From an optimization exercise on the open Yosys and OpenROAD flow, aimed at small area; shortcuts taken in it are not production practice. Where RTL was checked, it was by simulation tests only, not by an equivalence proof against the original. Some runs may be left out. An edit can pass the tests and still lose a function that they never use. No functional check of the RTL was part of runs 6 to 8. Power and IR drop assume default switching activity.

==> design.v <==
`timescale 1ns / 1ps
module sync_fifo #(
    parameter DATA_WIDTH = 8,
    parameter DEPTH = 32,
    parameter ALMOST_COUNT = 2
) (
    input wire clk,
    input wire reset,
    input wire wr_en,
    input wire rd_en,
    input wire [DATA_WIDTH-1:0] wr_data,
    output reg [DATA_WIDTH-1:0] rd_data,
    output wire empty,
    output wire full,
    output wire almost_empty,
    output wire almost_full,
    output wire valid,
    output wire overflow,
    output wire underflow,
    output wire [DEPTH:0] count
);
reg [DEPTH:0] wr_ptr;
reg [DEPTH:0] rd_ptr;
reg [DATA_WIDTH-1:0] memory [0:DEPTH-1];
    always @(posedge clk or posedge reset) begin
    if(reset) begin
        wr_ptr <= 0;
        rd_ptr <= 0;
    end else begin
        if(wr_en && !full) begin
            memory[wr_ptr[$clog2(DEPTH)-1:0]] <= wr_data;
            wr_ptr <= wr_ptr + 1;
        end
        if(rd_en && !empty) begin
            rd_data <= memory[rd_ptr[$clog2(DEPTH)-1:0]];
            rd_ptr <= rd_ptr + 1;
        end
    end
end
assign empty = (wr_ptr == rd_ptr);
assign full = (wr_ptr == rd_ptr + 32);
assign almost_empty = (wr_ptr - rd_ptr <= ALMOST_COUNT && rd_ptr != wr_ptr);
assign almost_full = (wr_ptr - rd_ptr >= DEPTH - ALMOST_COUNT && !full);
assign valid = (rd_en && !empty);
assign overflow = (wr_en && full);
assign underflow = (rd_en && empty);
assign count = wr_ptr - rd_ptr;
endmodule
==> run.sh <==
#!/bin/bash
# synth_recipe.tcl (not shown) runs the flow's synth.tcl, then flattens the netlist and writes it again
# the make line also repeats each setting of config.mk as NAME=value (left out here)
make -C /OpenROAD-flow-scripts/flow DESIGN_CONFIG=/design/flow/config.mk WORK_HOME=/design/flow/orfs CLKGATE_MAP_FILE= SYNTH_SCRIPT=/design/flow/synth_recipe.tcl finish
==> config.mk <==
export PLATFORM = sky130hd
export DESIGN_NAME = sync_fifo
export DESIGN_NICKNAME = sync_fifo
export VERILOG_FILES = /design/flow/design.v
export SDC_FILE = /design/flow/constraint.sdc
export NUM_CORES = 4
export LEC_CHECK = 0
export CAP_MARGIN = 20
export CORE_MARGIN = 2
export CORE_UTILIZATION = 40
export SLEW_MARGIN = 20
==> constraint.sdc <==
create_clock -name core_clock -period 6.5 [get_ports {clk}]
set_input_delay 1.3000 -clock core_clock [delete_from_list [all_inputs] [get_ports {clk}]]
set_output_delay 1.3000 -clock core_clock [all_outputs]
set_load 0.01 [all_outputs]
Run 1, the metal 1 layer:
Supply wires on this layer in grey.
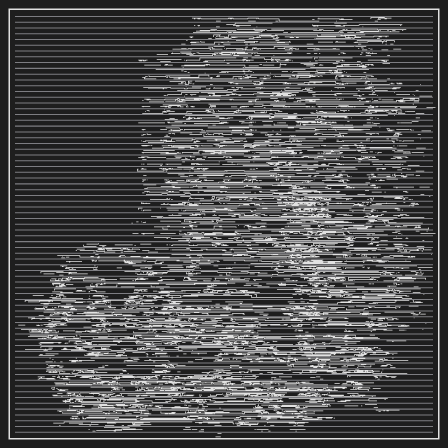
main direction = horizontal
longest straight run = 70.4 um
wire length on this layer = 20.2 mm
nets with wire on the layer = 1,344
share of all routed wire = 44%

Run 1, routing congestion:
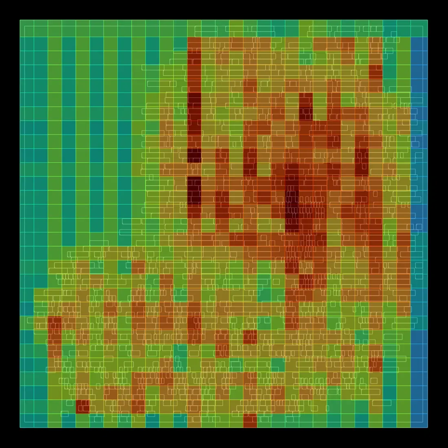
final core utilization: 47.04%
GRT met2 Usage: 33.61%
wire per inst: 24.08 um

Run 1, signal wires on met4:
Supply wires on this layer in grey.
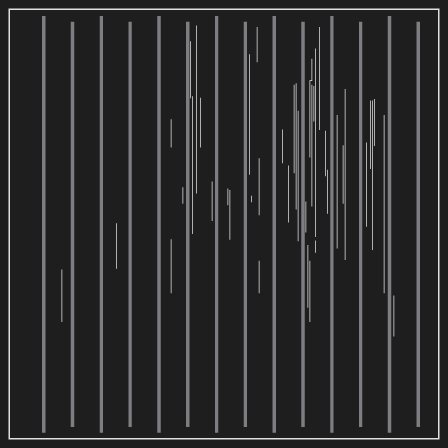
longest straight run = 88.4 um
wire length on this layer = 1,470 um
share of all routed wire = 3.2%
main direction = vertical
nets with wire on the layer = 28

==> run 1: cell type report <==
| type | count | area, um2 |
|---|---|---|
| clock buffers | 45 | 944.7 |
| clock inverters | 19 | 255.2 |
| fillers | 3511 | 20420 |
| inverters | 50 | 187.7 |
| multi-input cells | 847 | 5702 |
| flip-flops and latches | 330 | 9579 |
| well taps | 518 | 648.1 |
| repair buffers | 89 | 819.5 |
==> run 1: final timing paths <==
kind | slack (ns) | end | from | cells after the start
max in group asynchronous | 4.25 | rd_ptr[29] | reset | 3
hold reg to reg | 0.52 | wr_ptr[5] | wr_ptr[5] | 1
min in group asynchronous | 1.19 | wr_ptr[4] | reset | 2
setup / recovery | 0.29 | almost_empty | wr_ptr[0] | 13
setup reg to reg | 1.52 | memory[4][4] | rd_ptr[6] | 11
hold / removal | 0.52 | wr_ptr[5] | wr_ptr[5] | 1
==> run 1: critical path, stage by stage (launching register included) <==
cell and delay [ns]:
dfrtp_1 0.42, inv_1 0.12, ha_1 0.17, inv_1 0.05, fa_1 0.40, a21o_1 0.22, a221oi_4 0.36, xnor2_1 0.13
or4_1 0.56, or4_1 0.46, or4_1 0.43, nor4_2 0.29, and4_1 0.22, clkdlybuf4s50_1 0.53
==> run 1: cell families after synthesis <==
logic type	Yosys count	synth area share [%]
and+or+nand+nor	411	12.77
DFF	330	61.35
AOI/OAI and AO/OA	262	12.73
xor gates and xnor gates	126	7.068
buffers and inverters	83	2.196
adders and majority gates	46	3.734
muxes	2	0.1442
==> run 1: state kept, by name, indices dropped and copies added (netlist names) <==
register	flops
memory	256
rd_data	8
rd_ptr	33
wr_ptr	33
==> run 1: Yosys cell counts (all sizes together) (3+ instances only) <==
cell	instances	area share [%]
a2111oi	3	0.17
a211o	3	0.17
a211oi	13	0.63
a21o	5	0.24
a21oi	44	1.4
a221oi	40	2.4
a222oi	8	0.51
a22o	33	1.9
a22oi	46	2.2
a41oi	3	0.17
and2	8	0.32
and3	17	0.71
and4	9	0.52
buf	13	0.50
clkbuf	20	0.49
dfrtp	66	11
edfxtp	264	51
ha	45	3.6
inv	50	1.2
nand2	90	2.2
nand2b	5	0.20
nand3	39	1.3
nand4	35	1.4
nor2	136	3.3
nor3	26	0.83
nor3b	4	0.19
nor4	12	0.52
o2111a	4	0.29
o21a	7	0.34
o21ai	31	0.99
o31ai	3	0.14
or3	15	0.60
or4	6	0.29
xnor2	88	4.9
xor2	38	2.1
==> notes.md, run 1 <==
Sequential Power Share 39.9%; worst slew pin tran 1.195 ns; # setup viols final 0; gpl congestion about 0.92; top_reg_cell synth edfxtp_1; EDFF count, synth 264; Nets around 1.4k; fin. max-slew vios 0; final count of hold timing violations 0; vias ~11k; busiest grt layer met2; Max-Cap Viols 0; Starting Density 40.50%; Syn Inst Count about 1.3k; CTS H-tree lvls 2; Final Critical Period between 6 and 7 ns; PwrDens between 300 and 400 nW/um2; Top pwr grp registers; fraction of registers with async set/reset around 20%; vias per cell a little under 6; YS warnings 2; Initial DRC Count around 1.3k; synthesized cell area around 16,000 um2; Detail Placement HPWL about 32 mm; largest net degree at the start of global routing 59; Root Driver clkbuf_16; Seq. pwr around 2.5 mW; critical path class flop to primary output; Clock Power 2.08 mW; Pint 4.336 mW; met3 Usage GRT roughly 4.0%; Worst EP arrival 4.91 ns; Layout area overhead 16.15%; Die X between 200 and 250 um; vias in the first global route 10.63k; I/O pin count 60; Post-Route Skew about 0.019 ns; Clock power frac between 30% and 40%; CP Capture Type primary output; placed cells about 1.8k; status timing/DRC/antenna clean; CTS tree built; initial antenna violation count 0; # resized after CTS 0; routed wl met2 20.11 mm; cell area after layout ~18,000 um2; pre-CTS worst setup slack about 0.86 ns; Worst Hold Class flop to flop; ANT cells 0; post-route insts no fill roughly 1.9k; Final Cycle Share 95.48%; wirelength, routed between 40 and 50 mm; worst vdd ir 198.6 uV; first-pass GRT wire length a little under 70 mm; met1 Use GR 32.72%; die area 40,630 um2; sequential fraction of the synthesis area around 61%; hold_ws between 0.5 and 0.6 ns; Final Total Pwr 6.343 mW; Sw Pwr 2.007 mW; distinct cell type count after synthesis between 60 and 70; Pleak roughly 6.5 nW; #FFs+latches synth 330; routed wl met3 3.923 mm; DRT met1 WL 20.20 mm; post-CTS setup buffer count 0; CP Launch Type flop; clk sinks 330; PortBufs 59; highest-count cells in the layout ignoring fill and taps edfxtp_1 (264), nor2_1 (135), nand2_1 (90); CP max FO 5; Setup TNS Final 0 ns; post-route ant nets 0; commonest non-fill, non-tap cell in the layout edfxtp_1; DR DRC count 0; row cnt 72; core area 38,560 um2; Peak Freq 0.1611 GHz; Switching Share a little under a third; combinational share of power a little over a quarter; Rel. slew slack between 20% and 30%; CTS Hold Bufs 0; grt total ovfl 0; CTS buffer count 36; Max Root-Sink Buffers 3; Final WS setup slightly below 0.3 ns; Syn Area/Cell between 10 and 15 um2; DRT Pass-1 Iters 6; GRT Overall Usage between 20% and 30%; clk latency of the worst-skew pair around 0.53 ns; DIE HEIGHT a little over 200 um; Worst-path clk slew 0.06 ns; fraction of layout cells with a size suffix above 1 under 10%; DP Area between 15,000 and 20,000 um2; RSZ-0062 raised after global routing no; top layer in use met4; P_comb 1.72 mW; CP required between 5 and 6 ns
==> run 2, diff against run 1 <==
==> design.v (replaced) <==
module sync_fifo #(
    parameter DATA_WIDTH = 8,
    parameter DEPTH = 32,
    parameter ALMOST_COUNT = 2
) (
    input wire clk,
    input wire reset,
    input wire wr_en,
    input wire rd_en,
    input wire [DATA_WIDTH-1:0] wr_data,
    output reg [DATA_WIDTH-1:0] rd_data,
    output wire empty,
    output wire full,
    output wire almost_empty,
    output wire almost_full,
    output wire valid,
    output wire overflow,
    output wire underflow,
    output wire [DEPTH:0] count
);
localparam AW = $clog2(DEPTH);
reg [AW:0] n;                           
reg [DATA_WIDTH-1:0] mem [0:DEPTH-1];   
assign empty        = (n == 0);
assign full         = n[AW];
assign almost_empty = (n != 0) && (n <= ALMOST_COUNT);
assign almost_full  = !n[AW] && (n >= DEPTH - ALMOST_COUNT);
assign valid        = rd_en && !empty;
assign overflow     = wr_en && full;
assign underflow    = rd_en && empty;
assign count        = {{(DEPTH-AW){1'b0}}, n};
wire do_wr = wr_en && !full;
wire do_rd = valid;
always @(posedge clk or posedge reset) begin
    if (reset)
        n <= 0;
    else if (do_wr != do_rd)
        n <= do_wr ? n + 1'b1 : n - 1'b1;
end
integer i;
always @(posedge clk) begin
    if (do_wr) begin
        mem[0] <= wr_data;
        for (i = 1; i < DEPTH; i = i + 1)
            mem[i] <= mem[i-1];
    end
end
wire [AW-1:0] ra = n[AW-1:0] - 1'b1;
always @(posedge clk) begin
    if (do_rd)
        rd_data <= mem[ra];
end
endmodule
Run 2, supply voltage drop heat map:
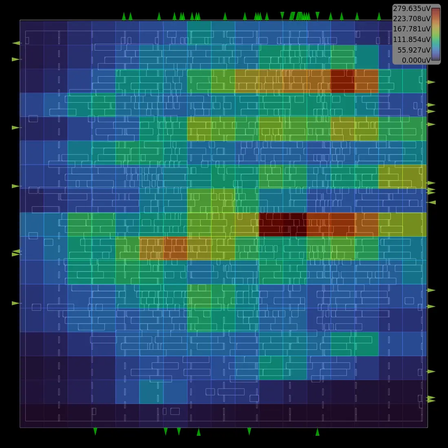
Sw Pwr: 2.210 mW
Final Total Pwr: 6.280 mW
PwrDens: 496.7 nW/um2
Pint: 4.070 mW

Run 2, routing congestion:
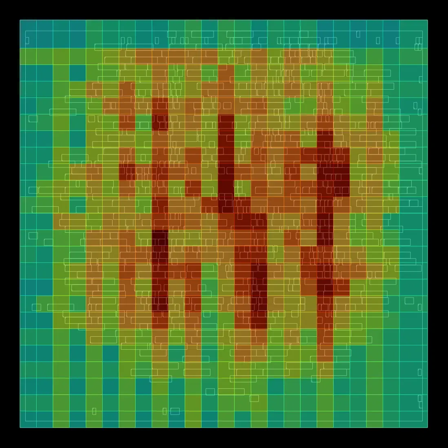
busiest grt layer: met2
met1 Use GR: 28.98%
final core utilization: 46.65%
wire per inst: 25.97 um
met3 Usage GRT: 4.303%

Run 2, the metal 1 layer:
Supply wires on this layer in grey.
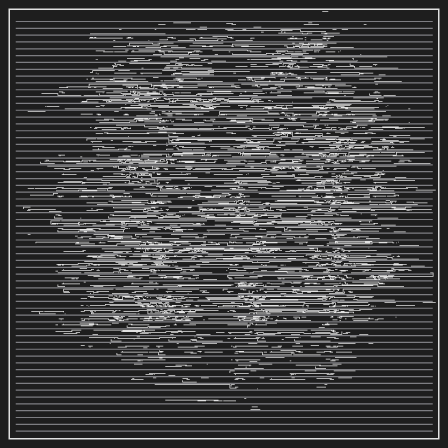
wire length on this layer = 12,100 um
longest straight run = 51.5 um
main direction = horizontal

Run 2, met3 routing:
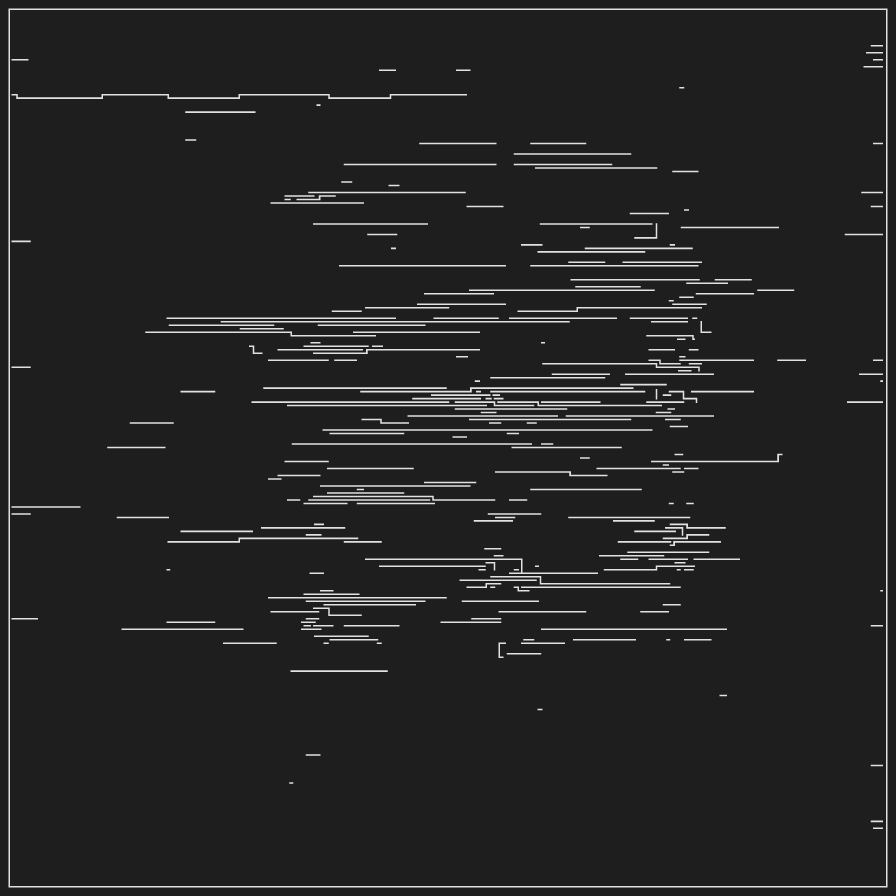
share of all routed wire = 10%
nets with wire on the layer = 138
longest straight run = 67.6 um

==> notes.md, run 2 <==
status timing/DRC/antenna clean; CTS H-tree lvls 1; Syn Inst Count 717; Post-Route Skew roughly 0.0096 ns; GRT Overall Usage between 20% and 30%; Critical Path Start n[4]; fillers 2,314; worst slew pin tran approximately 1.1 ns; Die X roughly 170 um; die area ~29,000 um2; Worst Hold Path EP mem[15][7]; Final Cycle Share around two thirds; Syn Area/Cell around 15 um2; EDFF count, synth between 200 and 300; gpl congestion a little over 0.9; PortBufs 32; Root Driver clkbuf_16; Initial DRC Count between 1k and 1.5k; fraction of layout cells with a size suffix above 1 10.84%; YS warnings 2; Yosys top cell by area edfxtp_1; synthesized cell area around 11,000 um2; Worst Hold Class flop to flop; vias per cell between 6 and 7; Post-Synth XOR/XNOR Area less than 1%; DP Area 11,740 um2; fin. max-slew vios 0; Starting Density between 40% and 50%; critical path class flop to primary output; post-synthesis compound-gate area fraction ~8.5%; CTS tree built; Worst EP arrival ~3.2 ns; CP Capture Point underflow; wirelength, routed roughly 30 mm; Pleak roughly 4.3 nW; placed cells roughly 1.1k; CP required between 5 and 6 ns; # resized after CTS 0; Crit Reg-Reg Endpoint rd_data[4]; Nets just under 800; clk sinks between 200 and 300; Peak Freq between 0.2 and 0.25 GHz; distinct cell type count after synthesis 63; Max Root-Sink Buffers 3; Largest register FFs 256; RSZ-0062 raised after global routing no; hold_ws around 0.44 ns; cell area after layout 12,640 um2; CP Capture Type primary output; #FFs+latches synth 270; worst reg-to-reg setup slack around 3.2 ns; highest-count cells in the layout ignoring fill and taps edfxtp_1 (264), nand3_1 (64), clkdlybuf4s50_1 (32); Hold Path Origin mem[14][7]; Detail Placement HPWL roughly 18 mm; top post-synthesis cells by count edfxtp_1 (264), nand3_1 (64), buf_4 (29), a22oi_1 (27), and3_1 (26); largest net degree at the start of global routing roughly 150; Setup TNS Final 0 ns; post-route ant nets 0; Switching Share about a third; post-synthesis adder-cell area fraction less than 1%; clk latency of the worst-skew pair ~0.54 ns; Rel. slew slack a little under a quarter; Layout area overhead 14.03%; row cnt 60; fraction of registers with async set/reset under 10%; count leader, synth edfxtp_1; DIE HEIGHT between 150 and 200 um; DRT Pass-1 Iters 6; post-synth top area share 71.50%; vias between 6k and 7k; grt total ovfl 0; CP Launch Type flop; top_reg_cell synth edfxtp_1; Synth area leaders edfxtp_1 (71%), nand3_1 (2.9%), buf_4 (2.0%), a22oi_1 (1.8%), and3_1 (1.5%); reg-to-reg critical path startpoint n[3]; CP max FO 39; first-pass GRT wire length approximately 44 mm; Sequential Power Share ~44%; initial antenna violation count 0; CTS Hold Bufs 0; vias in the first global route 6,877; Max-Cap Viols 0; post-synthesis mux area share 2.573%; pre-CTS worst setup slack between 2 and 3 ns; DR DRC count 0; Worst-path clk slew 0.06 ns; CTS buffer count 28; Clock power frac around 25%; Final WS setup approximately 2.0 ns; main combinational cell family by area after synthesis simple AND/OR/NAND/NOR gates; R2R cell count 6; combinational share of power slightly above 30%; final count of hold timing violations 0; worst vdd ir 250.3 uV; sequential fraction of the synthesis area 72.85%; simple-gate area share of the yosys netlist 10.75%; post-route insts no fill roughly 1.1k; worst hold path stage count 0; post-CTS setup buffer count 0; commonest non-fill, non-tap cell in the layout edfxtp_1; I/O pin count 60; Final Critical Period roughly 4.5 ns; core area about 27,000 um2; # setup viols final 0
## run 2: cell types whose count changed after synthesis, sizes merged, moves of 30 or more
cell / before / now
a21oi: 44 / 14
a221oi: 40 / 1
buf: 13 / 54
dfrtp: 66 / 6
ha: 45 / 4
inv: 50 / 8
nand2: 90 / 15
nor2: 136 / 16
xnor2: 88 / 5
xor2: 38 / 1
## run 2: power by group through the flow
stage / registers (mW) / clock network (mW) / logic [mW]
after floorplan: 2.73 / 0 / 1.20
after detailed placement: 2.78 / 0 / 1.89
after CTS: 2.75 / 1.61 / 1.90
after global routing: 2.79 / 1.67 / 2.05
final: 2.76 / 1.58 / 1.94
after global placement: 2.77 / 0 / 1.86
## run 2: critical path: stages (launching register included)
cell and delay [ns]:
dfrtp_1 0.36, buf_4 0.28, nor3_2 0.88, nand2_1 0.23
nor2_1 0.18, and2_1 0.15, clkdlybuf4s50_1 0.53
## run 2: final cells by class
| class | count | area, um2 | area share [%] |
|---|---|---|---|
| antenna | 1 | 2.502 | 0.01979 |
| clock buffer | 34 | 744.5 | 5.888 |
| clock inverter | 17 | 155.1 | 1.227 |
| inverter | 8 | 33.78 | 0.2672 |
| multi-input combinational | 394 | 2680 | 21.20 |
| sequential | 270 | 8079 | 63.90 |
| tap | 372 | 465.4 | 3.681 |
| timing repair buffer | 52 | 483.0 | 3.820 |
## run 2: cells by family (layout without fill, tap and decap cells)
group | after synthesis | count (layout)
fa+ha+maj | 5 | 5
xor+xnor | 6 | 6
other cells | 1 | 28
flops | 270 | 270
compound gates | 123 | 123
mux | 27 | 27
buf+inv | 79 | 111
simple gates | 206 | 206
## run 2: per-stage QoR
step | utilization (%) | power (mW)
floorplan | - | 3.929
global placement | 43.32 | 4.632
detailed placement | 43.32 | 4.670
CTS | 46.64 | 6.256
global route | 46.64 | 6.513
finish | 46.65 | 6.280
## run 2: routing by layer
metal	global-route usage (%)	wire length [um]	share of wire (%)	vias to the layer above
met5	0	0	0	-
met4	9.179	1267	4.2	0
met3	4.303	3016	10	100
met2	30.54	13390	45	448
met1	28.98	12140	41	3436
li1	-	-	-	2906
==> run 3, diff against run 2 <==
--- a/design.v
+++ b/design.v
@@ -48,5 +48,13 @@
 wire [AW-1:0] ra = n[AW-1:0] - 1'b1;
+wire [DEPTH-1:0] rsel = {{(DEPTH-1){1'b0}}, 1'b1} << ra;
+reg [DATA_WIDTH-1:0] rword;
+integer j;
+always @(*) begin
+    rword = 0;
+    for (j = 0; j < DEPTH; j = j + 1)
+        rword = rword | (mem[j] & {DATA_WIDTH{rsel[j]}});
+end
 always @(posedge clk) begin
     if (do_rd)
-        rd_data <= mem[ra];
+        rd_data <= rword;
 end
--- a/config.mk
+++ b/config.mk
@@ -9,3 +9,4 @@
 export CORE_MARGIN = 2
-export CORE_UTILIZATION = 40
+export CORE_UTILIZATION = 70
+export CTS_BUF_LIST = sky130_fd_sc_hd__clkbuf_4 sky130_fd_sc_hd__clkbuf_2
 export SLEW_MARGIN = 20
Run 3, met2 routing:
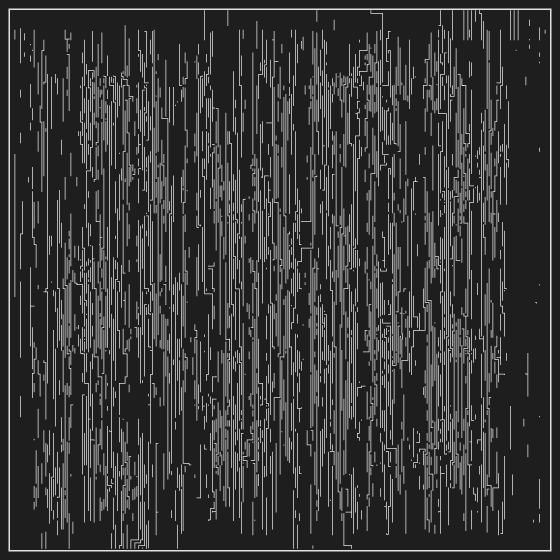
nets with wire on the layer = 718
share of all routed wire = 45%
wire length on this layer = 11,700 um
longest straight run = 58.8 um
main direction = vertical

Run 3, routing congestion:
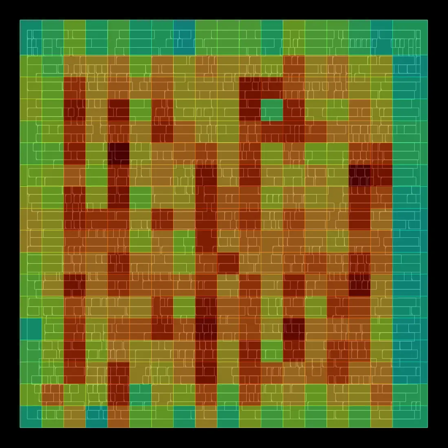
final core utilization: 79.51%
wire per inst: 25.69 um

Run 3, supply voltage drop heat map:
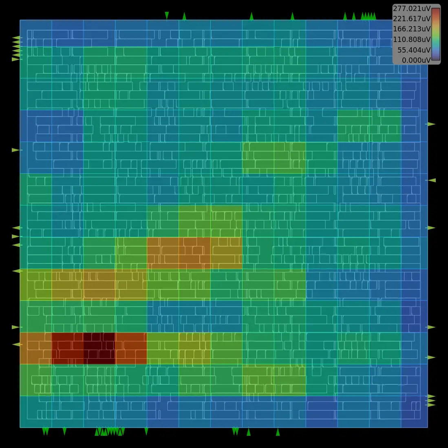
PwrDens: 465.3 nW/um2
Pint: 3.634 mW
Sw Pwr: 1.969 mW

Run 3, met3 routing:
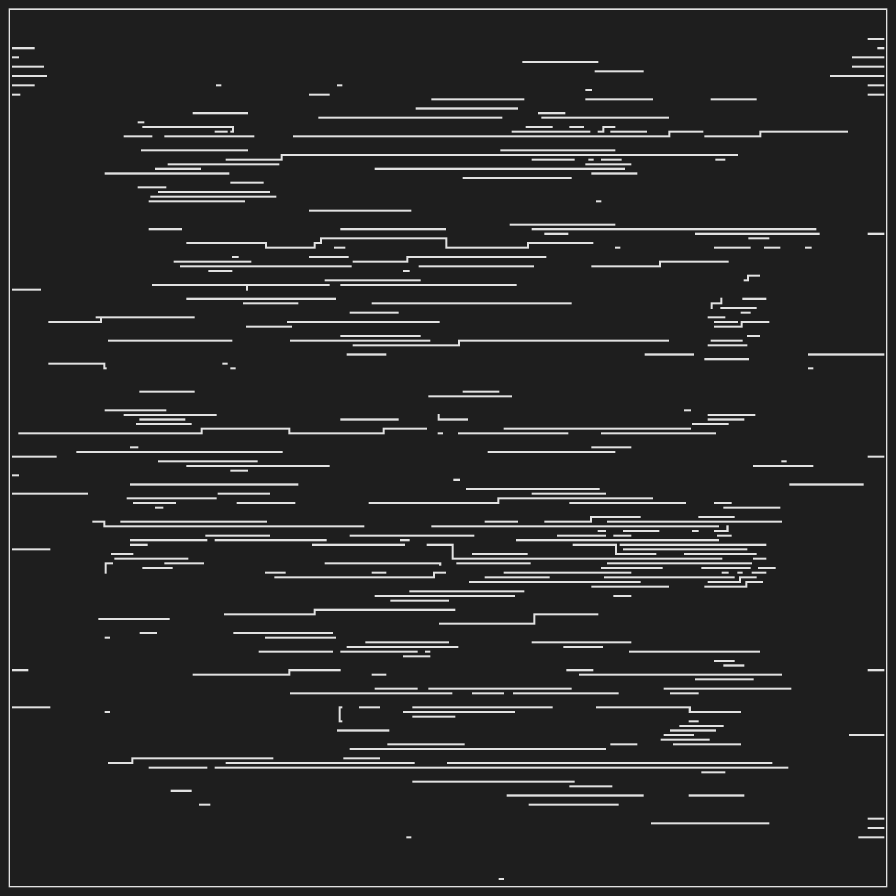
longest straight run = 83.7 um
wire length on this layer = 3,240 um

==> notes.md, run 3 <==
Worst-path clk slew roughly 0.070 ns; GRT Overall Usage between 30% and 40%; Synth area leaders edfxtp_1 (73%), nand3_1 (6.4%), a32oi_1 (2.3%), buf_4 (2.2%), nand4_1 (1.6%); Final Critical Period 4.702 ns; vias in the first global route approximately 7k; Detail Placement HPWL between 10 and 15 mm; CTS buffer count 69; EDFF count, synth between 200 and 300; post-synthesis compound-gate area fraction ~5.4%; die area 16,470 um2; core area around 15,000 um2; row cnt 45; crit-path cells nor2_2, buf_4, and2_1, a21boi_1, buf_4, clkdlybuf4s50_1; initial antenna violation count 1; status timing/DRC/antenna clean; Max-Cap Viols 0; Syn Inst Count 700; fraction of registers with async set/reset around 2.2%; CTS tree built; DRT Pass-1 Iters 5; Hold Path Origin mem[6][4]; post-route ant nets 0; Final Cycle Share between 70% and 80%; RSZ-0062 raised after global routing no; # setup viols final 0; PortBufs 32; CP Capture Type primary output; # resized after CTS 0; clk latency of the worst-skew pair 0.67 ns; Post-Route Skew approximately 0.04 ns; Worst EP arrival 3.40 ns; commonest non-fill, non-tap cell in the layout edfxtp_1; CP delay by family, top buffers and inverters; synthesized cell area approximately 11,000 um2; grt total ovfl 0; Crit Reg-Reg Endpoint rd_data[2]; post-synthesis mux area share 1.642%; post-synthesis adder-cell area fraction less than 1%; I/O pin count 60; placed cells between 800 and 900; Layout area overhead 11.30%; Max Root-Sink Buffers 3; distinct cell type count after synthesis between 50 and 60; main combinational cell family by area after synthesis simple AND/OR/NAND/NOR gates; post-route insts no fill around 1.0k; Peak Freq 0.2127 GHz; CP required approximately 5.2 ns; YS warnings 2; fraction of layout cells with a size suffix above 1 between 10% and 20%; Worst Hold Path EP mem[7][4]; post-CTS setup buffer count 0; clk sinks between 200 and 300; Root Driver clkbuf_4; Post-Synth XOR/XNOR Area less than 1%; slowest CP cell dfrtp_1; Starting Density 71.44%; wirelength, routed 25.92 mm; worst vdd ir about 380 uV; Top cell by count, worst path buf_4; Critical Path Start n[2]; DIE HEIGHT between 100 and 150 um; worst hold path stage count 0; fin. max-slew vios 0; first-pass GRT wire length approximately 39 mm; reg-to-reg critical path startpoint n[2]; largest net degree at the start of global routing between 100 and 150; CTS H-tree lvls 3
run 3: through the flow:
| step | area, um2 | hold WS, ns | utilization, % | power (mW) | setup WS, ns |
|---|---|---|---|---|---|
| finish | 12040 | 0.4242 | 79.51 | 5.604 | 1.798 |
| global route | 12040 | 0.4285 | 79.51 | 5.842 | 1.682 |
| CTS | 12040 | 0.4126 | 79.50 | 5.591 | 1.826 |
| detailed placement | 11250 | 0.4293 | 74.28 | 4.250 | 2.321 |
| global placement | 11250 | 0.4257 | 74.28 | 4.199 | 2.331 |
| floorplan | 10920 | 0.4174 | - | 3.663 | 0.6538 |
run 3: routing by layer:
layer  share of wire [%]  track usage (%)  vias to the layer above
met4                 3.8            16.55                        0
li1                    -                -                     2950
met2                  45            47.53                      550
met3                  13            10.48                       81
met5                   0                0                        -
met1                  38            45.59                     3434
run 3: layout make-up:
cell class,instances,area [um2]
repair buffers,54,498.0
fillers,891,3103
multi-input cells,377,2425
flip-flops and latches,270,8078
well taps,188,235.2
diodes,1,2.502
clock inverters,22,83.83
clock buffers,94,705.7
inverters,3,15.01
run 3: report_power, final:
group	switching, mW	internal, mW	total (mW)
Sequential	0.226	2.45	2.68
Combinational	1.08	0.514	1.59
Clock	0.667	0.669	1.34
run 3: worst max-delay path by stage:
stage                endpoint  slack (ns)  depth (start not counted)
floorplan           mem[0][0]        0.65                          2
global placement        valid        2.33                          4
CTS                     valid        1.83                          6
finish                  valid        1.80                          6
global route            valid        1.68                          6
detailed placement      valid        2.32                          4
run 3: logic make-up after synthesis:
family                     after synthesis
other                                    1
xor gates and xnor gates                 6
DFF                                    270
adders and majority gates                5
and+or+nand+nor                        252
AOI/OAI and AO/OA                       72
muxes                                   15
buffers and inverters                   79
run 3: worst reg2reg max path: stages (launching register included):
cell,delay [ns]
dfrtp_1,0.94
nor2b_2,0.24
buf_4,0.34
and2_1,0.38
a32o_1,0.28
or4_1,0.46
or4b_1,0.53
==> run 4, diff against run 3 <==
==> flow/run.sh (new file) <==
#!/bin/bash
# Own layout flow: the standard flow (standard.sh), with
#  - synthesis identical except for the ABC script used for the
#    combinational mapping (flow/abc_area.script, an area-oriented
#    mapping); registers are mapped exactly as in the standard synthesis;
#  - smaller port buffers, one shared tie cell, and a clock tree of small
#    buffers without dummy loads.
# Each tool's full output goes to the ORFS logs under orfs/logs and to
# standard.log in this folder.
set -euo pipefail
HERE=$(pwd)
mkdir -p mysynth
sed "s#log_cmd abc {\*}\$abc_args#log_cmd abc {*}[lreplace \$abc_args 1 1 $HERE/flow/abc_area.script]#" \
    "$FLOW_HOME/scripts/synth.tcl" > mysynth/synth.tcl
grep -q "flow/abc_area.script" mysynth/synth.tcl
sed "s#\$::env(SCRIPTS_DIR)/synth.tcl#$HERE/mysynth/synth.tcl#" synth_recipe.tcl > mysynth/synth_recipe.tcl
grep -q "mysynth/synth.tcl" mysynth/synth_recipe.tcl

source "$HERE/flow/settings.sh"

bash standard.sh \
    SYNTH_SCRIPT="$HERE/mysynth/synth_recipe.tcl" \
    "${EXTRA[@]}" \
    finish > standard.log 2>&1
==> flow/abc_area.script (new file) <==
strash
&get -n
&st
&syn2
&dch
&nf -R 1000
&put
==> flow/settings.sh (new file) <==
EXTRA=(
    CORE_UTILIZATION=70
    SKIP_REPAIR_TIE_FANOUT=1
    "BUFFER_PORTS_ARGS=-buffer_cell sky130_fd_sc_hd__buf_1"
    "CTS_ARGS=-sink_clustering_enable -repair_clock_nets -dont_use_dummy_load -buf_list {sky130_fd_sc_hd__clkbuf_16} -sink_clustering_size 32 -sink_clustering_max_diameter 120"
)
==> standard.sh (new file) <==
#!/bin/bash
# synth_recipe.tcl (not shown) runs the flow's synth.tcl, then flattens the netlist and writes it again
# the make line also repeats each setting of config.mk as NAME=value (left out here)
make -C /OpenROAD-flow-scripts/flow DESIGN_CONFIG=/design/flow/config.mk WORK_HOME=/design/flow/orfs CLKGATE_MAP_FILE= SYNTH_SCRIPT=/design/flow/synth_recipe.tcl "${@:-finish}"
--- a/config.mk
+++ b/config.mk
@@ -9,4 +9,3 @@
 export CORE_MARGIN = 2
-export CORE_UTILIZATION = 70
-export CTS_BUF_LIST = sky130_fd_sc_hd__clkbuf_4 sky130_fd_sc_hd__clkbuf_2
+export CORE_UTILIZATION = 40
 export SLEW_MARGIN = 20
removed: run.sh
Run 4, signal wires on met4:
Supply wires on this layer in grey.
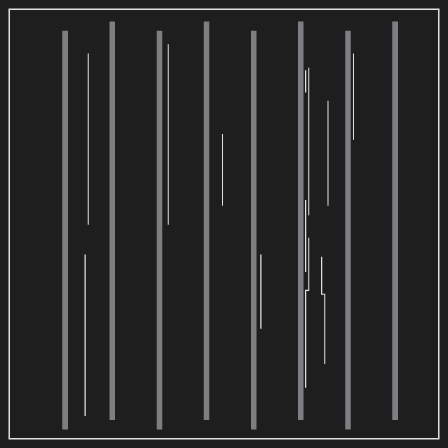
share of all routed wire = 2.0%
nets with wire on the layer = 8
wirelength, routed: 19.51 mm
vias: 5,341

Run 4, met2 routing:
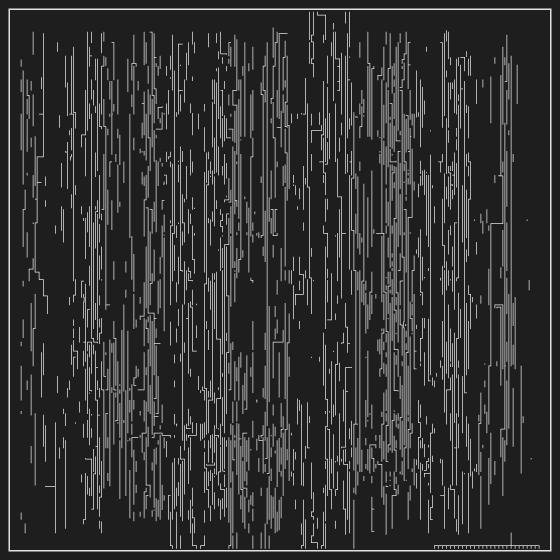
share of all routed wire = 46%
nets with wire on the layer = 521
longest straight run = 87.4 um
wire length on this layer = 8,940 um
GRT met2 Usage: 39.29%

Run 4, met3 routing:
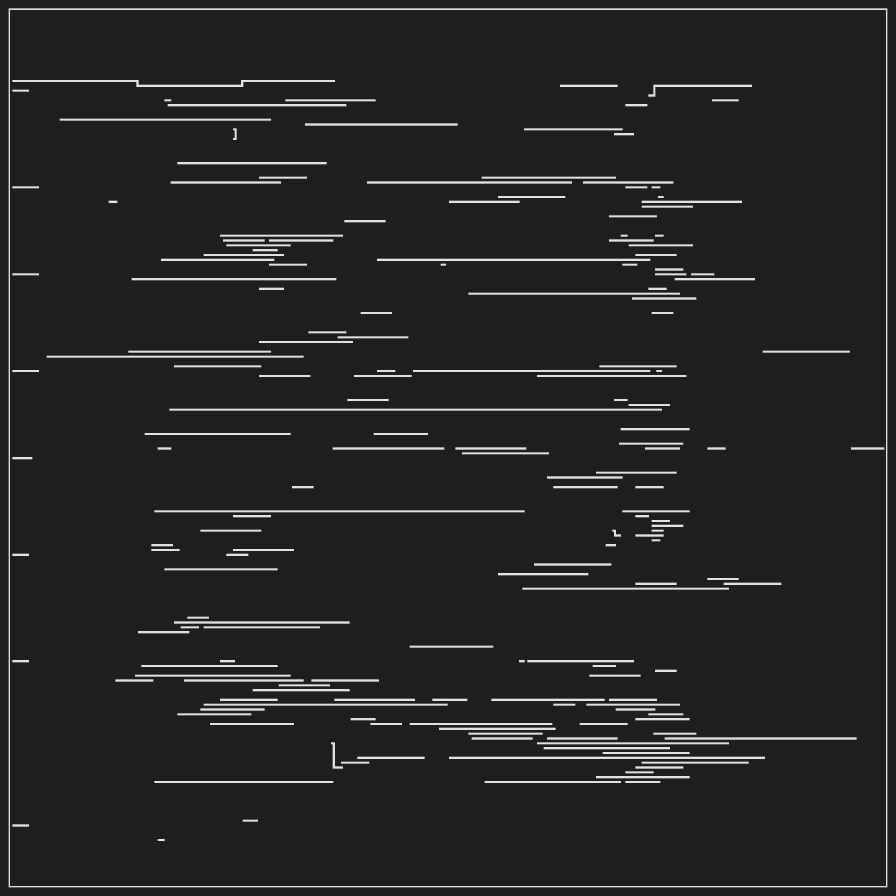
main direction = horizontal
share of all routed wire = 9.4%
nets with wire on the layer = 134
longest straight run = 69.0 um
met3 Usage GRT: 3.828%

Run 4, routing congestion:
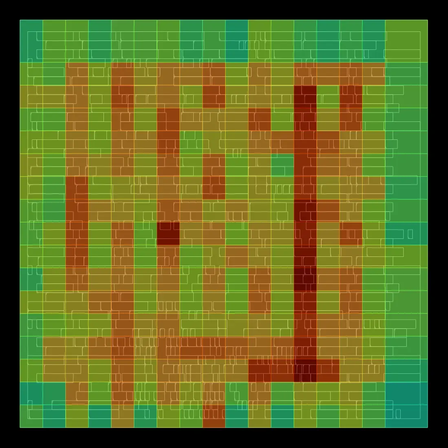
final core utilization: 75.10%
wire per inst: 26.36 um

==> notes.md, run 4 <==
status timing/DRC/antenna clean; CP Capture Type primary output; Syn Inst Count 540; worst path bufs/invs 2; slowest CP cell dfrtp_1; grt total ovfl 0; Final WS setup about 2.3 ns; GRT Overall Usage a little over a quarter; post-route insts no fill between 700 and 800; pre-CTS worst setup slack 2.832 ns; DR DRC count 0; Worst-path clk slew 0.11 ns; crit-path cells or3_1, or2_0, o21ai_0, clkinv_1, buf_1; post-route ant nets 0; Max Root-Sink Buffers 3; CTS tree built; Synth area leaders edfxtp_1 (80%), a222oi_1 (4.6%), buf_4 (2.1%), a22oi_1 (1.7%), dfrtp_1 (1.5%); Die X around 120 um; Setup TNS Final 0 ns; top post-synthesis cells by count edfxtp_1 (264), a222oi_1 (46), nor2_1 (39), buf_4 (28), nand2_1 (26); row cnt 43; fin. max-slew vios 0; first-pass GRT wire length around 30 mm; final count of hold timing violations 0; CP max FO 11; clk latency of the worst-skew pair between 0.4 and 0.5 ns; vias per cell roughly 7.2; ANT cells 0; Final Cycle Share 64.25%; CP Launch Type flop; hold_ws approximately 0.42 ns; I/O pin count 60; Initial DRC Count about 1.1k; top_reg_cell synth edfxtp_1; PwrDens 426.3 nW/um2; Yosys top cell by area edfxtp_1; RSZ-0062 raised after global routing no; vias in the first global route slightly below 5k; Layout area overhead 4.805%; CTS Hold Bufs 0; CP max stage delay roughly 0.50 ns; Nets approximately 580; Final Critical Period approximately 4.2 ns; Post-Route Skew around 0.048 ns; die area ~15,000 um2; Worst EP arrival 2.88 ns; CTS buffer count 12; Pleak approximately 3.3 nW; DRT Pass-1 Iters 6; count leader, synth edfxtp_1; Final Total Pwr 4.444 mW; EDFF count, synth ~260; Rel. slew slack ~37%; largest net degree at the start of global routing between 150 and 200; cell area after layout approximately 10,000 um2; placed cells approximately 730; # setup viols final 0; Peak Freq ~0.24 GHz; Max-Cap Viols 0; fraction of registers with async set/reset between 2 and 2.5%; synthesized cell area 9947 um2; worst slew pin tran between 0.9 and 1 ns; DIE HEIGHT 123.2 um; PortBufs 32; YS warnings 2; Detail Placement HPWL 13.03 mm; Syn Area/Cell between 15 and 20 um2; sequential fraction of the synthesis area about four fifths; CP delay by family, top simple AND/OR/NAND/NOR gates; initial antenna violation count 0; commonest non-fill, non-tap cell in the layout edfxtp_1; fraction of layout cells with a size suffix above 1 a little over 3%; clk sinks 270; post-synth top area share between 70 and 80%; Worst Hold Class flop to flop; gpl congestion 0.8651; Root Driver clkbuf_16; post-CTS setup buffer count 0; DP Area roughly 10,000 um2; critical path class flop to primary output; Largest register FFs 256; worst vdd ir about 310 uV; distinct cell type count after synthesis 32; highest-count cells in the layout ignoring fill and taps edfxtp_1 (264), a222oi_1 (46), nor2_1 (39); Starting Density a little under three quarters; #FFs+latches synth 270; CTS H-tree lvls 1; CP required ~5.2 ns; core area between 10,000 and 15,000 um2; # resized after CTS 0
==> run 4: cell types whose count changed in the layout (fill, tap and decap cells not counted), moves of 14 or more <==
cell / before / now
a222oi_1: 0 / 46
nor2_1: 8 / 39
nand4_1: 28 / 8
clkbuf_4: 94 / 0
clkinv_1: 16 / 2
clkdlybuf4s50_1: 32 / 0
buf_4: 21 / 4
buf_1: 0 / 32
a32oi_1: 29 / 0
conb_1: 27 / 1
nand3_1: 138 / 22
a22oi_1: 8 / 22
==> run 4: cell families (layout without fill, tap and decap cells) <==
| logic type | Yosys count | count (layout) | synth area share (%) |
|---|---|---|---|
| DFF | 270 | 270 | 81.21 |
| and+or+nand+nor | 120 | 120 | 5.837 |
| xor gates and xnor gates | 6 | 6 | 0.5283 |
| adders and majority gates | 5 | 5 | 0.7044 |
| muxes | 1 | 1 | 0.1132 |
| buffers and inverters | 31 | 51 | 2.226 |
| other | 1 | 1 | 0.03770 |
| AOI/OAI and AO/OA | 106 | 106 | 9.346 |
==> run 4: worst register-to-register path: stages, from the launching register on <==
cell      delay (ns)
dfrtp_1         0.49
nand2b_1        0.43
clkinv_8        0.58
xnor2_1         1.15
mux2_1          0.38
==> run 4: worst paths after layout <==
check | startpoint | to | slack, ns | depth (start not counted)
max | n[3] | valid | 2.32 | 5
min | mem[11][7] | mem[12][7] | 0.42 | 0
min in group asynchronous | reset | n[4] | 0.68 | 2
max in group asynchronous | reset | n[1] | 5.60 | 2
max reg2reg | n[5] | n[1] | 3.34 | 4
min reg2reg | mem[11][7] | mem[12][7] | 0.42 | 0
==> run 4: per-layer routing <==
layer  share of wire (%)  global-route usage, %  vias up  routed length [um]
li1                    -                      -     2283                   -
met1                  43                  42.00     2688                8346
met2                  46                  39.29      340                8936
met3                 9.4                  3.828       30                1840
met4                 2.0                  5.966        0                 386
met5                   0                      0        -                   0
==> run 4: power by group <==
group / switching [mW] / total [mW] / internal (mW)
clock: 0.466 / 0.802 / 0.335
combinational: 0.614 / 0.902 / 0.288
sequential: 0.249 / 2.74 / 2.49
==> run 4: final cells by class <==
| type | instances | area (um2) |
|---|---|---|
| Multi-Input combinational cell | 239 | 1648 |
| Tap cell | 180 | 225.2 |
| Fill cell | 814 | 3456 |
| Sequential cell | 270 | 8078 |
| Timing Repair Buffer | 36 | 150.1 |
| Clock buffer | 12 | 300.3 |
| Inverter | 3 | 23.77 |
==> run 5, diff against run 4 <==
==> flow/settings.sh (replaced) <==
EXTRA=(
    CORE_UTILIZATION=70
    SKIP_REPAIR_TIE_FANOUT=1
    "BUFFER_PORTS_ARGS=-buffer_cell sky130_fd_sc_hd__buf_1"
    "CTS_ARGS=-sink_clustering_enable -repair_clock_nets -dont_use_dummy_load -buf_list {sky130_fd_sc_hd__clkbuf_4 sky130_fd_sc_hd__clkbuf_8} -sink_clustering_size 16 -sink_clustering_max_diameter 60"
)
Run 5, supply voltage drop heat map:
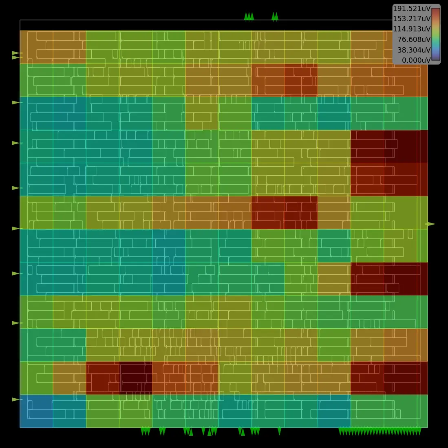
Pint: 3.057 mW
Final Total Pwr: 4.392 mW
PwrDens: 422.3 nW/um2

Run 5, met3 routing:
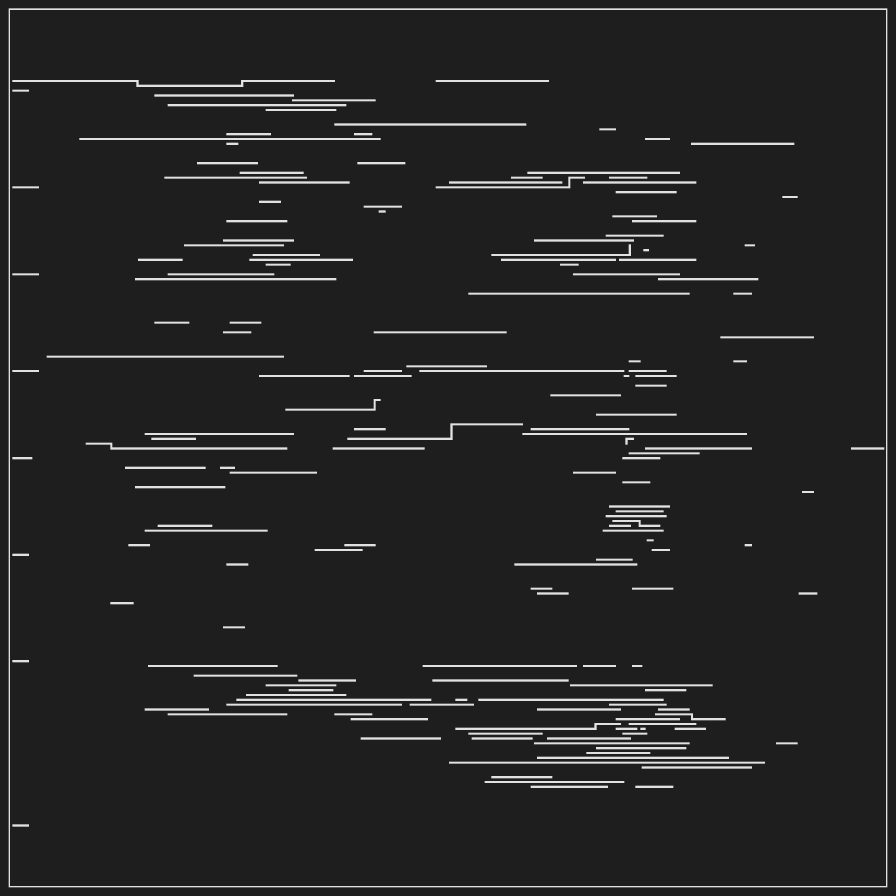
longest straight run = 44.2 um
wire length on this layer = 1,780 um
main direction = horizontal
share of all routed wire = 9.2%
vias: 5,311
met3 Usage GRT: 4.013%

Run 5, met2 routing:
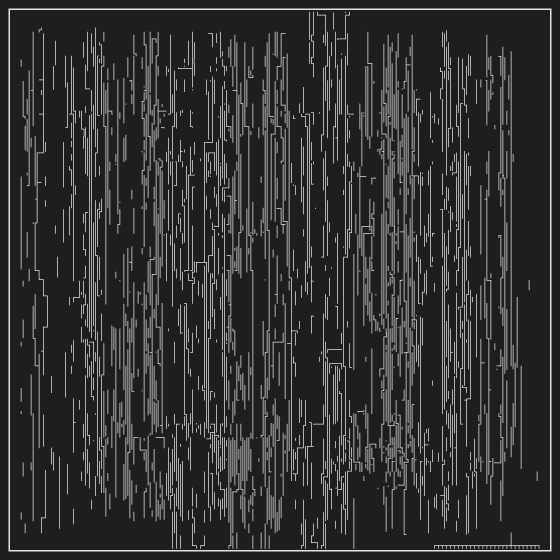
wire length on this layer = 8,980 um
nets with wire on the layer = 521
wirelength, routed: 19.46 mm
GRT met2 Usage: 39.53%

Run 5, the metal 1 layer:
Supply wires on this layer in grey.
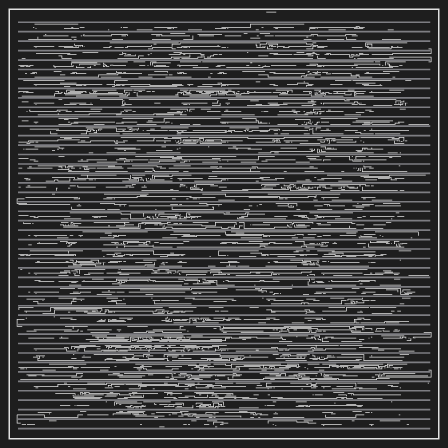
main direction = horizontal
wire length on this layer = 8,340 um
met1 Use GR: 42.16%

==> notes.md, run 5 <==
highest-count cells in the layout ignoring fill and taps edfxtp_1 (264), a222oi_1 (46), nor2_1 (39); clk latency of the worst-skew pair roughly 0.52 ns; largest net degree at the start of global routing between 150 and 200; RSZ-0062 raised after global routing no; count leader, synth edfxtp_1; top_reg_cell synth edfxtp_1; worst path bufs/invs 2; clk sinks 270; gpl congestion roughly 0.87; top layer in use met4; Final Cycle Share between 60 and 70%; Syn Inst Count 540; Worst EP arrival 2.90 ns; CTS tree built; fraction of layout cells with a size suffix above 1 4.401%; # resized after CTS 0; Yosys top cell by area edfxtp_1; Die X approximately 120 um; die area 15,180 um2; Synth area leaders edfxtp_1 (80%), a222oi_1 (4.6%), buf_4 (2.1%), a22oi_1 (1.7%), dfrtp_1 (1.5%); CTS H-tree lvls 1; hold_ws approximately 0.43 ns; fraction of registers with async set/reset approximately 2.2%; EDFF count, synth between 200 and 300; vias in the first global route 4,962; PortBufs 32; wire per inst 26.01 um; Post-Route Skew approximately 0.041 ns; total number of cells along the worst setup path 5; Layout area overhead 4.554%; Final WS setup around 2.3 ns; critical path class flop to primary output; post-route ant nets 0; CTS buffer count 20; synthesized cell area roughly 10000 um2; cell area after layout 10,400 um2; core area ~14,000 um2; status timing/DRC/antenna clean; Max-Cap Viols 0; Nets around 600; final core utilization roughly three quarters; top post-synthesis cells by count edfxtp_1 (264), a222oi_1 (46), nor2_1 (39), buf_4 (28), nand2_1 (26); DR DRC count 0; post-synth top area share roughly four fifths; Syn Area/Cell between 15 and 20 um2; CP Capture Type primary output; Rel. slew slack between 30% and 40%; initial antenna violation count 0; R2R cell count 4; CP max stage delay slightly below 0.5 ns; Setup TNS Final 0 ns; fillers just over 800; fin. max-slew vios 0; commonest non-fill, non-tap cell in the layout edfxtp_1; Final Critical Period 4.205 ns; # setup viols final 0; DP Area 10,120 um2; sequential fraction of the synthesis area about four fifths; routed wl met2 about 9 mm; placed cells 728; slowest CP cell dfrtp_1; CP delay by family, top simple AND/OR/NAND/NOR gates; ANT cells 0; DIE HEIGHT about 120 um; final count of hold timing violations 0; Max Root-Sink Buffers 3; first-pass GRT wire length around 29 mm; I/O pin count 60; CTS Hold Bufs 0; CP Launch Type flop; Initial DRC Count 1,182; Root Driver clkbuf_8; DRT Pass-1 Iters 8; Detail Placement HPWL between 10 and 15 mm; grt total ovfl 0; GRT Overall Usage 26.38%; Worst Hold Class flop to flop; Largest register FFs 256; CP max FO 11; post-route insts no fill approximately 750; crit-path cells or3_1, or2_0, o21ai_0, clkinv_1, buf_1; Worst-path clk slew around 0.10 ns; #FFs+latches synth between 200 and 300; distinct cell type count after synthesis 32; CP required around 5.2 ns; worst vdd ir 308.8 uV; vias per cell roughly 7.1; routed wl met3 around 1.8 mm; Starting Density between 70 and 80%
run 5: kinds of logic after synthesis:
family,after synthesis,synth area share [%]
adder cells (fa/ha/maj),5,0.7044
buffers and inverters,31,2.226
AO/OA/AOI/OAI,106,9.346
flip-flops,270,81.21
other,1,0.03770
multiplexers,1,0.1132
XOR/XNOR,6,0.5283
AND/OR/NAND/NOR,120,5.837
run 5: power breakdown:
group | switching (mW) | internal (mW)
Clock | 0.475 | 0.278
Combinational | 0.611 | 0.288
Sequential | 0.249 | 2.49
run 5: final timing paths:
check	start	end	slack [ns]
min in group asynchronous	reset	n[5]	0.63
worst max-delay path	n[3]	valid	2.30
worst min-delay path	mem[19][4]	mem[20][4]	0.43
worst min register to register	mem[19][4]	mem[20][4]	0.43
max in group asynchronous	reset	n[2]	5.66
worst max register to register	n[5]	n[1]	3.30
run 5: area by class of cell:
class | count | area, um2 | area share, %
Multi-Input combinational cell | 239 | 1648 | 15.84
Clock buffer | 20 | 275.3 | 2.647
Tap cell | 180 | 225.2 | 2.166
Inverter | 3 | 23.77 | 0.2286
Timing Repair Buffer | 36 | 150.1 | 1.444
Sequential cell | 270 | 8078 | 77.67
run 5: routing by layer:
metal / up-vias / track usage [%]
li1: 2297 / -
met5: - / 0
met1: 2643 / 42.16
met4: 0 / 6.179
met3: 30 / 4.013
met2: 341 / 39.53
==> run 6, diff against run 5 <==
--- a/design.v
+++ b/design.v
@@ -49,2 +49,23 @@
 wire [DEPTH-1:0] rsel = {{(DEPTH-1){1'b0}}, 1'b1} << ra;
+localparam NG = (DEPTH + 2) / 3;             
+wire [DATA_WIDTH-1:0] grp_n [0:NG-1];        
+genvar g, b;
+generate
+    for (g = 0; g < NG; g = g + 1) begin : grp
+        for (b = 0; b < DATA_WIDTH; b = b + 1) begin : bit_
+            if (3*g + 2 < DEPTH) begin : full3
+                sync_fifo_aoi222 u (
+                    .a1(rsel[3*g]),   .a2(mem[3*g][b]),
+                    .b1(rsel[3*g+1]), .b2(mem[3*g+1][b]),
+                    .c1(rsel[3*g+2]), .c2(mem[3*g+2][b]),
+                    .y(grp_n[g][b]));
+            end else begin : part2
+                sync_fifo_aoi22 u (
+                    .a1(rsel[3*g]),   .a2(mem[3*g][b]),
+                    .b1(rsel[3*g+1]), .b2(mem[3*g+1][b]),
+                    .y(grp_n[g][b]));
+            end
+        end
+    end
+endgenerate
 reg [DATA_WIDTH-1:0] rword;
@@ -52,5 +73,6 @@
 always @(*) begin
-    rword = 0;
-    for (j = 0; j < DEPTH; j = j + 1)
-        rword = rword | (mem[j] & {DATA_WIDTH{rsel[j]}});
+    rword = {DATA_WIDTH{1'b1}};
+    for (j = 0; j < NG; j = j + 1)
+        rword = rword & grp_n[j];
+    rword = ~rword;
 end
@@ -61 +83,13 @@
 endmodule
+module sync_fifo_aoi222 (
+    input wire a1, a2, b1, b2, c1, c2,
+    output wire y
+);
+assign y = ~((a1 & a2) | (b1 & b2) | (c1 & c2));
+endmodule
+module sync_fifo_aoi22 (
+    input wire a1, a2, b1, b2,
+    output wire y
+);
+assign y = ~((a1 & a2) | (b1 & b2));
+endmodule
--- a/flow/settings.sh
+++ b/flow/settings.sh
@@ -3,2 +3,3 @@
     SKIP_REPAIR_TIE_FANOUT=1
+    "SYNTH_KEEP_MODULES=sync_fifo_aoi222 sync_fifo_aoi22"
     "BUFFER_PORTS_ARGS=-buffer_cell sky130_fd_sc_hd__buf_1"
Run 6, met2 routing:
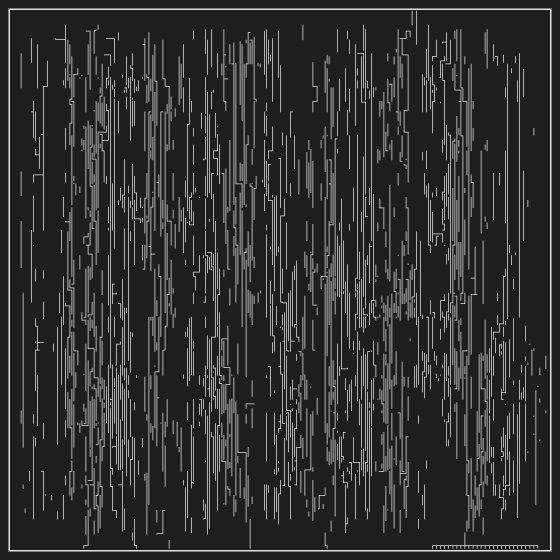
longest straight run = 66.0 um
main direction = vertical
wire length on this layer = 8,260 um

Run 6, routing congestion:
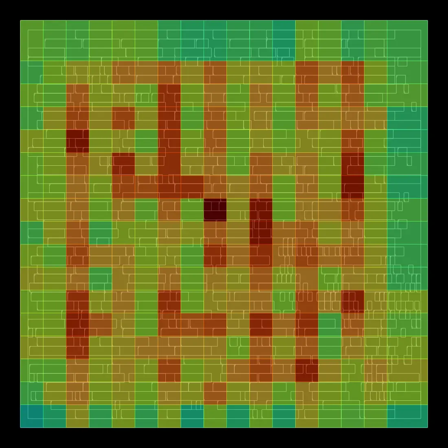
GRT met2 Usage: 36.56%
wire per inst: 24.93 um
busiest grt layer: met1
met1 Use GR: 38.67%

Run 6, signal wires on met4:
Supply wires on this layer in grey.
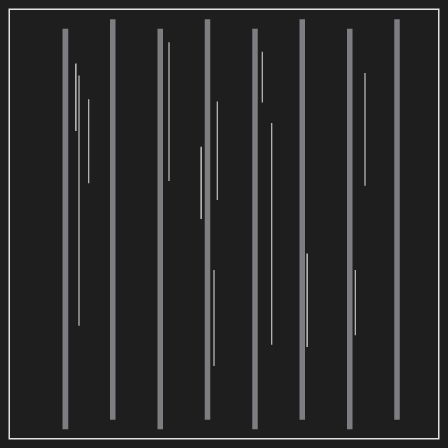
share of all routed wire = 2.1%
longest straight run = 71.4 um
main direction = vertical
vias: 5,189
wirelength, routed: 17.97 mm

Run 6, supply voltage drop heat map:
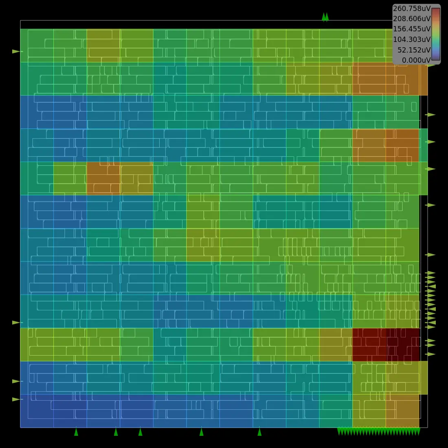
PwrDens: 422.6 nW/um2
Final Total Pwr: 4.343 mW
Pint: 2.995 mW

==> notes.md, run 6 <==
status timing/DRC/antenna clean; fillers a little over 800; final core utilization 74.32%; largest net degree at the start of global routing 90; highest-count cells in the layout ignoring fill and taps edfxtp_1 (264), a222oi_1 (80), nor2_1 (46); Die X about 120 um; clk latency of the worst-skew pair about 0.50 ns; synthesized cell area about 9800 um2; worst vdd ir approximately 230 uV; crit-path cells clkinv_1, nand2_1, or3_1, nor3_1, nand2b_1, clkinv_1, buf_1; CP max stage delay 0.49 ns; Top cell by count, worst path clkinv_1; slowest CP cell dfrtp_1; Synth area leaders edfxtp_1 (81%), a222oi_1 (8.1%), buf_4 (2.1%), nor2_1 (1.8%), dfrtp_1 (1.5%); GRT Overall Usage between 20% and 30%; # setup viols final 0; Detail Placement HPWL about 12 mm; post-synthesis compound-gate area fraction 9.584%; die area 15,030 um2; vias in the first global route 4,853; Root Driver clkbuf_8; Final WS setup 2.615 ns; post-route ant nets 0; Pleak 3.150 nW; Max Root-Sink Buffers 3; Syn Area/Cell between 15 and 20 um2; ANT cells 0; Rel. slew slack 28.53%; CP delay by family, top simple AND/OR/NAND/NOR gates; Final Critical Period approximately 3.9 ns; Layout area overhead 4.398%; CP required 5.20 ns; YS warnings 3; # resized after CTS 0; post-CTS setup buffer count 0; CTS Hold Bufs 0; initial antenna violation count 0; vias per cell 7.197; Post-Synth XOR/XNOR Area 0.6229%; post-synth top area share roughly 80%; cell area after layout slightly above 10,000 um2; distinct cell type count after synthesis 27; DIE HEIGHT 122.6 um; fin. max-slew vios 0; RSZ-0062 raised after global routing no; Yosys top cell by area edfxtp_1; Final Cycle Share between 50% and 60%; post-synthesis mux area share 0%; clk sinks 270; CTS buffer count 20; core area 13,830 um2; EDFF count, synth about 260; Nets between 500 and 600; pre-CTS worst setup slack a little under 3 ns; top post-synthesis cells by count edfxtp_1 (264), a222oi_1 (80), nor2_1 (46), buf_4 (28), nand4_1 (24); post-synthesis adder-cell area fraction less than 1%; fraction of layout cells with a size suffix above 1 4.251%; worst slew pin tran about 1.1 ns; worst path bufs/invs 3; row cnt 43; Max-Cap Viols 0; DP Area 10,000 um2; CP Capture Type primary output; I/O pin count 60; PortBufs 32; DR DRC count 0; first-pass GRT wire length approximately 27 mm; main combinational cell family by area after synthesis compound AO/OA/AOI/OAI gates; sequential fraction of the synthesis area about 82%; CTS H-tree lvls 1; Syn Inst Count a little over 500; CP max FO 9; commonest non-fill, non-tap cell in the layout edfxtp_1; Worst EP arrival 2.59 ns; top_reg_cell synth edfxtp_1; Largest register FFs 256; Worst Hold Class flop to flop; critical path class flop to primary output; final count of hold timing violations 0; CTS tree built; Worst-path clk slew around 0.090 ns; Peak Freq 0.2574 GHz; CP Launch Type flop; Setup TNS Final 0 ns; Initial DRC Count about 950; Starting Density roughly 70%; simple-gate area share of the yosys netlist around 4.6%; gpl congestion 0.7814; hold_ws roughly 0.44 ns; grt total ovfl 0; Post-Route Skew 0.02436 ns; #FFs+latches synth 270; count leader, synth edfxtp_1; fraction of registers with async set/reset between 2 and 2.5%; DRT Pass-1 Iters 8
[run 6: changes by cell type in the layout (fill, tap and decap cells not counted), moves of 15 or more]
cell	change
a222oi_1	+34
nand2_1	-22
nand3_1	-15
nand4_1	+16
[run 6: cell type report]
cell class / count / area (um2) / share of cell area, %
clock buffer: 20 / 275.3 / 2.679
inverter: 7 / 33.78 / 0.3287
multi-input combinational: 210 / 1529 / 14.88
sequential: 270 / 8078 / 78.61
tap: 180 / 225.2 / 2.192
timing repair buffer: 34 / 135.1 / 1.315
[run 6: worst reg2reg max path: stages, from the launching register on]
cell and delay (ns):
dfrtp_1 0.49, nor2_1 0.29, nor2b_1 0.14, o21ai_0 0.72, nor2_1 0.42, a222oi_1 0.44, nand4_1 0.25, nor2_1 0.32
nand4_1 0.12
[run 6: modules after synthesis (local to each module, per instance)]
module,cells inside,copies in the design,cell area (um2)
sync_fifo_aoi22,1,8,7.507
sync_fifo_aoi222,1,80,10.01
sync_fifo,427,1,8982
[run 6: report_power, final]
group / internal, mW / total (mW) / leakage (nW) / switching, mW
combinational: 0.309 / 0.998 / 0.487 / 0.690
sequential: 2.41 / 2.61 / 2.52 / 0.200
clock: 0.277 / 0.736 / 0.144 / 0.459
total: 3.00 / 4.34 / 3.15 / 1.35
[run 6: logic make-up (layout without fill, tap and decap cells)]
family,count (synthesis),after routing
buffers and inverters,35,61
DFF,270,270
and+or+nand+nor,94,94
AOI/OAI and AO/OA,103,103
xor gates and xnor gates,7,7
other,1,1
adders and majority gates,5,5
[run 6: final timing paths]
| path | from | endpoint | slack, ns | cells after the start |
|---|---|---|---|---|
| worst max-delay path | n[0] | valid | 2.61 | 7 |
| worst min-delay path | mem[16][0] | mem[17][0] | 0.44 | 0 |
| worst max register to register | n[1] | rd_data[4] | 3.06 | 8 |
| worst min register to register | mem[16][0] | mem[17][0] | 0.44 | 0 |
| max in group asynchronous | reset | n[1] | 5.69 | 2 |
| min in group asynchronous | reset | n[5] | 0.66 | 2 |
[run 6: per-layer routing]
layer / vias up / part of all wire [%] / GRT usage (%)
li1: 2249 / - / -
met1: 2559 / 41 / 38.67
met2: 352 / 46 / 36.56
met3: 29 / 11 / 4.322
met4: 0 / 2.1 / 6.466
met5: - / 0 / 0
[run 6: metrics by stage]
step                power (mW)  instances
floorplan                3.293        515
finish                   4.343        721
global route             4.565        721
CTS                      4.362        721
global placement         3.586        701
detailed placement       3.635        701
==> run 7, diff against run 6 <==
==> flow/settings.sh (replaced) <==
EXTRA=(
    CORE_UTILIZATION=70
    SKIP_REPAIR_TIE_FANOUT=1
    "SYNTH_KEEP_MODULES=sync_fifo_aoi222 sync_fifo_aoi22"
    "BUFFER_PORTS_ARGS=-buffer_cell sky130_fd_sc_hd__buf_1"
    "CTS_ARGS=-sink_clustering_enable -repair_clock_nets -dont_use_dummy_load -buf_list {sky130_fd_sc_hd__clkbuf_4 sky130_fd_sc_hd__clkbuf_16} -root_buf sky130_fd_sc_hd__clkbuf_4 -tree_buf sky130_fd_sc_hd__clkbuf_4 -sink_clustering_buffer sky130_fd_sc_hd__clkbuf_16 -sink_clustering_size 36 -sink_clustering_max_diameter 120"
)
Run 7, met2 routing:
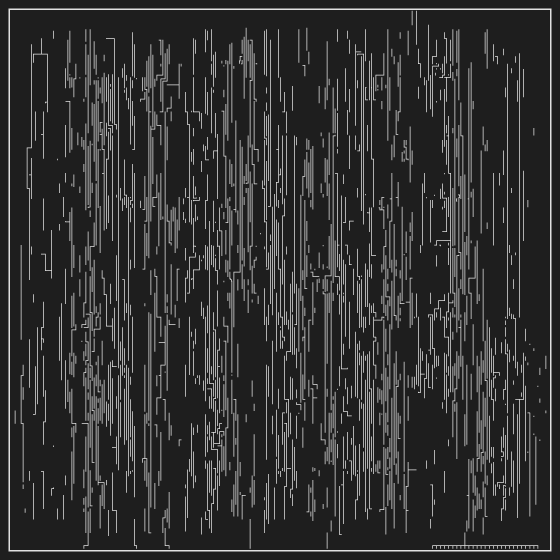
nets with wire on the layer = 502
wire length on this layer = 8,180 um
GRT met2 Usage: 36.70%
wirelength, routed: 17.64 mm
vias: 5,158

Run 7, met3 routing:
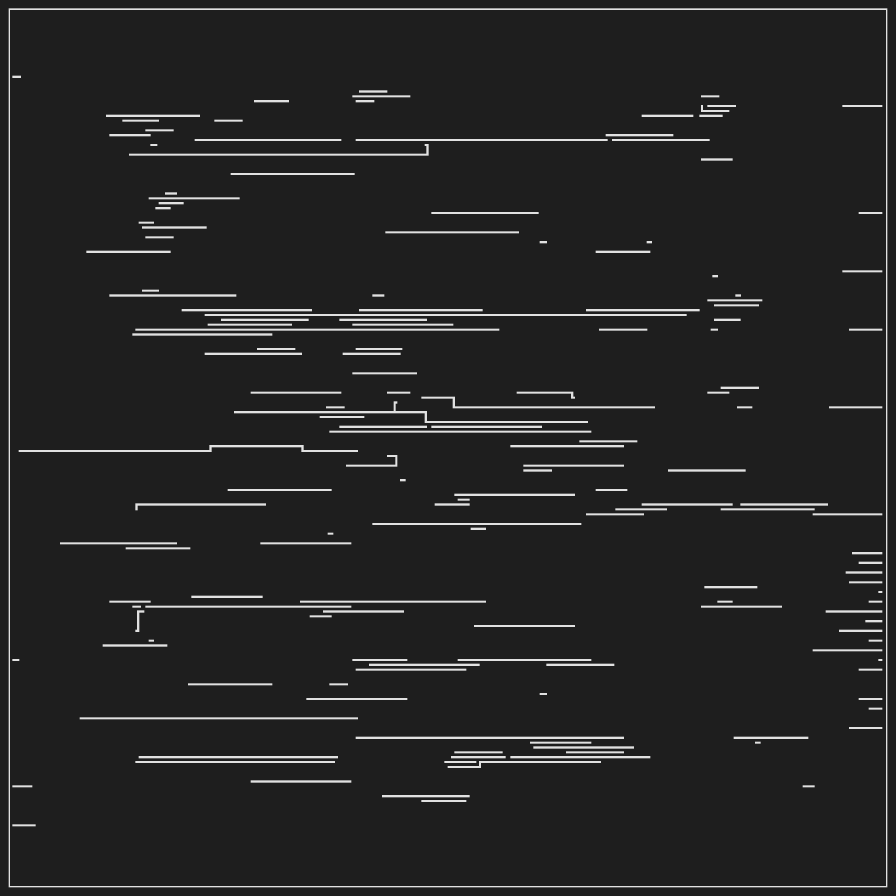
share of all routed wire = 9.6%
main direction = horizontal
longest straight run = 67.2 um
nets with wire on the layer = 123
wire length on this layer = 1,690 um

Run 7, routing congestion:
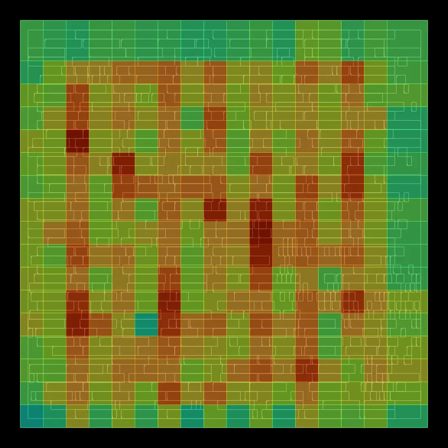
wire per inst: 24.74 um
GRT Overall Usage: 23.97%
met3 Usage GRT: 3.067%
met1 Use GR: 37.98%
final core utilization: 73.96%

Run 7, supply voltage drop heat map:
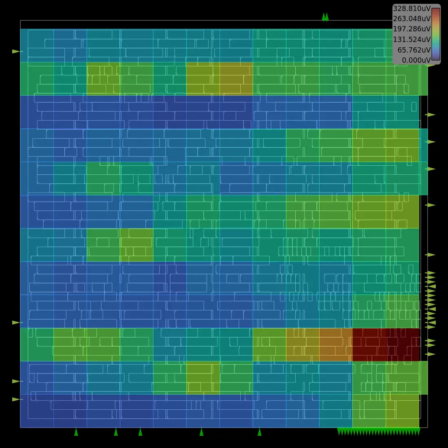
Final Total Pwr: 4.292 mW
Pint: 2.961 mW
Sw Pwr: 1.331 mW
PwrDens: 419.7 nW/um2

==> notes.md, run 7 <==
Pleak between 3 and 4 nW; PortBufs 32; Setup TNS Final 0 ns; post-CTS setup buffer count 0; Worst EP arrival around 2.7 ns; Nets 551; Final Critical Period 3.979 ns; Max Root-Sink Buffers 3; CTS tree built; # resized after CTS 0; pre-CTS worst setup slack around 3 ns; placed cells ~700; post-route insts no fill between 700 and 800; Starting Density approximately 71%; core area 13,830 um2; CP max FO 9; CTS buffer count 11; die area around 15,000 um2; commonest non-fill, non-tap cell in the layout edfxtp_1; worst vdd ir between 300 and 400 uV; CP required about 5.2 ns; #FFs+latches synth between 200 and 300; largest net degree at the start of global routing 90; worst slew pin tran around 1.1 ns; Max-Cap Viols 0; Root Driver clkbuf_4; slowest CP cell dfrtp_1; sequential fraction of the synthesis area between 80 and 90%; distinct cell type count after synthesis 27; fillers about 830; clk sinks 270; reg-to-reg critical path startpoint n[1]; busiest grt layer met1; CTS H-tree lvls 1; Yosys top cell by area edfxtp_1; post-route ant nets 0; fin. max-slew vios 0; Synth area leaders edfxtp_1 (81%), a222oi_1 (8.1%), buf_4 (2.1%), nor2_1 (1.8%), dfrtp_1 (1.5%); final count of hold timing violations 0; CP max stage delay ~0.5 ns; Post-Route Skew between 0.04 and 0.05 ns; Worst-path clk slew 0.12 ns; EDFF count, synth approximately 260; row cnt 43; Critical Path Start n[0]; initial antenna violation count 1; DIE HEIGHT 122.6 um; YS warnings 3; Largest register FFs approximately 260; first-pass GRT wire length approximately 27 mm; Top cell by count, worst path clkinv_1; synthesized cell area about 10000 um2; top post-synthesis cells by count edfxtp_1 (264), a222oi_1 (80), nor2_1 (46), buf_4 (28), nand4_1 (24); vias per cell around 7.2; highest-count cells in the layout ignoring fill and taps edfxtp_1 (264), a222oi_1 (80), nor2_1 (46); Worst Hold Class flop to flop; fraction of registers with async set/reset 2.222%; crit-path cells clkinv_1, nand2_1, or3_1, nor3_1, nand2b_1, clkinv_1, buf_1; CP Launch Type flop; DP Area 10,000 um2; DR DRC count 0; clk latency of the worst-skew pair 0.58 ns; CP Capture Type primary output; critical path class flop to primary output; Final Cycle Share approximately 60%; worst reg-to-reg setup slack 3.09 ns; fraction of layout cells with a size suffix above 1 about 2.6%; Rel. slew slack between 20% and 30%; RSZ-0062 raised after global routing no; Peak Freq between 0.2 and 0.3 GHz; vias in the first global route about 4.7k; R2R cell count 8; top_reg_cell synth edfxtp_1; Detail Placement HPWL 11.66 mm; status timing/DRC/antenna clean; Layout area overhead 3.890%; DRT Pass-1 Iters 7; count leader, synth edfxtp_1; CP Capture Point valid; Die X about 120 um; post-synth top area share roughly four fifths; # setup viols final 0; Syn Inst Count about 500; Syn Area/Cell ~19 um2; I/O pin count 60; CTS Hold Bufs 0; Final WS setup 2.521 ns; cell area after layout 10,230 um2; Crit Reg-Reg Endpoint rd_data[4]; grt total ovfl 0; Initial DRC Count about 1.2k; gpl congestion about 0.8
## run 7: worst min path at each step
stage / startpoint / end / cells after the start / slack, ns
6_report: mem[6][1] / mem[7][1] / 0 / 0.40
5_1_grt: mem[6][1] / mem[7][1] / 0 / 0.42
4_1_cts: mem[6][1] / mem[7][1] / 0 / 0.41
3_5_place_dp: mem[18][7] / mem[19][7] / 0 / 0.44
3_3_place_gp: mem[17][5] / mem[18][5] / 0 / 0.43
2_1_floorplan: mem[9][0] / mem[10][0] / 0 / 0.43
## run 7: logic make-up after synthesis
logic type      count (synthesis)  share of synthesized area (%)
flops                         270                          82.06
compound gates                103                          9.584
simple gates                   94                          4.576
buf+inv                        35                          2.402
xor+xnor                        7                         0.6229
fa+ha+maj                       5                         0.7119
other cells                     1                        0.03810
## run 7: final cells by class
class	count	area, um2	share of cell area (%)
Sequential cell	270	8078	78.99
Multi-Input combinational cell	210	1529	14.95
Tap cell	180	225.2	2.202
Clock buffer	11	222.7	2.178
Timing Repair Buffer	34	135.1	1.321
Inverter	7	33.78	0.3304
Antenna cell	1	2.502	0.02447
## run 7: report_power, final
part           leakage [nW]  internal [mW]  switching [mW]
clock network         0.112          0.245           0.441
logic                 0.487          0.309           0.690
registers              2.52           2.41           0.199
## run 7: per-layer routing
layer	vias to the layer above	part of all wire, %
met5	-	0
met2	317	46
met3	26	9.6
met4	0	2.0
li1	2236	-
met1	2579	42
## run 7: critical path, delay by kind of cell, from the launching register on
kind	cells	cell delay (ns)
buf+inv	3	0.72
simple gates	4	0.88
flops	1	0.50
## run 7: modules after synthesis (local to each module, per instance)
| module | flip-flops and latches | times used |
|---|---|---|
| sync_fifo | 270 | 1 |
| sync_fifo_aoi22 | 0 | 8 |
| sync_fifo_aoi222 | 0 | 80 |
## run 7: per-stage QoR
step | hold slack (ns) | utilization, %
after CTS | 0.4128 | 73.94
after global placement | 0.4288 | 72.33
after floorplan | 0.4252 | -
after detailed placement | 0.4356 | 72.33
final | 0.4036 | 73.96
after global routing | 0.4185 | 73.96
==> run 8, diff against run 7 <==
==> flow/settings.sh (replaced) <==
EXTRA=(
    CORE_UTILIZATION=70
    SKIP_REPAIR_TIE_FANOUT=1
    "SYNTH_KEEP_MODULES=sync_fifo_aoi222 sync_fifo_aoi22"
    "BUFFER_PORTS_ARGS=-buffer_cell sky130_fd_sc_hd__buf_1"
    "CTS_ARGS=-sink_clustering_enable -repair_clock_nets -dont_use_dummy_load -buf_list {sky130_fd_sc_hd__clkbuf_4 sky130_fd_sc_hd__clkbuf_8} -root_buf sky130_fd_sc_hd__clkbuf_4 -tree_buf sky130_fd_sc_hd__clkbuf_4 -sink_clustering_buffer sky130_fd_sc_hd__clkbuf_8 -sink_clustering_size 18 -sink_clustering_max_diameter 70"
)
Run 8, supply voltage drop heat map:
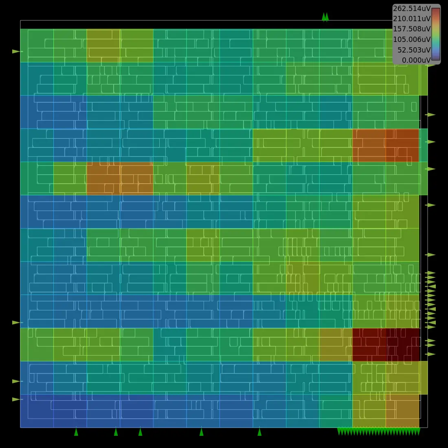
Sw Pwr: 1.345 mW
PwrDens: 419.3 nW/um2
Final Total Pwr: 4.290 mW

Run 8, met3 routing:
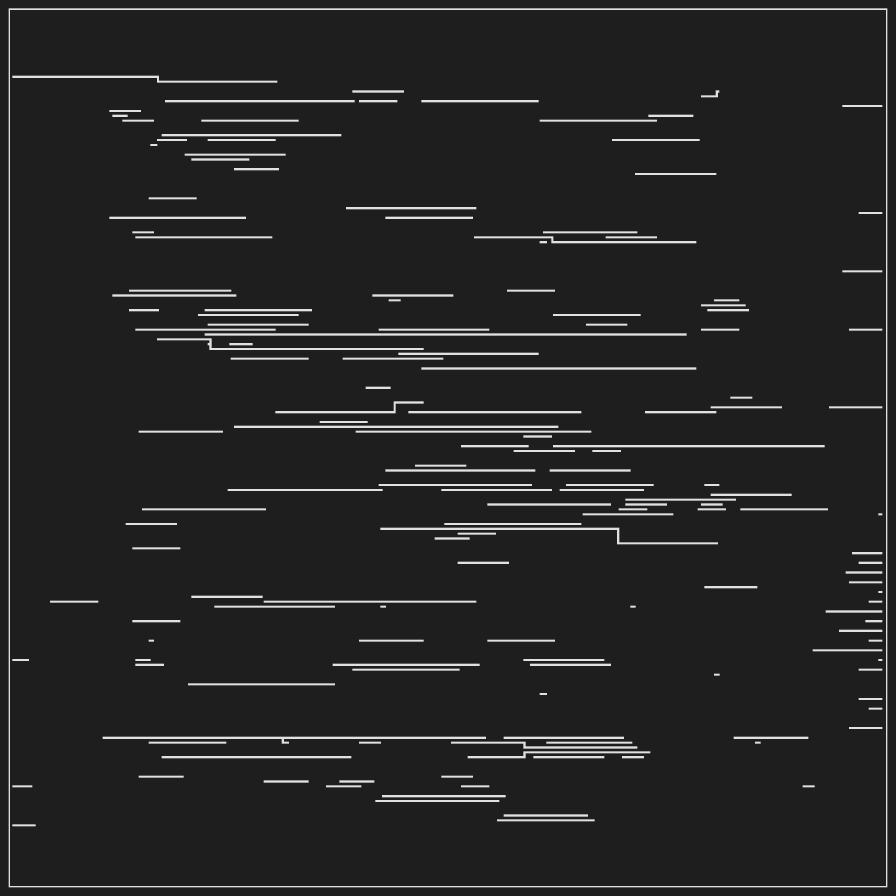
nets with wire on the layer = 112
longest straight run = 67.2 um
main direction = horizontal
share of all routed wire = 10%
met3 Usage GRT: 3.578%
vias: 5,146
wirelength, routed: 17.80 mm

Run 8, signal wires on met4:
Supply wires on this layer in grey.
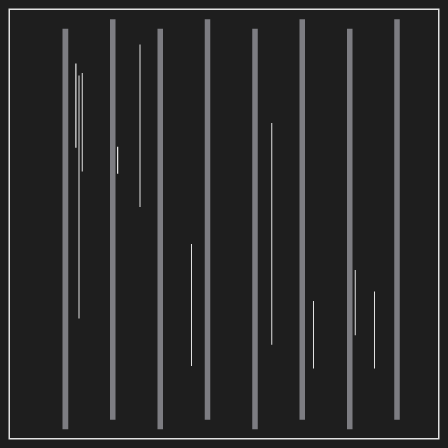
main direction = vertical
longest straight run = 69.4 um

Run 8, met2 routing:
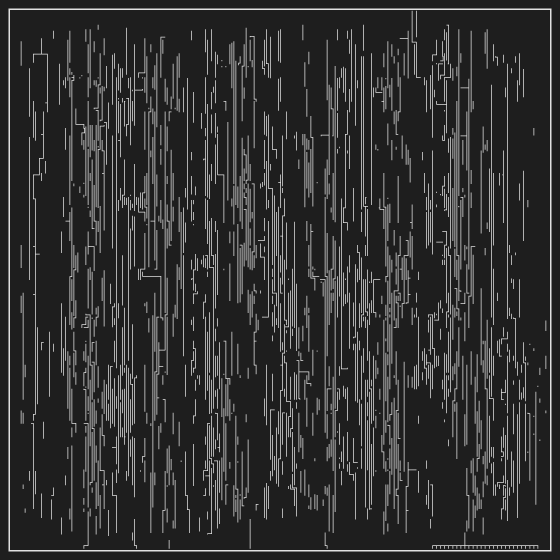
main direction = vertical
share of all routed wire = 45%
nets with wire on the layer = 511
GRT met2 Usage: 36.32%

==> notes.md, run 8 <==
status timing/DRC/antenna clean; fin. max-slew vios 0; PortBufs 32; Largest register FFs between 200 and 300; vias per cell slightly above 7; R2R cell count 8; Clock power frac approximately 16%; Max-Cap Viols 0; Yosys top cell by area edfxtp_1; row cnt 43; Die X approximately 120 um; Max Root-Sink Buffers 3; DRT Pass-1 Iters 6; gpl congestion around 0.78; Syn Inst Count 515; distinct cell type count after synthesis 27; #FFs+latches synth 270; top_reg_cell synth edfxtp_1; routed wl met3 between 1.5 and 2 mm; post-CTS setup buffer count 0; die area between 15,000 and 20,000 um2; met1 Use GR 38.53%; combinational share of power approximately a quarter; highest-count cells in the layout ignoring fill and taps edfxtp_1 (264), a222oi_1 (80), nor2_1 (46); Switching Share between 30% and 40%; Rel. slew slack around 28%; Worst EP arrival between 2 and 3 ns; Top cell by count, worst path clkinv_1; EDFF count, synth 264; Hold Path Origin mem[16][0]; sequential fraction of the synthesis area between 80% and 90%; CP Launch Type flop; top layer in use met4; clk sinks between 200 and 300; first-pass GRT wire length approximately 27 mm; reg-to-reg critical path startpoint n[1]; Starting Density 71.19%; I/O pin count 60; Syn Area/Cell 19.11 um2; Layout area overhead 3.928%; Synth area leaders edfxtp_1 (81%), a222oi_1 (8.1%), buf_4 (2.1%), nor2_1 (1.8%), dfrtp_1 (1.5%); YS warnings 3; Peak Freq around 0.25 GHz; synthesized cell area 9843 um2; worst reg-to-reg setup slack roughly 3.1 ns; Worst-path clk slew ~0.1 ns; vias in the first global route 4,818; worst slew pin tran between 1 and 1.5 ns; Final Cycle Share 61.01%; RSZ-0062 raised after global routing no; clk latency of the worst-skew pair about 0.6 ns; CTS tree built; routed wl met2 about 8.1 mm; CP required ~5.2 ns; Worst Hold Path EP mem[17][0]; Setup TNS Final 0 ns; crit-path cells clkinv_1, nand2_1, or3_1, nor3_1, nand2b_1, clkinv_1, buf_1; largest net degree at the start of global routing 90; post-synth top area share around 81%; CP max FO 9; Sequential Power Share between 60% and 70%; core area roughly 14,000 um2; count leader, synth edfxtp_1; top post-synthesis cells by count edfxtp_1 (264), a222oi_1 (80), nor2_1 (46), buf_4 (28), nand4_1 (24); fraction of registers with async set/reset under 10%; busiest grt layer met1; worst path bufs/invs 3; initial antenna violation count 0; fraction of layout cells with a size suffix above 1 under 10%; worst hold path stage count 0; Worst Hold Class flop to flop; DRT met1 WL about 7.6 mm; CP max stage delay 0.49 ns; post-route ant nets 0; CTS buffer count 18
## run 8: cell count changes in the layout (fill, tap and decap cells not counted), sizes merged
cell and change:
diode -1, clkbuf +7
## run 8: how the worst max path moves through the flow
stage / startpoint / cells after the start / end
2_1_floorplan: wr_en / 5 / n[5]
3_3_place_gp: wr_en / 4 / mem[31][4]
3_5_place_dp: wr_en / 4 / mem[31][4]
4_1_cts: n[0] / 7 / valid
5_1_grt: n[0] / 7 / valid
6_report: n[0] / 7 / valid
## run 8: layout make-up
cell class | instances | area (um2)
clock buffers | 18 | 229.0
fillers | 823 | 3597
inverters | 7 | 33.78
multi-input cells | 210 | 1529
flip-flops and latches | 270 | 8078
well taps | 180 | 225.2
repair buffers | 34 | 135.1
## run 8: power groups by stage
stage / registers [mW] / logic [mW] / clock network (mW)
floorplan: 2.63 / 0.664 / 0
global placement: 2.62 / 0.967 / 0
detailed placement: 2.64 / 0.995 / 0
CTS: 2.61 / 0.994 / 0.702
global route: 2.64 / 1.10 / 0.762
finish: 2.61 / 0.999 / 0.684
## run 8: worst register-to-register path: cells and delay by family (launching register included)
| family | cells | cell delay [ns] |
|---|---|---|
| AND/OR/NAND/NOR | 6 | 1.41 |
| AO/OA/AOI/OAI | 2 | 1.28 |
| flip-flops | 1 | 0.50 |
## run 8: modules after synthesis (local to each module, per instance)
module | area, um2 | copies in the design | cells inside
sync_fifo | 8982 | 1 | 427
sync_fifo_aoi22 | 7.507 | 8 | 1
sync_fifo_aoi222 | 10.01 | 80 | 1
## run 8: cells by family after synthesis
| kind of cell | share of synthesized area (%) |
|---|---|
| buf+inv | 2.402 |
| fa+ha+maj | 0.7119 |
| other cells | 0.03810 |
| flops | 82.06 |
| compound gates | 9.584 |
| xor+xnor | 0.6229 |
| simple gates | 4.576 |
## run 8: through the flow
step / std cells / hold slack, ns / instance area [um2] / setup slack [ns]
after floorplan: 515 / 0.4252 / 9844 / 0.5364
after global placement: 701 / 0.4288 / 10000 / 3.059
final: 719 / 0.4431 / 10230 / 2.534
after global routing: 719 / 0.4638 / 10230 / 2.258
after detailed placement: 701 / 0.4356 / 10000 / 2.973
after CTS: 719 / 0.4397 / 10230 / 2.494
==> run 9, diff against run 8 <==
--- a/design.v
+++ b/design.v
@@ -33,2 +33,16 @@
 wire do_rd = valid;
+wire up = do_wr && !do_rd;
+wire dn = do_rd && !do_wr;
+reg [AW:0] tgl;
+reg all1, all0;
+integer k;
+always @(*) begin
+    all1 = 1'b1;
+    all0 = 1'b1;
+    for (k = 0; k <= AW; k = k + 1) begin
+        tgl[k] = (up && all1) || (dn && all0);
+        all1 = all1 && n[k];
+        all0 = all0 && !n[k];
+    end
+end
 always @(posedge clk or posedge reset) begin
@@ -36,4 +50,4 @@
         n <= 0;
-    else if (do_wr != do_rd)
-        n <= do_wr ? n + 1'b1 : n - 1'b1;
+    else
+        n <= n ^ tgl;
 end
@@ -47,4 +61,4 @@
 end
-wire [AW-1:0] ra = n[AW-1:0] - 1'b1;
-wire [DEPTH-1:0] rsel = {{(DEPTH-1){1'b0}}, 1'b1} << ra;
+wire [DEPTH-1:0] nsel = {{(DEPTH-1){1'b0}}, 1'b1} << n[AW-1:0];
+wire [DEPTH-1:0] rsel = {nsel[0], nsel[DEPTH-1:1]};
 localparam NG = (DEPTH + 2) / 3;             
Run 9, supply voltage drop heat map:
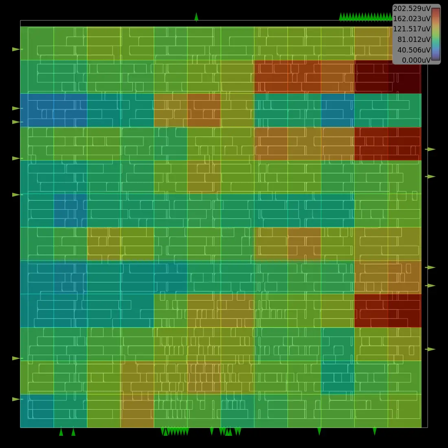
Sw Pwr: 1.292 mW
PwrDens: 419.7 nW/um2

Run 9, met2 routing:
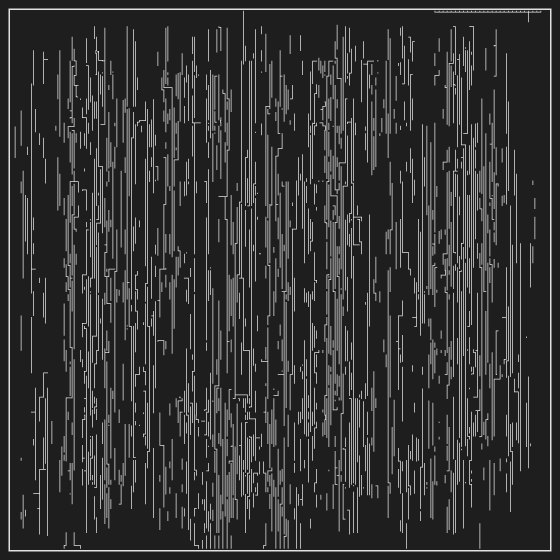
share of all routed wire = 50%
wire length on this layer = 9,110 um
main direction = vertical
longest straight run = 51.3 um
nets with wire on the layer = 504
vias: 5,020
GRT met2 Usage: 39.21%
wirelength, routed: 18.20 mm

Run 9, routing congestion:
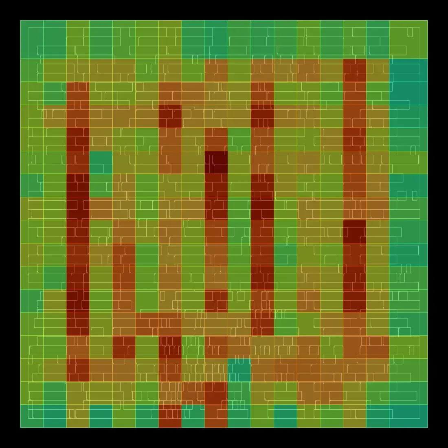
GRT Overall Usage: 24.98%
met1 Use GR: 36.00%
met3 Usage GRT: 4.354%
busiest grt layer: met2

Run 9, signal wires on met4:
Supply wires on this layer in grey.
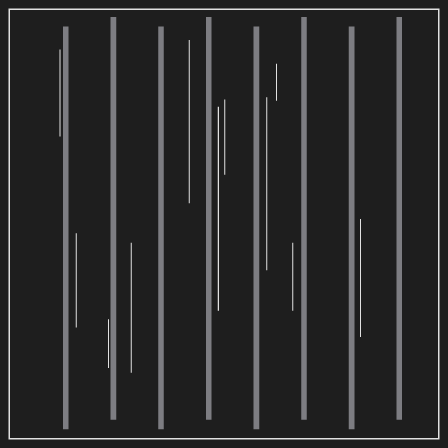
longest straight run = 57.8 um
nets with wire on the layer = 8
wire length on this layer = 338 um

==> notes.md, run 9 <==
Worst EP arrival around 2.8 ns; # resized after CTS 0; YS warnings 3; highest-count cells in the layout ignoring fill and taps edfxtp_1 (264), a222oi_1 (80), nor2_1 (41); EDFF count, synth ~260; R2R cell count 9; Worst-path clk slew between 0.1 and 0.15 ns; CP Capture Point valid; Yosys top cell by area edfxtp_1; CP Capture Type primary output; DRT met1 WL between 7 and 8 mm; Pleak 3.173 nW; Post-Route Skew between 0.02 and 0.03 ns; post-CTS setup buffer count 0; Nets between 500 and 600; commonest non-fill, non-tap cell in the layout edfxtp_1; Largest register FFs about 260; fillers just over 800; wire per inst 25.89 um; CTS Hold Bufs 0; top_reg_cell synth edfxtp_1; Final Critical Period 4.052 ns; critical path class flop to primary output; Detail Placement HPWL about 12 mm; vias in the first global route 4,902; CTS buffer count 18; PortBufs 32; routed wl met3 approximately 1.4 mm; DRT Pass-1 Iters 6; #FFs+latches synth 270; clk latency of the worst-skew pair 0.62 ns; DR DRC count 0; post-route ant nets 0; post-synthesis compound-gate area fraction 9.120%; register area just over 8000 um2; top post-synthesis cells by count edfxtp_1 (264), a222oi_1 (80), nor2_1 (41), buf_4 (28), nand4_1 (24); distinct cell type count after synthesis 27; Max-Cap Viols 0; final core utilization between 70% and 80%; I/O pin count 60; Synth area leaders edfxtp_1 (82%), a222oi_1 (8.2%), buf_4 (2.2%), nor2_1 (1.6%), dfrtp_1 (1.5%); CP Launch Type flop; Worst Hold Class flop to flop; Max Root-Sink Buffers 3; CTS H-tree lvls 1; row cnt 43; reg-to-reg critical path startpoint n[0]; fraction of layout cells with a size suffix above 1 about 5.0%; worst vdd ir 337.8 uV; RSZ-0062 raised after global routing no; largest net degree at the start of global routing slightly below 100; DIE HEIGHT between 100 and 150 um; top layer in use met4; vias per cell between 7 and 8; status timing/DRC/antenna clean; grt total ovfl 0; post-synthesis adder-cell area fraction less than 1%; Syn Area/Cell approximately 20 um2
## run 9: cell types whose count changed after synthesis, sizes merged, moves of 2 or more
cell	before	now
ha	4	2
nor2	46	41
clkinv	7	5
a21o	2	0
nand3b	0	2
a21oi	9	2
nand3	7	1
or3b	0	2
## run 9: worst min path at each step
stage,from,slack (ns),cells after the start,endpoint
global placement,mem[18][5],0.43,0,mem[19][5]
finish,mem[10][2],0.43,0,mem[11][2]
CTS,mem[5][3],0.45,0,mem[6][3]
floorplan,mem[9][0],0.43,0,mem[10][0]
detailed placement,mem[25][3],0.43,0,mem[26][3]
global route,mem[2][3],0.46,0,mem[3][3]
## run 9: area by class of cell
class / count / share of cell area, %
timing repair buffer: 39 / 1.737
clock buffer: 18 / 2.255
tap: 180 / 2.218
inverter: 5 / 0.2587
sequential: 270 / 79.55
multi-input combinational: 191 / 13.98
## run 9: worst max-delay path: stages (launching register included)
cell and delay, ns:
dfrtp_1 0.53, or3_1 0.51, nor3_1 0.27, nand2b_1 0.19, clkinv_1 0.39, buf_1 0.25
## run 9: modules after synthesis (local to each module, per instance)
| module | cells inside | flops+latches |
|---|---|---|
| sync_fifo | 406 | 270 |
| sync_fifo_aoi222 | 1 | 0 |
| sync_fifo_aoi22 | 1 | 0 |
## run 9: per-stage QoR
step / instances / worst slack (ns) / hold slack, ns / power [mW] / area [um2]
after floorplan: 494 / 1.031 / 0.4252 / 3.259 / 9728
after global placement: 685 / 3.093 / 0.4291 / 3.554 / 9922
after detailed placement: 685 / 2.974 / 0.4325 / 3.601 / 9922
after CTS: 703 / 2.412 / 0.4500 / 4.276 / 10150
after global routing: 703 / 2.267 / 0.4596 / 4.443 / 10150
final: 703 / 2.448 / 0.4345 / 4.262 / 10150
## run 9: metal layers
metal | GRT usage, % | vias to the layer above
met3 | 4.354 | 26
met5 | 0 | -
met1 | 36.00 | 2515
li1 | - | 2185
met2 | 39.21 | 294
met4 | 9.770 | 0
## run 9: where the power goes
group	internal (mW)	switching (mW)
Sequential	2.49	0.231
Clock	0.229	0.462
Combinational	0.249	0.599
==> run 10, diff against run 9 <==
--- a/flow/settings.sh
+++ b/flow/settings.sh
@@ -2,2 +2,4 @@
     CORE_UTILIZATION=70
+    SLEW_MARGIN=0
+    CAP_MARGIN=0
     SKIP_REPAIR_TIE_FANOUT=1
Run 10, met3 routing:
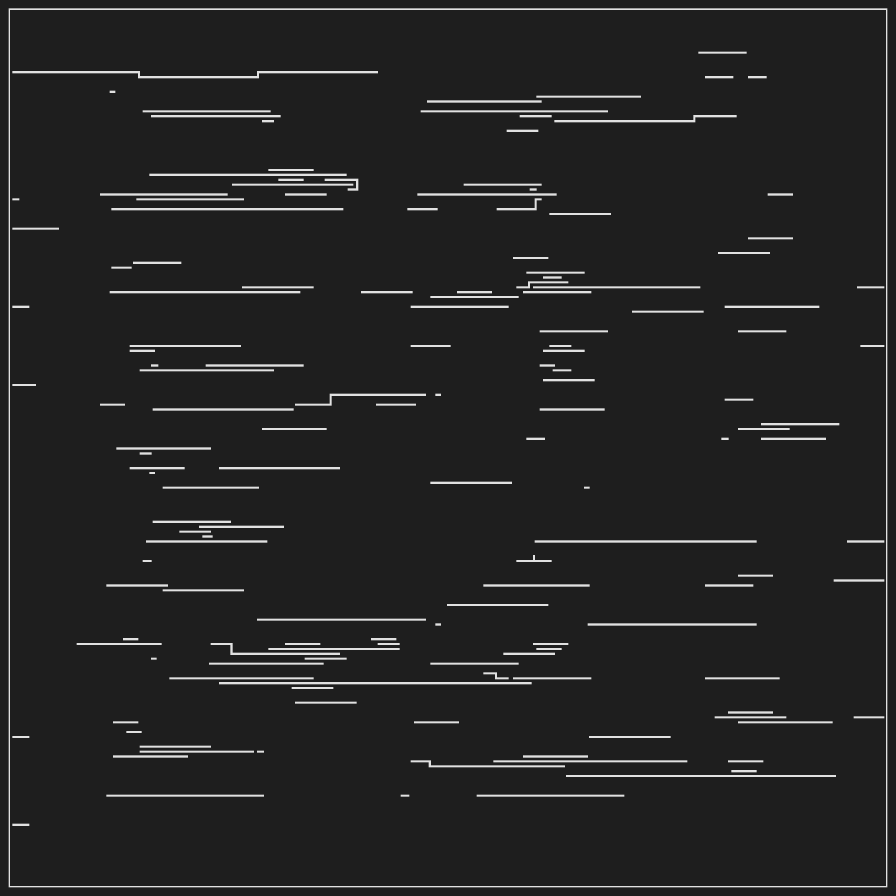
share of all routed wire = 8.0%
nets with wire on the layer = 102
wire length on this layer = 1,460 um
main direction = horizontal
wirelength, routed: 18.23 mm
vias: 5,054

Run 10, met2 routing:
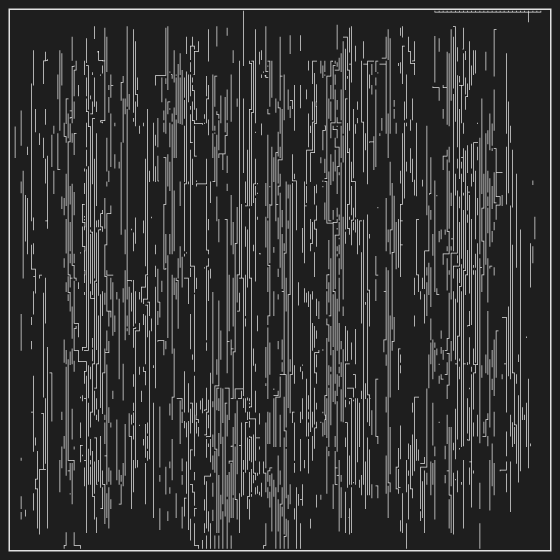
wire length on this layer = 9,070 um
main direction = vertical
nets with wire on the layer = 506

Run 10, the metal 1 layer:
Supply wires on this layer in grey.
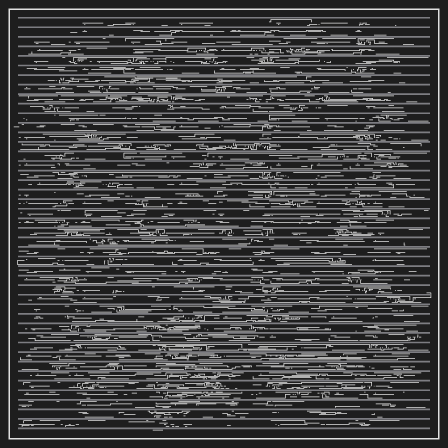
nets with wire on the layer = 509
wire length on this layer = 7,330 um
main direction = horizontal
longest straight run = 53.8 um
share of all routed wire = 40%

Run 10, routing congestion:
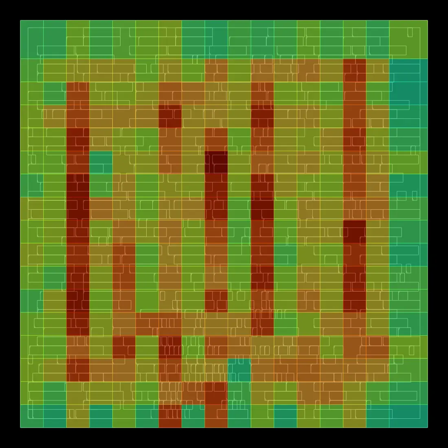
wire per inst: 25.93 um
final core utilization: 73.99%

==> notes.md, run 10 <==
Setup TNS Final 0 ns; CP required around 5.2 ns; Max-Cap Viols 0; Layout area overhead 4.361%; worst reg-to-reg setup slack 3.62 ns; Final Critical Period 4.057 ns; # resized after CTS 0; reg-to-reg critical path startpoint n[0]; distinct cell type count after synthesis 27; CP Capture Type primary output; Largest register FFs around 260; Post-Route Skew 0.02752 ns; Final Cycle Share 62.41%; Pleak 3.172 nW; placed cells 685; fraction of layout cells with a size suffix above 1 slightly below 5%; DR DRC count 0; worst slew pin tran approximately 1.2 ns; vias in the first global route around 5k; vias per cell slightly above 7; YS warnings 3; post-CTS setup buffer count 0; EDFF count, synth between 200 and 300; Worst-path clk slew roughly 0.11 ns; DP Area roughly 9900 um2; CP Capture Point valid; cell area after layout approximately 10,000 um2; Critical Path Start n[0]; count leader, synth edfxtp_1; Nets 539; Yosys top cell by area edfxtp_1; fraction of registers with async set/reset 2.222%; Syn Area/Cell 19.69 um2; largest net degree at the start of global routing roughly 100; synthesized cell area between 9000 and 10,000 um2; critical path class flop to primary output; gpl congestion between 0.8 and 0.9; Synth area leaders edfxtp_1 (82%), a222oi_1 (8.2%), buf_4 (2.2%), nor2_1 (1.6%), dfrtp_1 (1.5%); DIE HEIGHT roughly 120 um; top post-synthesis cells by count edfxtp_1 (264), a222oi_1 (80), nor2_1 (41), buf_4 (28), nand4_1 (24); Initial DRC Count 974; PortBufs 32; PwrDens roughly 420 nW/um2; Syn Inst Count just under 500; clk latency of the worst-skew pair slightly above 0.6 ns; CTS H-tree lvls 1; commonest non-fill, non-tap cell in the layout edfxtp_1; CTS buffer count 18; Rel. slew slack between 20 and 25%; Detail Placement HPWL about 12 mm; #FFs+latches synth between 200 and 300; hold_ws 0.4345 ns; clk sinks 270; Die X 121.9 um; first-pass GRT wire length about 28 mm; highest-count cells in the layout ignoring fill and taps edfxtp_1 (264), a222oi_1 (80), nor2_1 (41); Max Root-Sink Buffers 3; status timing/DRC/antenna clean; CTS tree built; grt total ovfl 0; fin. max-slew vios 0; top_reg_cell synth edfxtp_1; row cnt 43; initial antenna violation count 0; ANT cells 0; R2R cell count 9; RSZ-0062 raised after global routing no; worst vdd ir approximately 330 uV; final count of hold timing violations 0; CP Launch Type flop; post-synth top area share approximately 82%; core area between 10,000 and 15,000 um2; post-route insts no fill approximately 700; post-route ant nets 0; Peak Freq between 0.2 and 0.25 GHz; sequential fraction of the synthesis area between 80% and 90%; CP max FO 13; I/O pin count 60; die area 14,850 um2; Worst Hold Class flop to flop; Worst EP arrival approximately 2.8 ns; Root Driver clkbuf_4; DRT Pass-1 Iters 9; # setup viols final 0; Crit Reg-Reg Endpoint n[4]; Starting Density a little under three quarters; CTS Hold Bufs 0; GRT Overall Usage between 20% and 30%
==> run 10: logic make-up after synthesis <==
group	synth area share (%)
simple gates	4.541
other cells	0.03855
flops	83.05
fa+ha+maj	0.2572
compound gates	9.120
mux	0.1029
xor+xnor	0.5403
buf+inv	2.354
==> run 10: worst min-delay path by stage <==
stage | from | endpoint | slack (ns) | cells after the start
6_report | mem[10][2] | mem[11][2] | 0.43 | 0
5_1_grt | mem[2][3] | mem[3][3] | 0.46 | 0
4_1_cts | mem[5][3] | mem[6][3] | 0.45 | 0
3_5_place_dp | mem[25][3] | mem[26][3] | 0.43 | 0
3_3_place_gp | mem[18][5] | mem[19][5] | 0.43 | 0
2_1_floorplan | mem[9][0] | mem[10][0] | 0.43 | 0
==> run 10: stage by stage <==
stage,util (%),power [mW],worst slack [ns]
finish,73.99,4.265,2.443
global route,73.99,4.443,2.267
CTS,73.99,4.276,2.412
detailed placement,72.32,3.601,2.974
global placement,72.32,3.554,3.093
floorplan,-,3.259,1.031
==> run 10: layer usage <==
| layer | track usage, % | vias to the layer above | wire length [um] |
|---|---|---|---|
| met2 | 39.21 | 289 | 9065 |
| li1 | - | 2181 | - |
| met3 | 4.354 | 28 | 1463 |
| met1 | 36.00 | 2556 | 7325 |
| met4 | 9.770 | 0 | 373 |
| met5 | 0 | - | 0 |
==> run 10: area by class of cell <==
| type | count | area (um2) |
|---|---|---|
| Fill cell | 823 | 3568 |
| Tap cell | 180 | 225.2 |
| Sequential cell | 270 | 8078 |
| Multi-Input combinational cell | 191 | 1420 |
| Clock buffer | 18 | 229.0 |
| Inverter | 5 | 26.28 |
| Timing Repair Buffer | 39 | 172.7 |
==> run 10: critical path, stage by stage (launching register included) <==
cell and delay (ns):
dfrtp_1 0.53, or3_1 0.51, nor3_1 0.27, nand2b_1 0.18
clkinv_1 0.40, buf_1 0.26
==> run 10: power by group <==
part	total, mW	switching (mW)	leakage (nW)	internal, mW
sequential	2.72	0.231	2.59	2.49
combinational	0.848	0.600	0.459	0.248
clock	0.693	0.464	0.122	0.229
==> run 10: per-module statistics from Yosys, one instance, submodules excluded <==
| module | copies in the design | flip-flops and latches |
|---|---|---|
| sync_fifo_aoi22 | 8 | 0 |
| sync_fifo | 1 | 270 |
| sync_fifo_aoi222 | 80 | 0 |
==> run 11, diff against run 10 <==
--- a/flow/settings.sh
+++ b/flow/settings.sh
@@ -1,5 +1,4 @@
 EXTRA=(
-    CORE_UTILIZATION=70
-    SLEW_MARGIN=0
-    CAP_MARGIN=0
+    CORE_UTILIZATION=88
+    PLACE_DENSITY=0.92
     SKIP_REPAIR_TIE_FANOUT=1
==> notes.md, run 11 <==
row cnt 38; Syn Area/Cell 19.69 um2; distinct cell type count after synthesis 27; EDFF count, synth approximately 260; Fail Step detailed placement (3_5_place_dp); sequential fraction of the synthesis area between 80% and 90%; post-synth top area share 81.50%; synthesized cell area roughly 9700 um2; status stopped before the end; Yosys top cell by area edfxtp_1; Log Error [ERROR DPL-0033] detailed placement checks failed during check placement.; YS warnings 3; Synth area leaders edfxtp_1 (82%), a222oi_1 (8.2%), buf_4 (2.2%), nor2_1 (1.6%), dfrtp_1 (1.5%); I/O pin count 60; Syn Inst Count 494; Starting Density about nine tenths; top post-synthesis cells by count edfxtp_1 (264), a222oi_1 (80), nor2_1 (41), buf_4 (28), nand4_1 (24); top_reg_cell synth edfxtp_1; DIE HEIGHT between 100 and 150 um; fraction of registers with async set/reset between 2 and 2.5%; Detail Placement HPWL between 15 and 20 mm; Die X 109.1 um; gpl congestion between 0.8 and 0.9; #FFs+latches synth 270; count leader, synth edfxtp_1; PortBufs 32
run 11: kinds of logic after synthesis:
logic type | count (synthesis) | synth area share [%]
buffers and inverters | 33 | 2.354
adders and majority gates | 2 | 0.2572
AOI/OAI and AO/OA | 93 | 9.120
other | 1 | 0.03855
DFF | 270 | 83.05
and+or+nand+nor | 88 | 4.541
xor gates and xnor gates | 6 | 0.5403
muxes | 1 | 0.1029
run 11: worst max path at each step:
stage	start	slack (ns)	depth (start not counted)	endpoint
floorplan	wr_en	1.03	7	n[4]
global placement	wr_en	2.86	4	mem[13][5]
run 11: power groups by stage:
stage / registers, mW / clock network [mW] / logic, mW
floorplan: 2.73 / 0 / 0.526
global placement: 2.72 / 0 / 0.769
run 11: per-module statistics from Yosys (local to each module, per instance):
module / flip-flops and latches / area, um2
sync_fifo: 270 / 8866
sync_fifo_aoi222: 0 / 10.01
sync_fifo_aoi22: 0 / 7.507
==> run 12, diff against run 11 <==
--- a/flow/settings.sh
+++ b/flow/settings.sh
@@ -1,4 +1,4 @@
 EXTRA=(
-    CORE_UTILIZATION=88
-    PLACE_DENSITY=0.92
+    CORE_UTILIZATION=84
+    PLACE_DENSITY=0.9
     SKIP_REPAIR_TIE_FANOUT=1
Run 12, routing congestion:
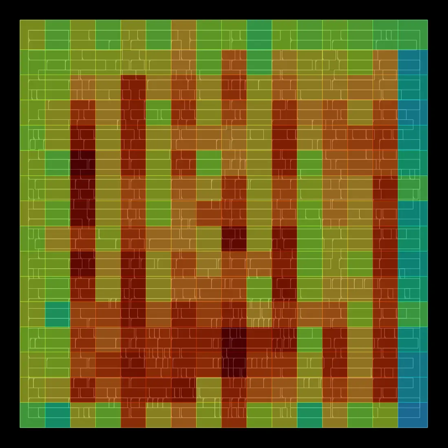
GRT Overall Usage: 33.16%
met1 Use GR: 44.95%

Run 12, signal wires on met4:
Supply wires on this layer in grey.
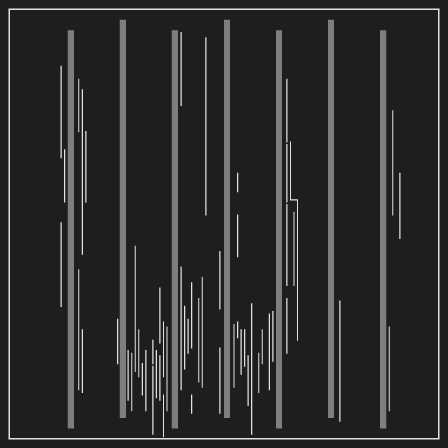
main direction = vertical
nets with wire on the layer = 48
wire length on this layer = 1,020 um
share of all routed wire = 5.0%
longest straight run = 46.2 um
wirelength, routed: 20.54 mm
vias: 5,545

Run 12, supply voltage drop heat map:
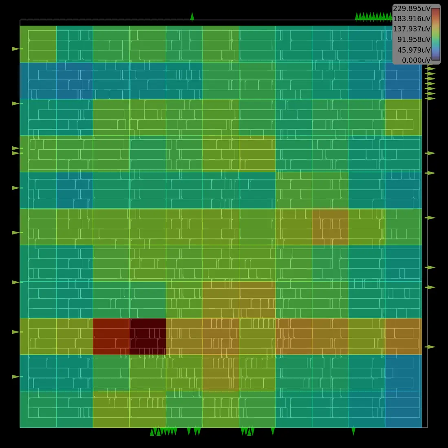
Final Total Pwr: 4.345 mW
PwrDens: 430.1 nW/um2

Run 12, met3 routing:
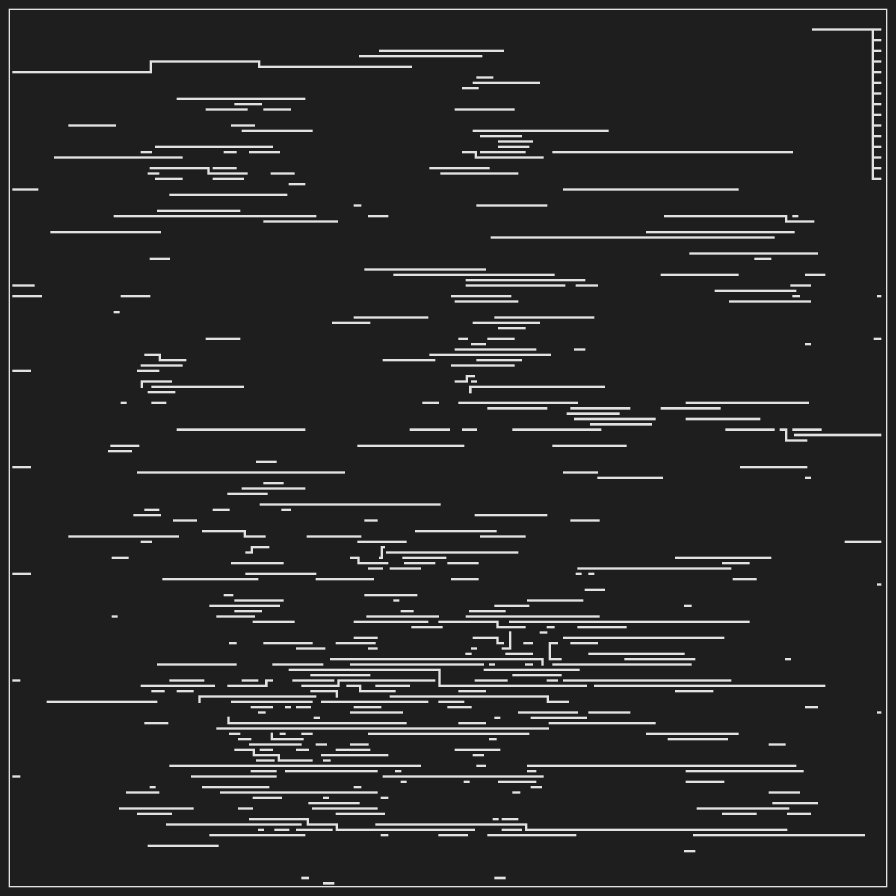
main direction = horizontal
longest straight run = 42.1 um
wire length on this layer = 2,500 um
share of all routed wire = 12%
nets with wire on the layer = 200
met3 Usage GRT: 6.859%

==> notes.md, run 12 <==
status timing/DRC/antenna clean; Clock power frac 16.1%; # setup viols final 0; Root Driver clkbuf_4; cell area after layout about 10,000 um2; busiest grt layer met2; Max Root-Sink Buffers 3; top post-synthesis cells by count edfxtp_1 (264), a222oi_1 (80), nor2_1 (41), buf_4 (28), nand4_1 (24); worst slew pin tran 0.9092 ns; # resized after CTS 0; DIE HEIGHT 111.6 um; register area between 8000 and 9000 um2; Yosys top cell by area edfxtp_1; PortBufs 32; Initial DRC Count ~1.4k; fraction of registers with async set/reset 2.222%; Pleak about 3.2 nW; CP required around 5.2 ns; count leader, synth edfxtp_1; ANT cells 0; crit-path cells or3_1, nor3_1, nand2b_1, clkinv_1, buf_1; Worst EP arrival slightly above 3 ns; clk latency of the worst-skew pair roughly 0.62 ns; CTS H-tree lvls 1; Nets 538; post-CTS setup buffer count 0; commonest non-fill, non-tap cell in the layout edfxtp_1; post-synth top area share approximately 82%; area of the multi-input gates 1420 um2; Starting Density a little under nine tenths; fillers 375; Max-Cap Viols 0; largest net degree at the start of global routing ~190; Peak Freq 0.2285 GHz; fin. max-slew vios 0; slowest CP cell dfrtp_1; CP Launch Type flop; wire per inst between 30 and 40 um; clk sinks between 200 and 300; CTS buffer count 18; Syn Area/Cell about 20 um2; DR DRC count 0; top_reg_cell synth edfxtp_1; highest-count cells in the layout ignoring fill and taps edfxtp_1 (264), a222oi_1 (80), nor2_1 (41); Rel. slew slack between 30% and 40%; RSZ-0062 raised after global routing no; Pint approximately 3.0 mW; distinct cell type count after synthesis 27; CP max stage delay 0.57 ns; CTS Hold Bufs 0; DRT Pass-1 Iters 12; I/O pin count 60; post-route ant nets 0; Switching Share between 30% and 40%; Final Critical Period approximately 4.4 ns; CP Capture Type primary output; #FFs+latches synth 270; final count of hold timing violations 0; YS warnings 3; Syn Inst Count between 400 and 500; Die X 111.6 um; initial antenna violation count 0; critical path class flop to primary output; vias in the first global route around 5.2k
run 12: power groups by stage:
stage                     Combinational (mW)  Clock, mW  Sequential [mW]
after global placement                 0.772          0             2.72
after CTS                              0.839      0.696             2.76
final                                  0.872      0.698             2.77
after detailed placement               0.829          0             2.78
after floorplan                        0.526          0             2.73
after global routing                   0.914      0.749             2.80
run 12: final cells by class:
cell class | instances | area share [%]
inverter | 5 | 0.3096
clock buffer | 18 | 2.267
timing repair buffer | 38 | 1.635
tap | 143 | 1.771
sequential | 270 | 79.96
multi-input combinational | 191 | 14.06
run 12: final timing paths:
kind	from	slack, ns	cells after the start	to
max	n[0]	2.12	5	valid
min	mem[14][5]	0.43	0	mem[15][5]
max reg2reg	n[0]	3.19	9	n[4]
min reg2reg	mem[14][5]	0.43	0	mem[15][5]
max in group asynchronous	reset	5.78	2	n[3]
min in group asynchronous	reset	0.54	2	n[4]
run 12: per-module statistics from Yosys, one instance, submodules excluded:
module,cells inside,flops+latches,cell area [um2],copies in the design
sync_fifo,406,270,8866,1
sync_fifo_aoi222,1,0,10.01,80
sync_fifo_aoi22,1,0,7.507,8
run 12: cell families after synthesis:
family | share of synthesized area (%)
adder cells (fa/ha/maj) | 0.2572
AND/OR/NAND/NOR | 4.541
multiplexers | 0.1029
XOR/XNOR | 0.5403
other | 0.03855
AO/OA/AOI/OAI | 9.120
buffers and inverters | 2.354
flip-flops | 83.05
run 12: worst max-delay path: cells and delay by family (launching register included):
family | cells | cell delay, ns
and+or+nand+nor | 3 | 1.13
buffers and inverters | 2 | 0.77
DFF | 1 | 0.57
run 12: metal layers:
layer | vias to the layer above | share of wire (%)
met5 | - | 0
met4 | 0 | 5.0
met3 | 127 | 12
met2 | 609 | 50
met1 | 2621 | 33
li1 | 2188 | -
run 12: per-stage QoR:
stage	worst slack (ns)	hold WS, ns	utilization (%)	power [mW]	cells
floorplan	1.031	0.4252	-	3.259	494
global placement	2.906	0.4258	86.79	3.491	647
detailed placement	2.737	0.4335	86.79	3.609	647
CTS	2.235	0.4502	88.81	4.292	665
global route	1.975	0.4582	88.85	4.467	665
finish	2.124	0.4339	88.85	4.345	665
==> run 13, diff against run 12 <==
--- a/flow/settings.sh
+++ b/flow/settings.sh
@@ -1,4 +1,4 @@
 EXTRA=(
-    CORE_UTILIZATION=84
-    PLACE_DENSITY=0.9
+    CORE_UTILIZATION=80
+    PLACE_DENSITY=0.85
     SKIP_REPAIR_TIE_FANOUT=1
Run 13, met2 routing:
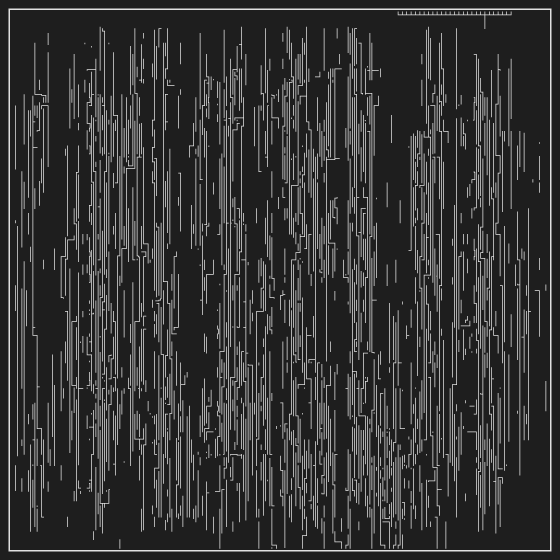
nets with wire on the layer = 512
wire length on this layer = 9,070 um
share of all routed wire = 51%
main direction = vertical
longest straight run = 56.3 um
vias: 5,108
wirelength, routed: 17.82 mm
GRT met2 Usage: 46.43%

Run 13, signal wires on met4:
Supply wires on this layer in grey.
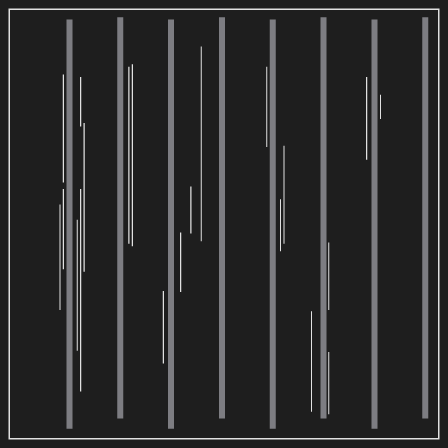
longest straight run = 53.7 um
wire length on this layer = 561 um
main direction = vertical
share of all routed wire = 3.2%

Run 13, the metal 1 layer:
Supply wires on this layer in grey.
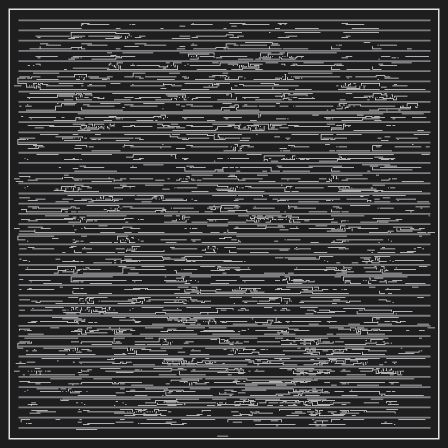
nets with wire on the layer = 507
main direction = horizontal
longest straight run = 48.3 um
wire length on this layer = 6,460 um
met1 Use GR: 38.51%

Run 13, supply voltage drop heat map:
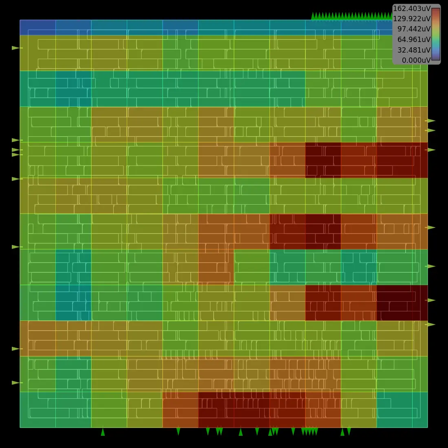
Sw Pwr: 1.268 mW
PwrDens: 420.3 nW/um2

==> notes.md, run 13 <==
RSZ-0062 raised after global routing no; Final Total Pwr around 4.2 mW; CTS tree built; CP max FO 13; post-CTS setup buffer count 0; CTS Hold Bufs 0; Max Root-Sink Buffers 3; Layout area overhead 3.551%; highest-count cells in the layout ignoring fill and taps edfxtp_1 (264), a222oi_1 (80), nor2_1 (41); Setup TNS Final 0 ns; CTS H-tree lvls 1; die area around 13,000 um2; clk sinks 270; CP Launch Type flop; status timing/DRC/antenna clean; gpl congestion 0.8005; Syn Inst Count ~500; clk latency of the worst-skew pair 0.60 ns; row cnt 40; post-route ant nets 0; vias in the first global route 5,051; Initial DRC Count 1,055; critical path class flop to primary output; I/O pin count 60; Starting Density between 80% and 90%; fraction of registers with async set/reset between 2 and 2.5%; # setup viols final 0; Final Cycle Share around three fifths; PortBufs 32; commonest non-fill, non-tap cell in the layout edfxtp_1; final count of hold timing violations 0; post-synth top area share between 80% and 90%; top post-synthesis cells by count edfxtp_1 (264), a222oi_1 (80), nor2_1 (41), buf_4 (28), nand4_1 (24); sequential fraction of the synthesis area roughly 83%; YS warnings 3; Detail Placement HPWL ~12 mm; # resized after CTS 0; GRT Overall Usage roughly 28%; CP required 5.20 ns; Worst-path clk slew 0.11 ns; distinct cell type count after synthesis 27; Die X 114.3 um; core area about 12,000 um2; Pleak between 3 and 4 nW; fraction of layout cells with a size suffix above 1 roughly 3.9%; Peak Freq roughly 0.25 GHz; cell area after layout between 10,000 and 15,000 um2; CTS buffer count 18; largest net degree at the start of global routing 191; Worst Hold Class flop to flop; Syn Area/Cell 19.69 um2; Root Driver clkbuf_4; Max-Cap Viols 0; fin. max-slew vios 0; count leader, synth edfxtp_1; crit-path cells or3_1, nor3_1, nand2b_1, clkinv_1, buf_1; DIE HEIGHT about 110 um; DRT Pass-1 Iters 7; fillers between 500 and 600; Nets approximately 530; top_reg_cell synth edfxtp_1; Worst EP arrival ~2.7 ns; #FFs+latches synth between 200 and 300; DP Area 9836 um2; first-pass GRT wire length approximately 27 mm; EDFF count, synth about 260; Final Critical Period 4.012 ns; DR DRC count 0; Synth area leaders edfxtp_1 (82%), a222oi_1 (8.2%), buf_4 (2.2%), nor2_1 (1.6%), dfrtp_1 (1.5%); Yosys top cell by area edfxtp_1; worst slew pin tran 0.9582 ns; Rel. slew slack a little over a third; initial antenna violation count 1; Largest register FFs 256; vias per cell around 7.7; wire per inst about 27 um; slowest CP cell dfrtp_1; worst vdd ir roughly 290 uV; hold_ws 0.4477 ns; grt total ovfl 0; Post-Route Skew about 0.034 ns; CP Capture Type primary output; CP max stage delay between 0.5 and 0.6 ns; synthesized cell area between 9000 and 10,000 um2
## run 13: cell counts after synthesis
Identical to the previous run, type by type.
## run 13: final timing paths
path	from	endpoint	slack, ns	depth (start not counted)
worst max-delay path	n[0]	valid	2.49	5
worst min-delay path	mem[19][4]	mem[20][4]	0.45	0
worst max register to register	n[0]	n[4]	3.66	9
worst min register to register	mem[19][4]	mem[20][4]	0.45	0
max in group asynchronous	reset	n[1]	5.77	2
min in group asynchronous	reset	n[4]	0.54	2
## run 13: through the flow
step                std cells  util (%)  worst slack (ns)
global route              665     84.21             2.357
detailed placement        646     82.23             2.782
global placement          646     82.23             2.904
finish                    665     84.21             2.488
CTS                       664     84.14             2.489
floorplan                 494         -             1.031
## run 13: logic make-up (layout without fill, tap and decap cells)
family	count (synthesis)	after routing	synth area share (%)
AO/OA/AOI/OAI	93	93	9.120
XOR/XNOR	6	6	0.5403
adder cells (fa/ha/maj)	2	2	0.2572
buffers and inverters	33	56	2.354
flip-flops	270	270	83.05
multiplexers	1	1	0.1029
other	1	2	0.03855
AND/OR/NAND/NOR	88	88	4.541
## run 13: where the power goes
part / switching, mW / leakage (nW) / internal [mW]
clock network: 0.450 / 0.122 / 0.228
registers: 0.235 / 2.59 / 2.50
logic: 0.583 / 0.428 / 0.240
total: 1.27 / 3.14 / 2.97
## run 13: layout make-up
cell class,count,area [um2],share of cell area (%)
well taps,147,183.9,1.826
multi-input cells,191,1420,14.10
repair buffers,33,127.6,1.267
inverters,5,31.28,0.3106
flip-flops and latches,270,8078,80.20
clock buffers,18,229.0,2.273
diodes,1,2.502,0.02484
## run 13: layer usage
layer	routed length [um]	vias to the layer above	GRT usage, %
met4	561	0	10.24
li1	-	2180	-
met3	1738	49	4.711
met1	6459	2509	38.51
met2	9065	370	46.43
met5	0	-	0
## run 13: per-module statistics from Yosys, one instance, submodules excluded
module            times used  flops+latches
sync_fifo                  1            270
sync_fifo_aoi222          80              0
sync_fifo_aoi22            8              0
## run 13: worst max-delay path: cells and delay by family, from the launching register on
kind,cells,cell delay (ns)
flip-flops,1,0.53
buffers and inverters,2,0.64
AND/OR/NAND/NOR,3,0.96
==> run 14, diff against run 13 <==
==> flow/settings.sh (replaced) <==
EXTRA=(
    CORE_UTILIZATION=70
    SKIP_REPAIR_TIE_FANOUT=1
    "SYNTH_KEEP_MODULES=sync_fifo_aoi222 sync_fifo_aoi22"
    "BUFFER_PORTS_ARGS=-buffer_cell sky130_fd_sc_hd__buf_1"
    "CTS_ARGS=-sink_clustering_enable -repair_clock_nets -dont_use_dummy_load -buf_list {sky130_fd_sc_hd__clkbuf_4 sky130_fd_sc_hd__clkbuf_16} -root_buf sky130_fd_sc_hd__clkbuf_4 -tree_buf sky130_fd_sc_hd__clkbuf_4 -sink_clustering_buffer sky130_fd_sc_hd__clkbuf_16 -sink_clustering_size 32 -sink_clustering_max_diameter 100"
)
Run 14, met3 routing:
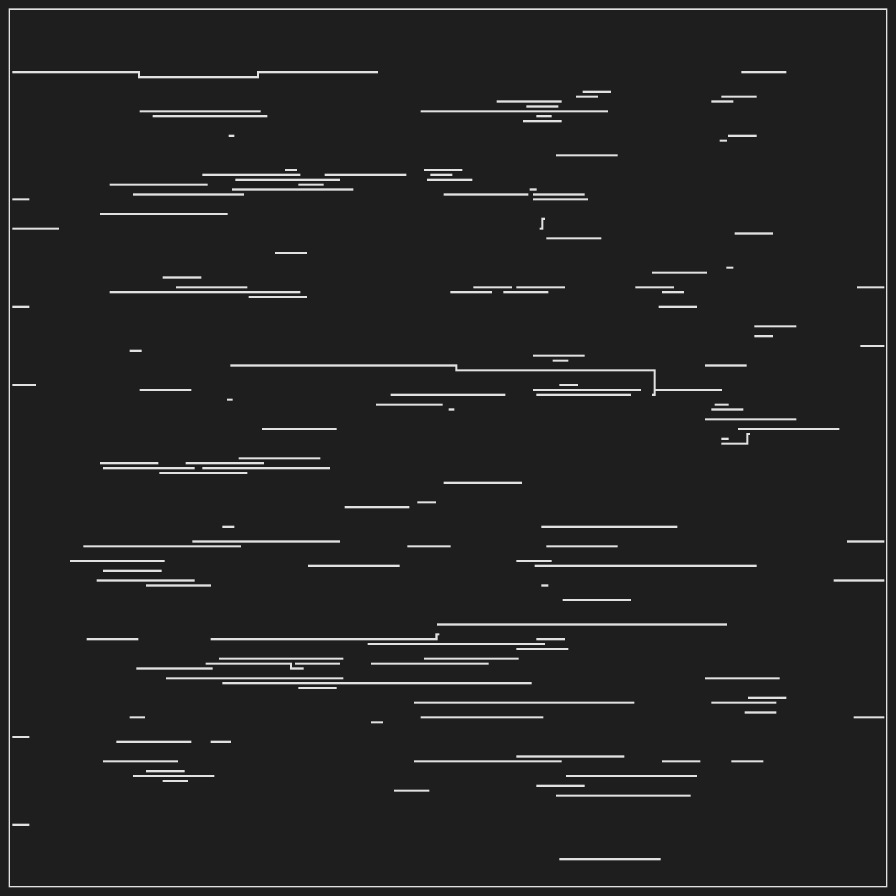
nets with wire on the layer = 101
longest straight run = 42.8 um
wirelength, routed: 18.06 mm
met3 Usage GRT: 3.418%
vias: 5,040

Run 14, the metal 1 layer:
Supply wires on this layer in grey.
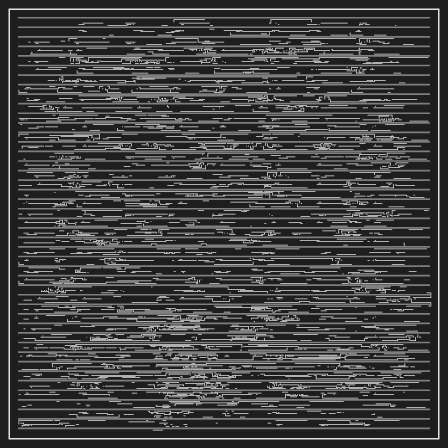
wire length on this layer = 7,270 um
share of all routed wire = 40%
longest straight run = 53.4 um
main direction = horizontal
met1 Use GR: 36.38%

Run 14, supply voltage drop heat map:
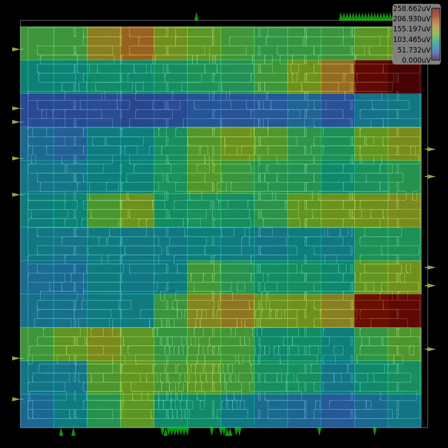
Final Total Pwr: 4.299 mW
Sw Pwr: 1.287 mW
PwrDens: 422.5 nW/um2
Pint: 3.011 mW

Run 14, routing congestion:
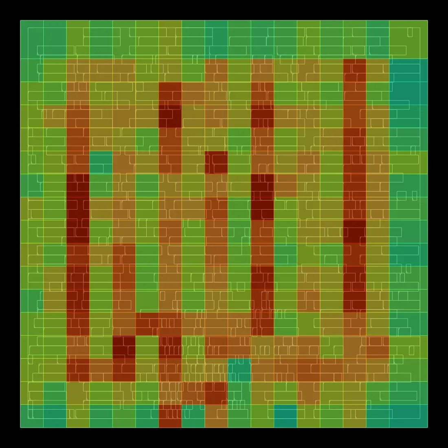
GRT met2 Usage: 39.73%
final core utilization: 74.15%
GRT Overall Usage: 24.74%
wire per inst: 25.91 um

==> notes.md, run 14 <==
DRT met1 WL about 7.3 mm; highest-count cells in the layout ignoring fill and taps edfxtp_1 (264), a222oi_1 (80), nor2_1 (41); row cnt 43; CP Launch Type flop; Final Critical Period ~4.0 ns; Post-Route Skew roughly 0.09 ns; Max-Cap Viols 0; largest net degree at the start of global routing 98; CTS buffer count 12; sequential fraction of the synthesis area 83.05%; CTS tree built; placed cells 685; Final Cycle Share 61.79%; Largest register FFs 256; RSZ-0062 raised after global routing no; top post-synthesis cells by count edfxtp_1 (264), a222oi_1 (80), nor2_1 (41), buf_4 (28), nand4_1 (24); DRT Pass-1 Iters 8; Max Root-Sink Buffers 3; Nets ~530; Starting Density a little under three quarters; fraction of layout cells with a size suffix above 1 under 10%; grt total ovfl 0; critical path class flop to primary output; Layout area overhead 4.592%; count leader, synth edfxtp_1; Peak Freq ~0.25 GHz; YS warnings 3; Syn Area/Cell roughly 20 um2; clk sinks between 200 and 300; commonest non-fill, non-tap cell in the layout edfxtp_1; final count of hold timing violations 0; crit-path cells or3_1, nor3_1, nand2b_1, clkinv_1, buf_1; DR DRC count 0; status timing/DRC/antenna clean; worst hold path stage count 0; initial antenna violation count 0; Worst-path clk slew approximately 0.12 ns; Die X 121.9 um; vias per cell between 7 and 8; hold_ws just over 0.4 ns; post-route insts no fill between 600 and 700; Yosys top cell by area edfxtp_1; DIE HEIGHT ~120 um; fraction of registers with async set/reset 2.222%; Worst Hold Class flop to flop; top_reg_cell synth edfxtp_1; Initial DRC Count about 910; Rel. slew slack between 30% and 40%; gpl congestion just over 0.8; CTS H-tree lvls 1; # resized after CTS 0; routed wl met3 ~1.4 mm; CP max FO 12; R2R cell count 9; #FFs+latches synth 270; die area between 10,000 and 15,000 um2; distinct cell type count after synthesis 27; worst slew pin tran ~0.9 ns; post-synth top area share roughly 82%; Root Driver clkbuf_4; fin. max-slew vios 0; clk latency of the worst-skew pair ~0.6 ns; Pleak around 3.2 nW; routed wl met2 a little over 9 mm; core area roughly 14,000 um2; vias in the first global route around 4.9k; Synth area leaders edfxtp_1 (82%), a222oi_1 (8.2%), buf_4 (2.2%), nor2_1 (1.6%), dfrtp_1 (1.5%); first-pass GRT wire length around 28 mm; ANT cells 0; worst vdd ir ~270 uV; Detail Placement HPWL 11.81 mm; CP Capture Type primary output; Worst EP arrival approximately 2.7 ns; top layer in use met4; PortBufs 32; EDFF count, synth roughly 260; CP max stage delay 0.52 ns; synthesized cell area 9727 um2; Syn Inst Count 494; I/O pin count 60; post-CTS setup buffer count 0; post-route ant nets 0; # setup viols final 0; Setup TNS Final 0 ns; CP required approximately 5.2 ns; slowest CP cell dfrtp_1; CTS Hold Bufs 0
[run 14: final cells by class]
class	instances	area, um2
Inverter	5	26.28
Tap cell	180	225.2
Clock buffer	12	247.7
Sequential cell	270	8078
Fill cell	814	3546
Multi-Input combinational cell	191	1420
Timing Repair Buffer	39	176.4
[run 14: path summary, 6_finish.rpt]
kind / endpoint / slack [ns] / from
setup reg to reg: n[4] / 3.63 / n[1]
setup / recovery: valid / 2.48 / n[1]
min in group asynchronous: n[5] / 0.57 / reset
max in group asynchronous: n[2] / 5.71 / reset
hold / removal: mem[12][3] / 0.41 / mem[11][3]
hold reg to reg: mem[12][3] / 0.41 / mem[11][3]
[run 14: Yosys stat by module, one instance, submodules excluded]
| module | cell area (um2) | flip-flops and latches | cells inside |
|---|---|---|---|
| sync_fifo | 8866 | 270 | 406 |
| sync_fifo_aoi222 | 10.01 | 0 | 1 |
| sync_fifo_aoi22 | 7.507 | 0 | 1 |
[run 14: worst max-delay path, delay by kind of cell (launching register included)]
kind	cells	cell delay [ns]
DFF	1	0.52
and+or+nand+nor	3	0.97
buffers and inverters	2	0.66
[run 14: report_power, final]
group	switching, mW	internal, mW
Clock	0.454	0.271
Combinational	0.600	0.249
Sequential	0.233	2.49
Total	1.29	3.01
[run 14: cells by family after synthesis]
kind of cell    share of synthesized area, %
fa+ha+maj                             0.2572
xor+xnor                              0.5403
buf+inv                                2.354
compound gates                         9.120
flops                                  83.05
mux                                   0.1029
simple gates                           4.541
other cells                          0.03855
[run 14: metal layers]
| layer | vias up | GRT usage [%] |
|---|---|---|
| met5 | - | 0 |
| met4 | 0 | 7.687 |
| met3 | 21 | 3.418 |
| met2 | 286 | 39.73 |
| met1 | 2551 | 36.38 |
| li1 | 2182 | - |
[run 14: stage by stage]
step / setup slack (ns) / area (um2)
detailed placement: 2.974 / 9922
finish: 2.484 / 10170
CTS: 2.491 / 10170
global route: 2.346 / 10170
floorplan: 1.031 / 9728
global placement: 3.093 / 9922

==> static timing again, ports no longer ideal <==
The results above use ideal ports. As a check the final layouts listed here were re-extracted and re-timed, cells and wires unchanged. Step 1, drivers: a clkbuf_16 drives clk and a buf_2 each remaining input, both assumed. Step 2, shift: input delay + t, output delay - t, t = (earliest + latest rising clock arrival at the registers) / 2. This alone moves slack from input paths to output paths. a / b / c = no drivers / after step 1 / after step 2; a / b = the first two.
| run | t (ns) | setup WS [ns] | clock arrival spread, ns | worst register clock-pin slew, ns | worst slew at a driven data input, ns |
|---|---|---|---|---|---|
| run 1 | 0.574 | 0.294 / 0.243 / 0.817 | 0.019 / 0.020 | 0.06 / 0.06 | 0.04 |
| run 2 | 0.587 | 2.041 / 1.990 / 2.524 | 0.010 / 0.011 | 0.06 / 0.06 | 0.04 |
| run 3 | 0.690 | 1.798 / 1.763 / 2.252 | 0.047 / 0.047 | 0.08 / 0.08 | 0.05 |
| run 4 | 0.495 | 2.323 / 2.278 / 2.474 | 0.048 / 0.049 | 0.11 / 0.11 | 0.03 |
| run 5 | 0.539 | 2.295 / 2.256 / 2.486 | 0.044 / 0.044 | 0.10 / 0.10 | 0.03 |
| run 6 | 0.528 | 2.615 / 2.578 / 2.966 | 0.025 / 0.024 | 0.09 / 0.09 | 0.03 |
| run 7 | 0.590 | 2.521 / 2.489 / 2.967 | 0.050 / 0.050 | 0.12 / 0.12 | 0.03 |
| run 8 | 0.621 | 2.534 / 2.499 / 2.953 | 0.029 / 0.029 | 0.11 / 0.11 | 0.03 |
| run 9 | 0.638 | 2.448 / 2.414 / 3.052 | 0.030 / 0.030 | 0.11 / 0.11 | 0.03 |
| run 10 | 0.639 | 2.443 / 2.409 / 2.992 | 0.029 / 0.029 | 0.11 / 0.11 | 0.03 |
| run 12 | 0.637 | 2.124 / 2.090 / 2.624 | 0.043 / 0.043 | 0.12 / 0.12 | 0.05 |
| run 13 | 0.621 | 2.488 / 2.452 / 2.993 | 0.036 / 0.036 | 0.11 / 0.11 | 0.03 |
| run 14 | 0.603 | 2.484 / 2.450 / 3.047 | 0.095 / 0.095 | 0.12 / 0.12 | 0.03 |
After both steps setup and hold are still met in every run listed.
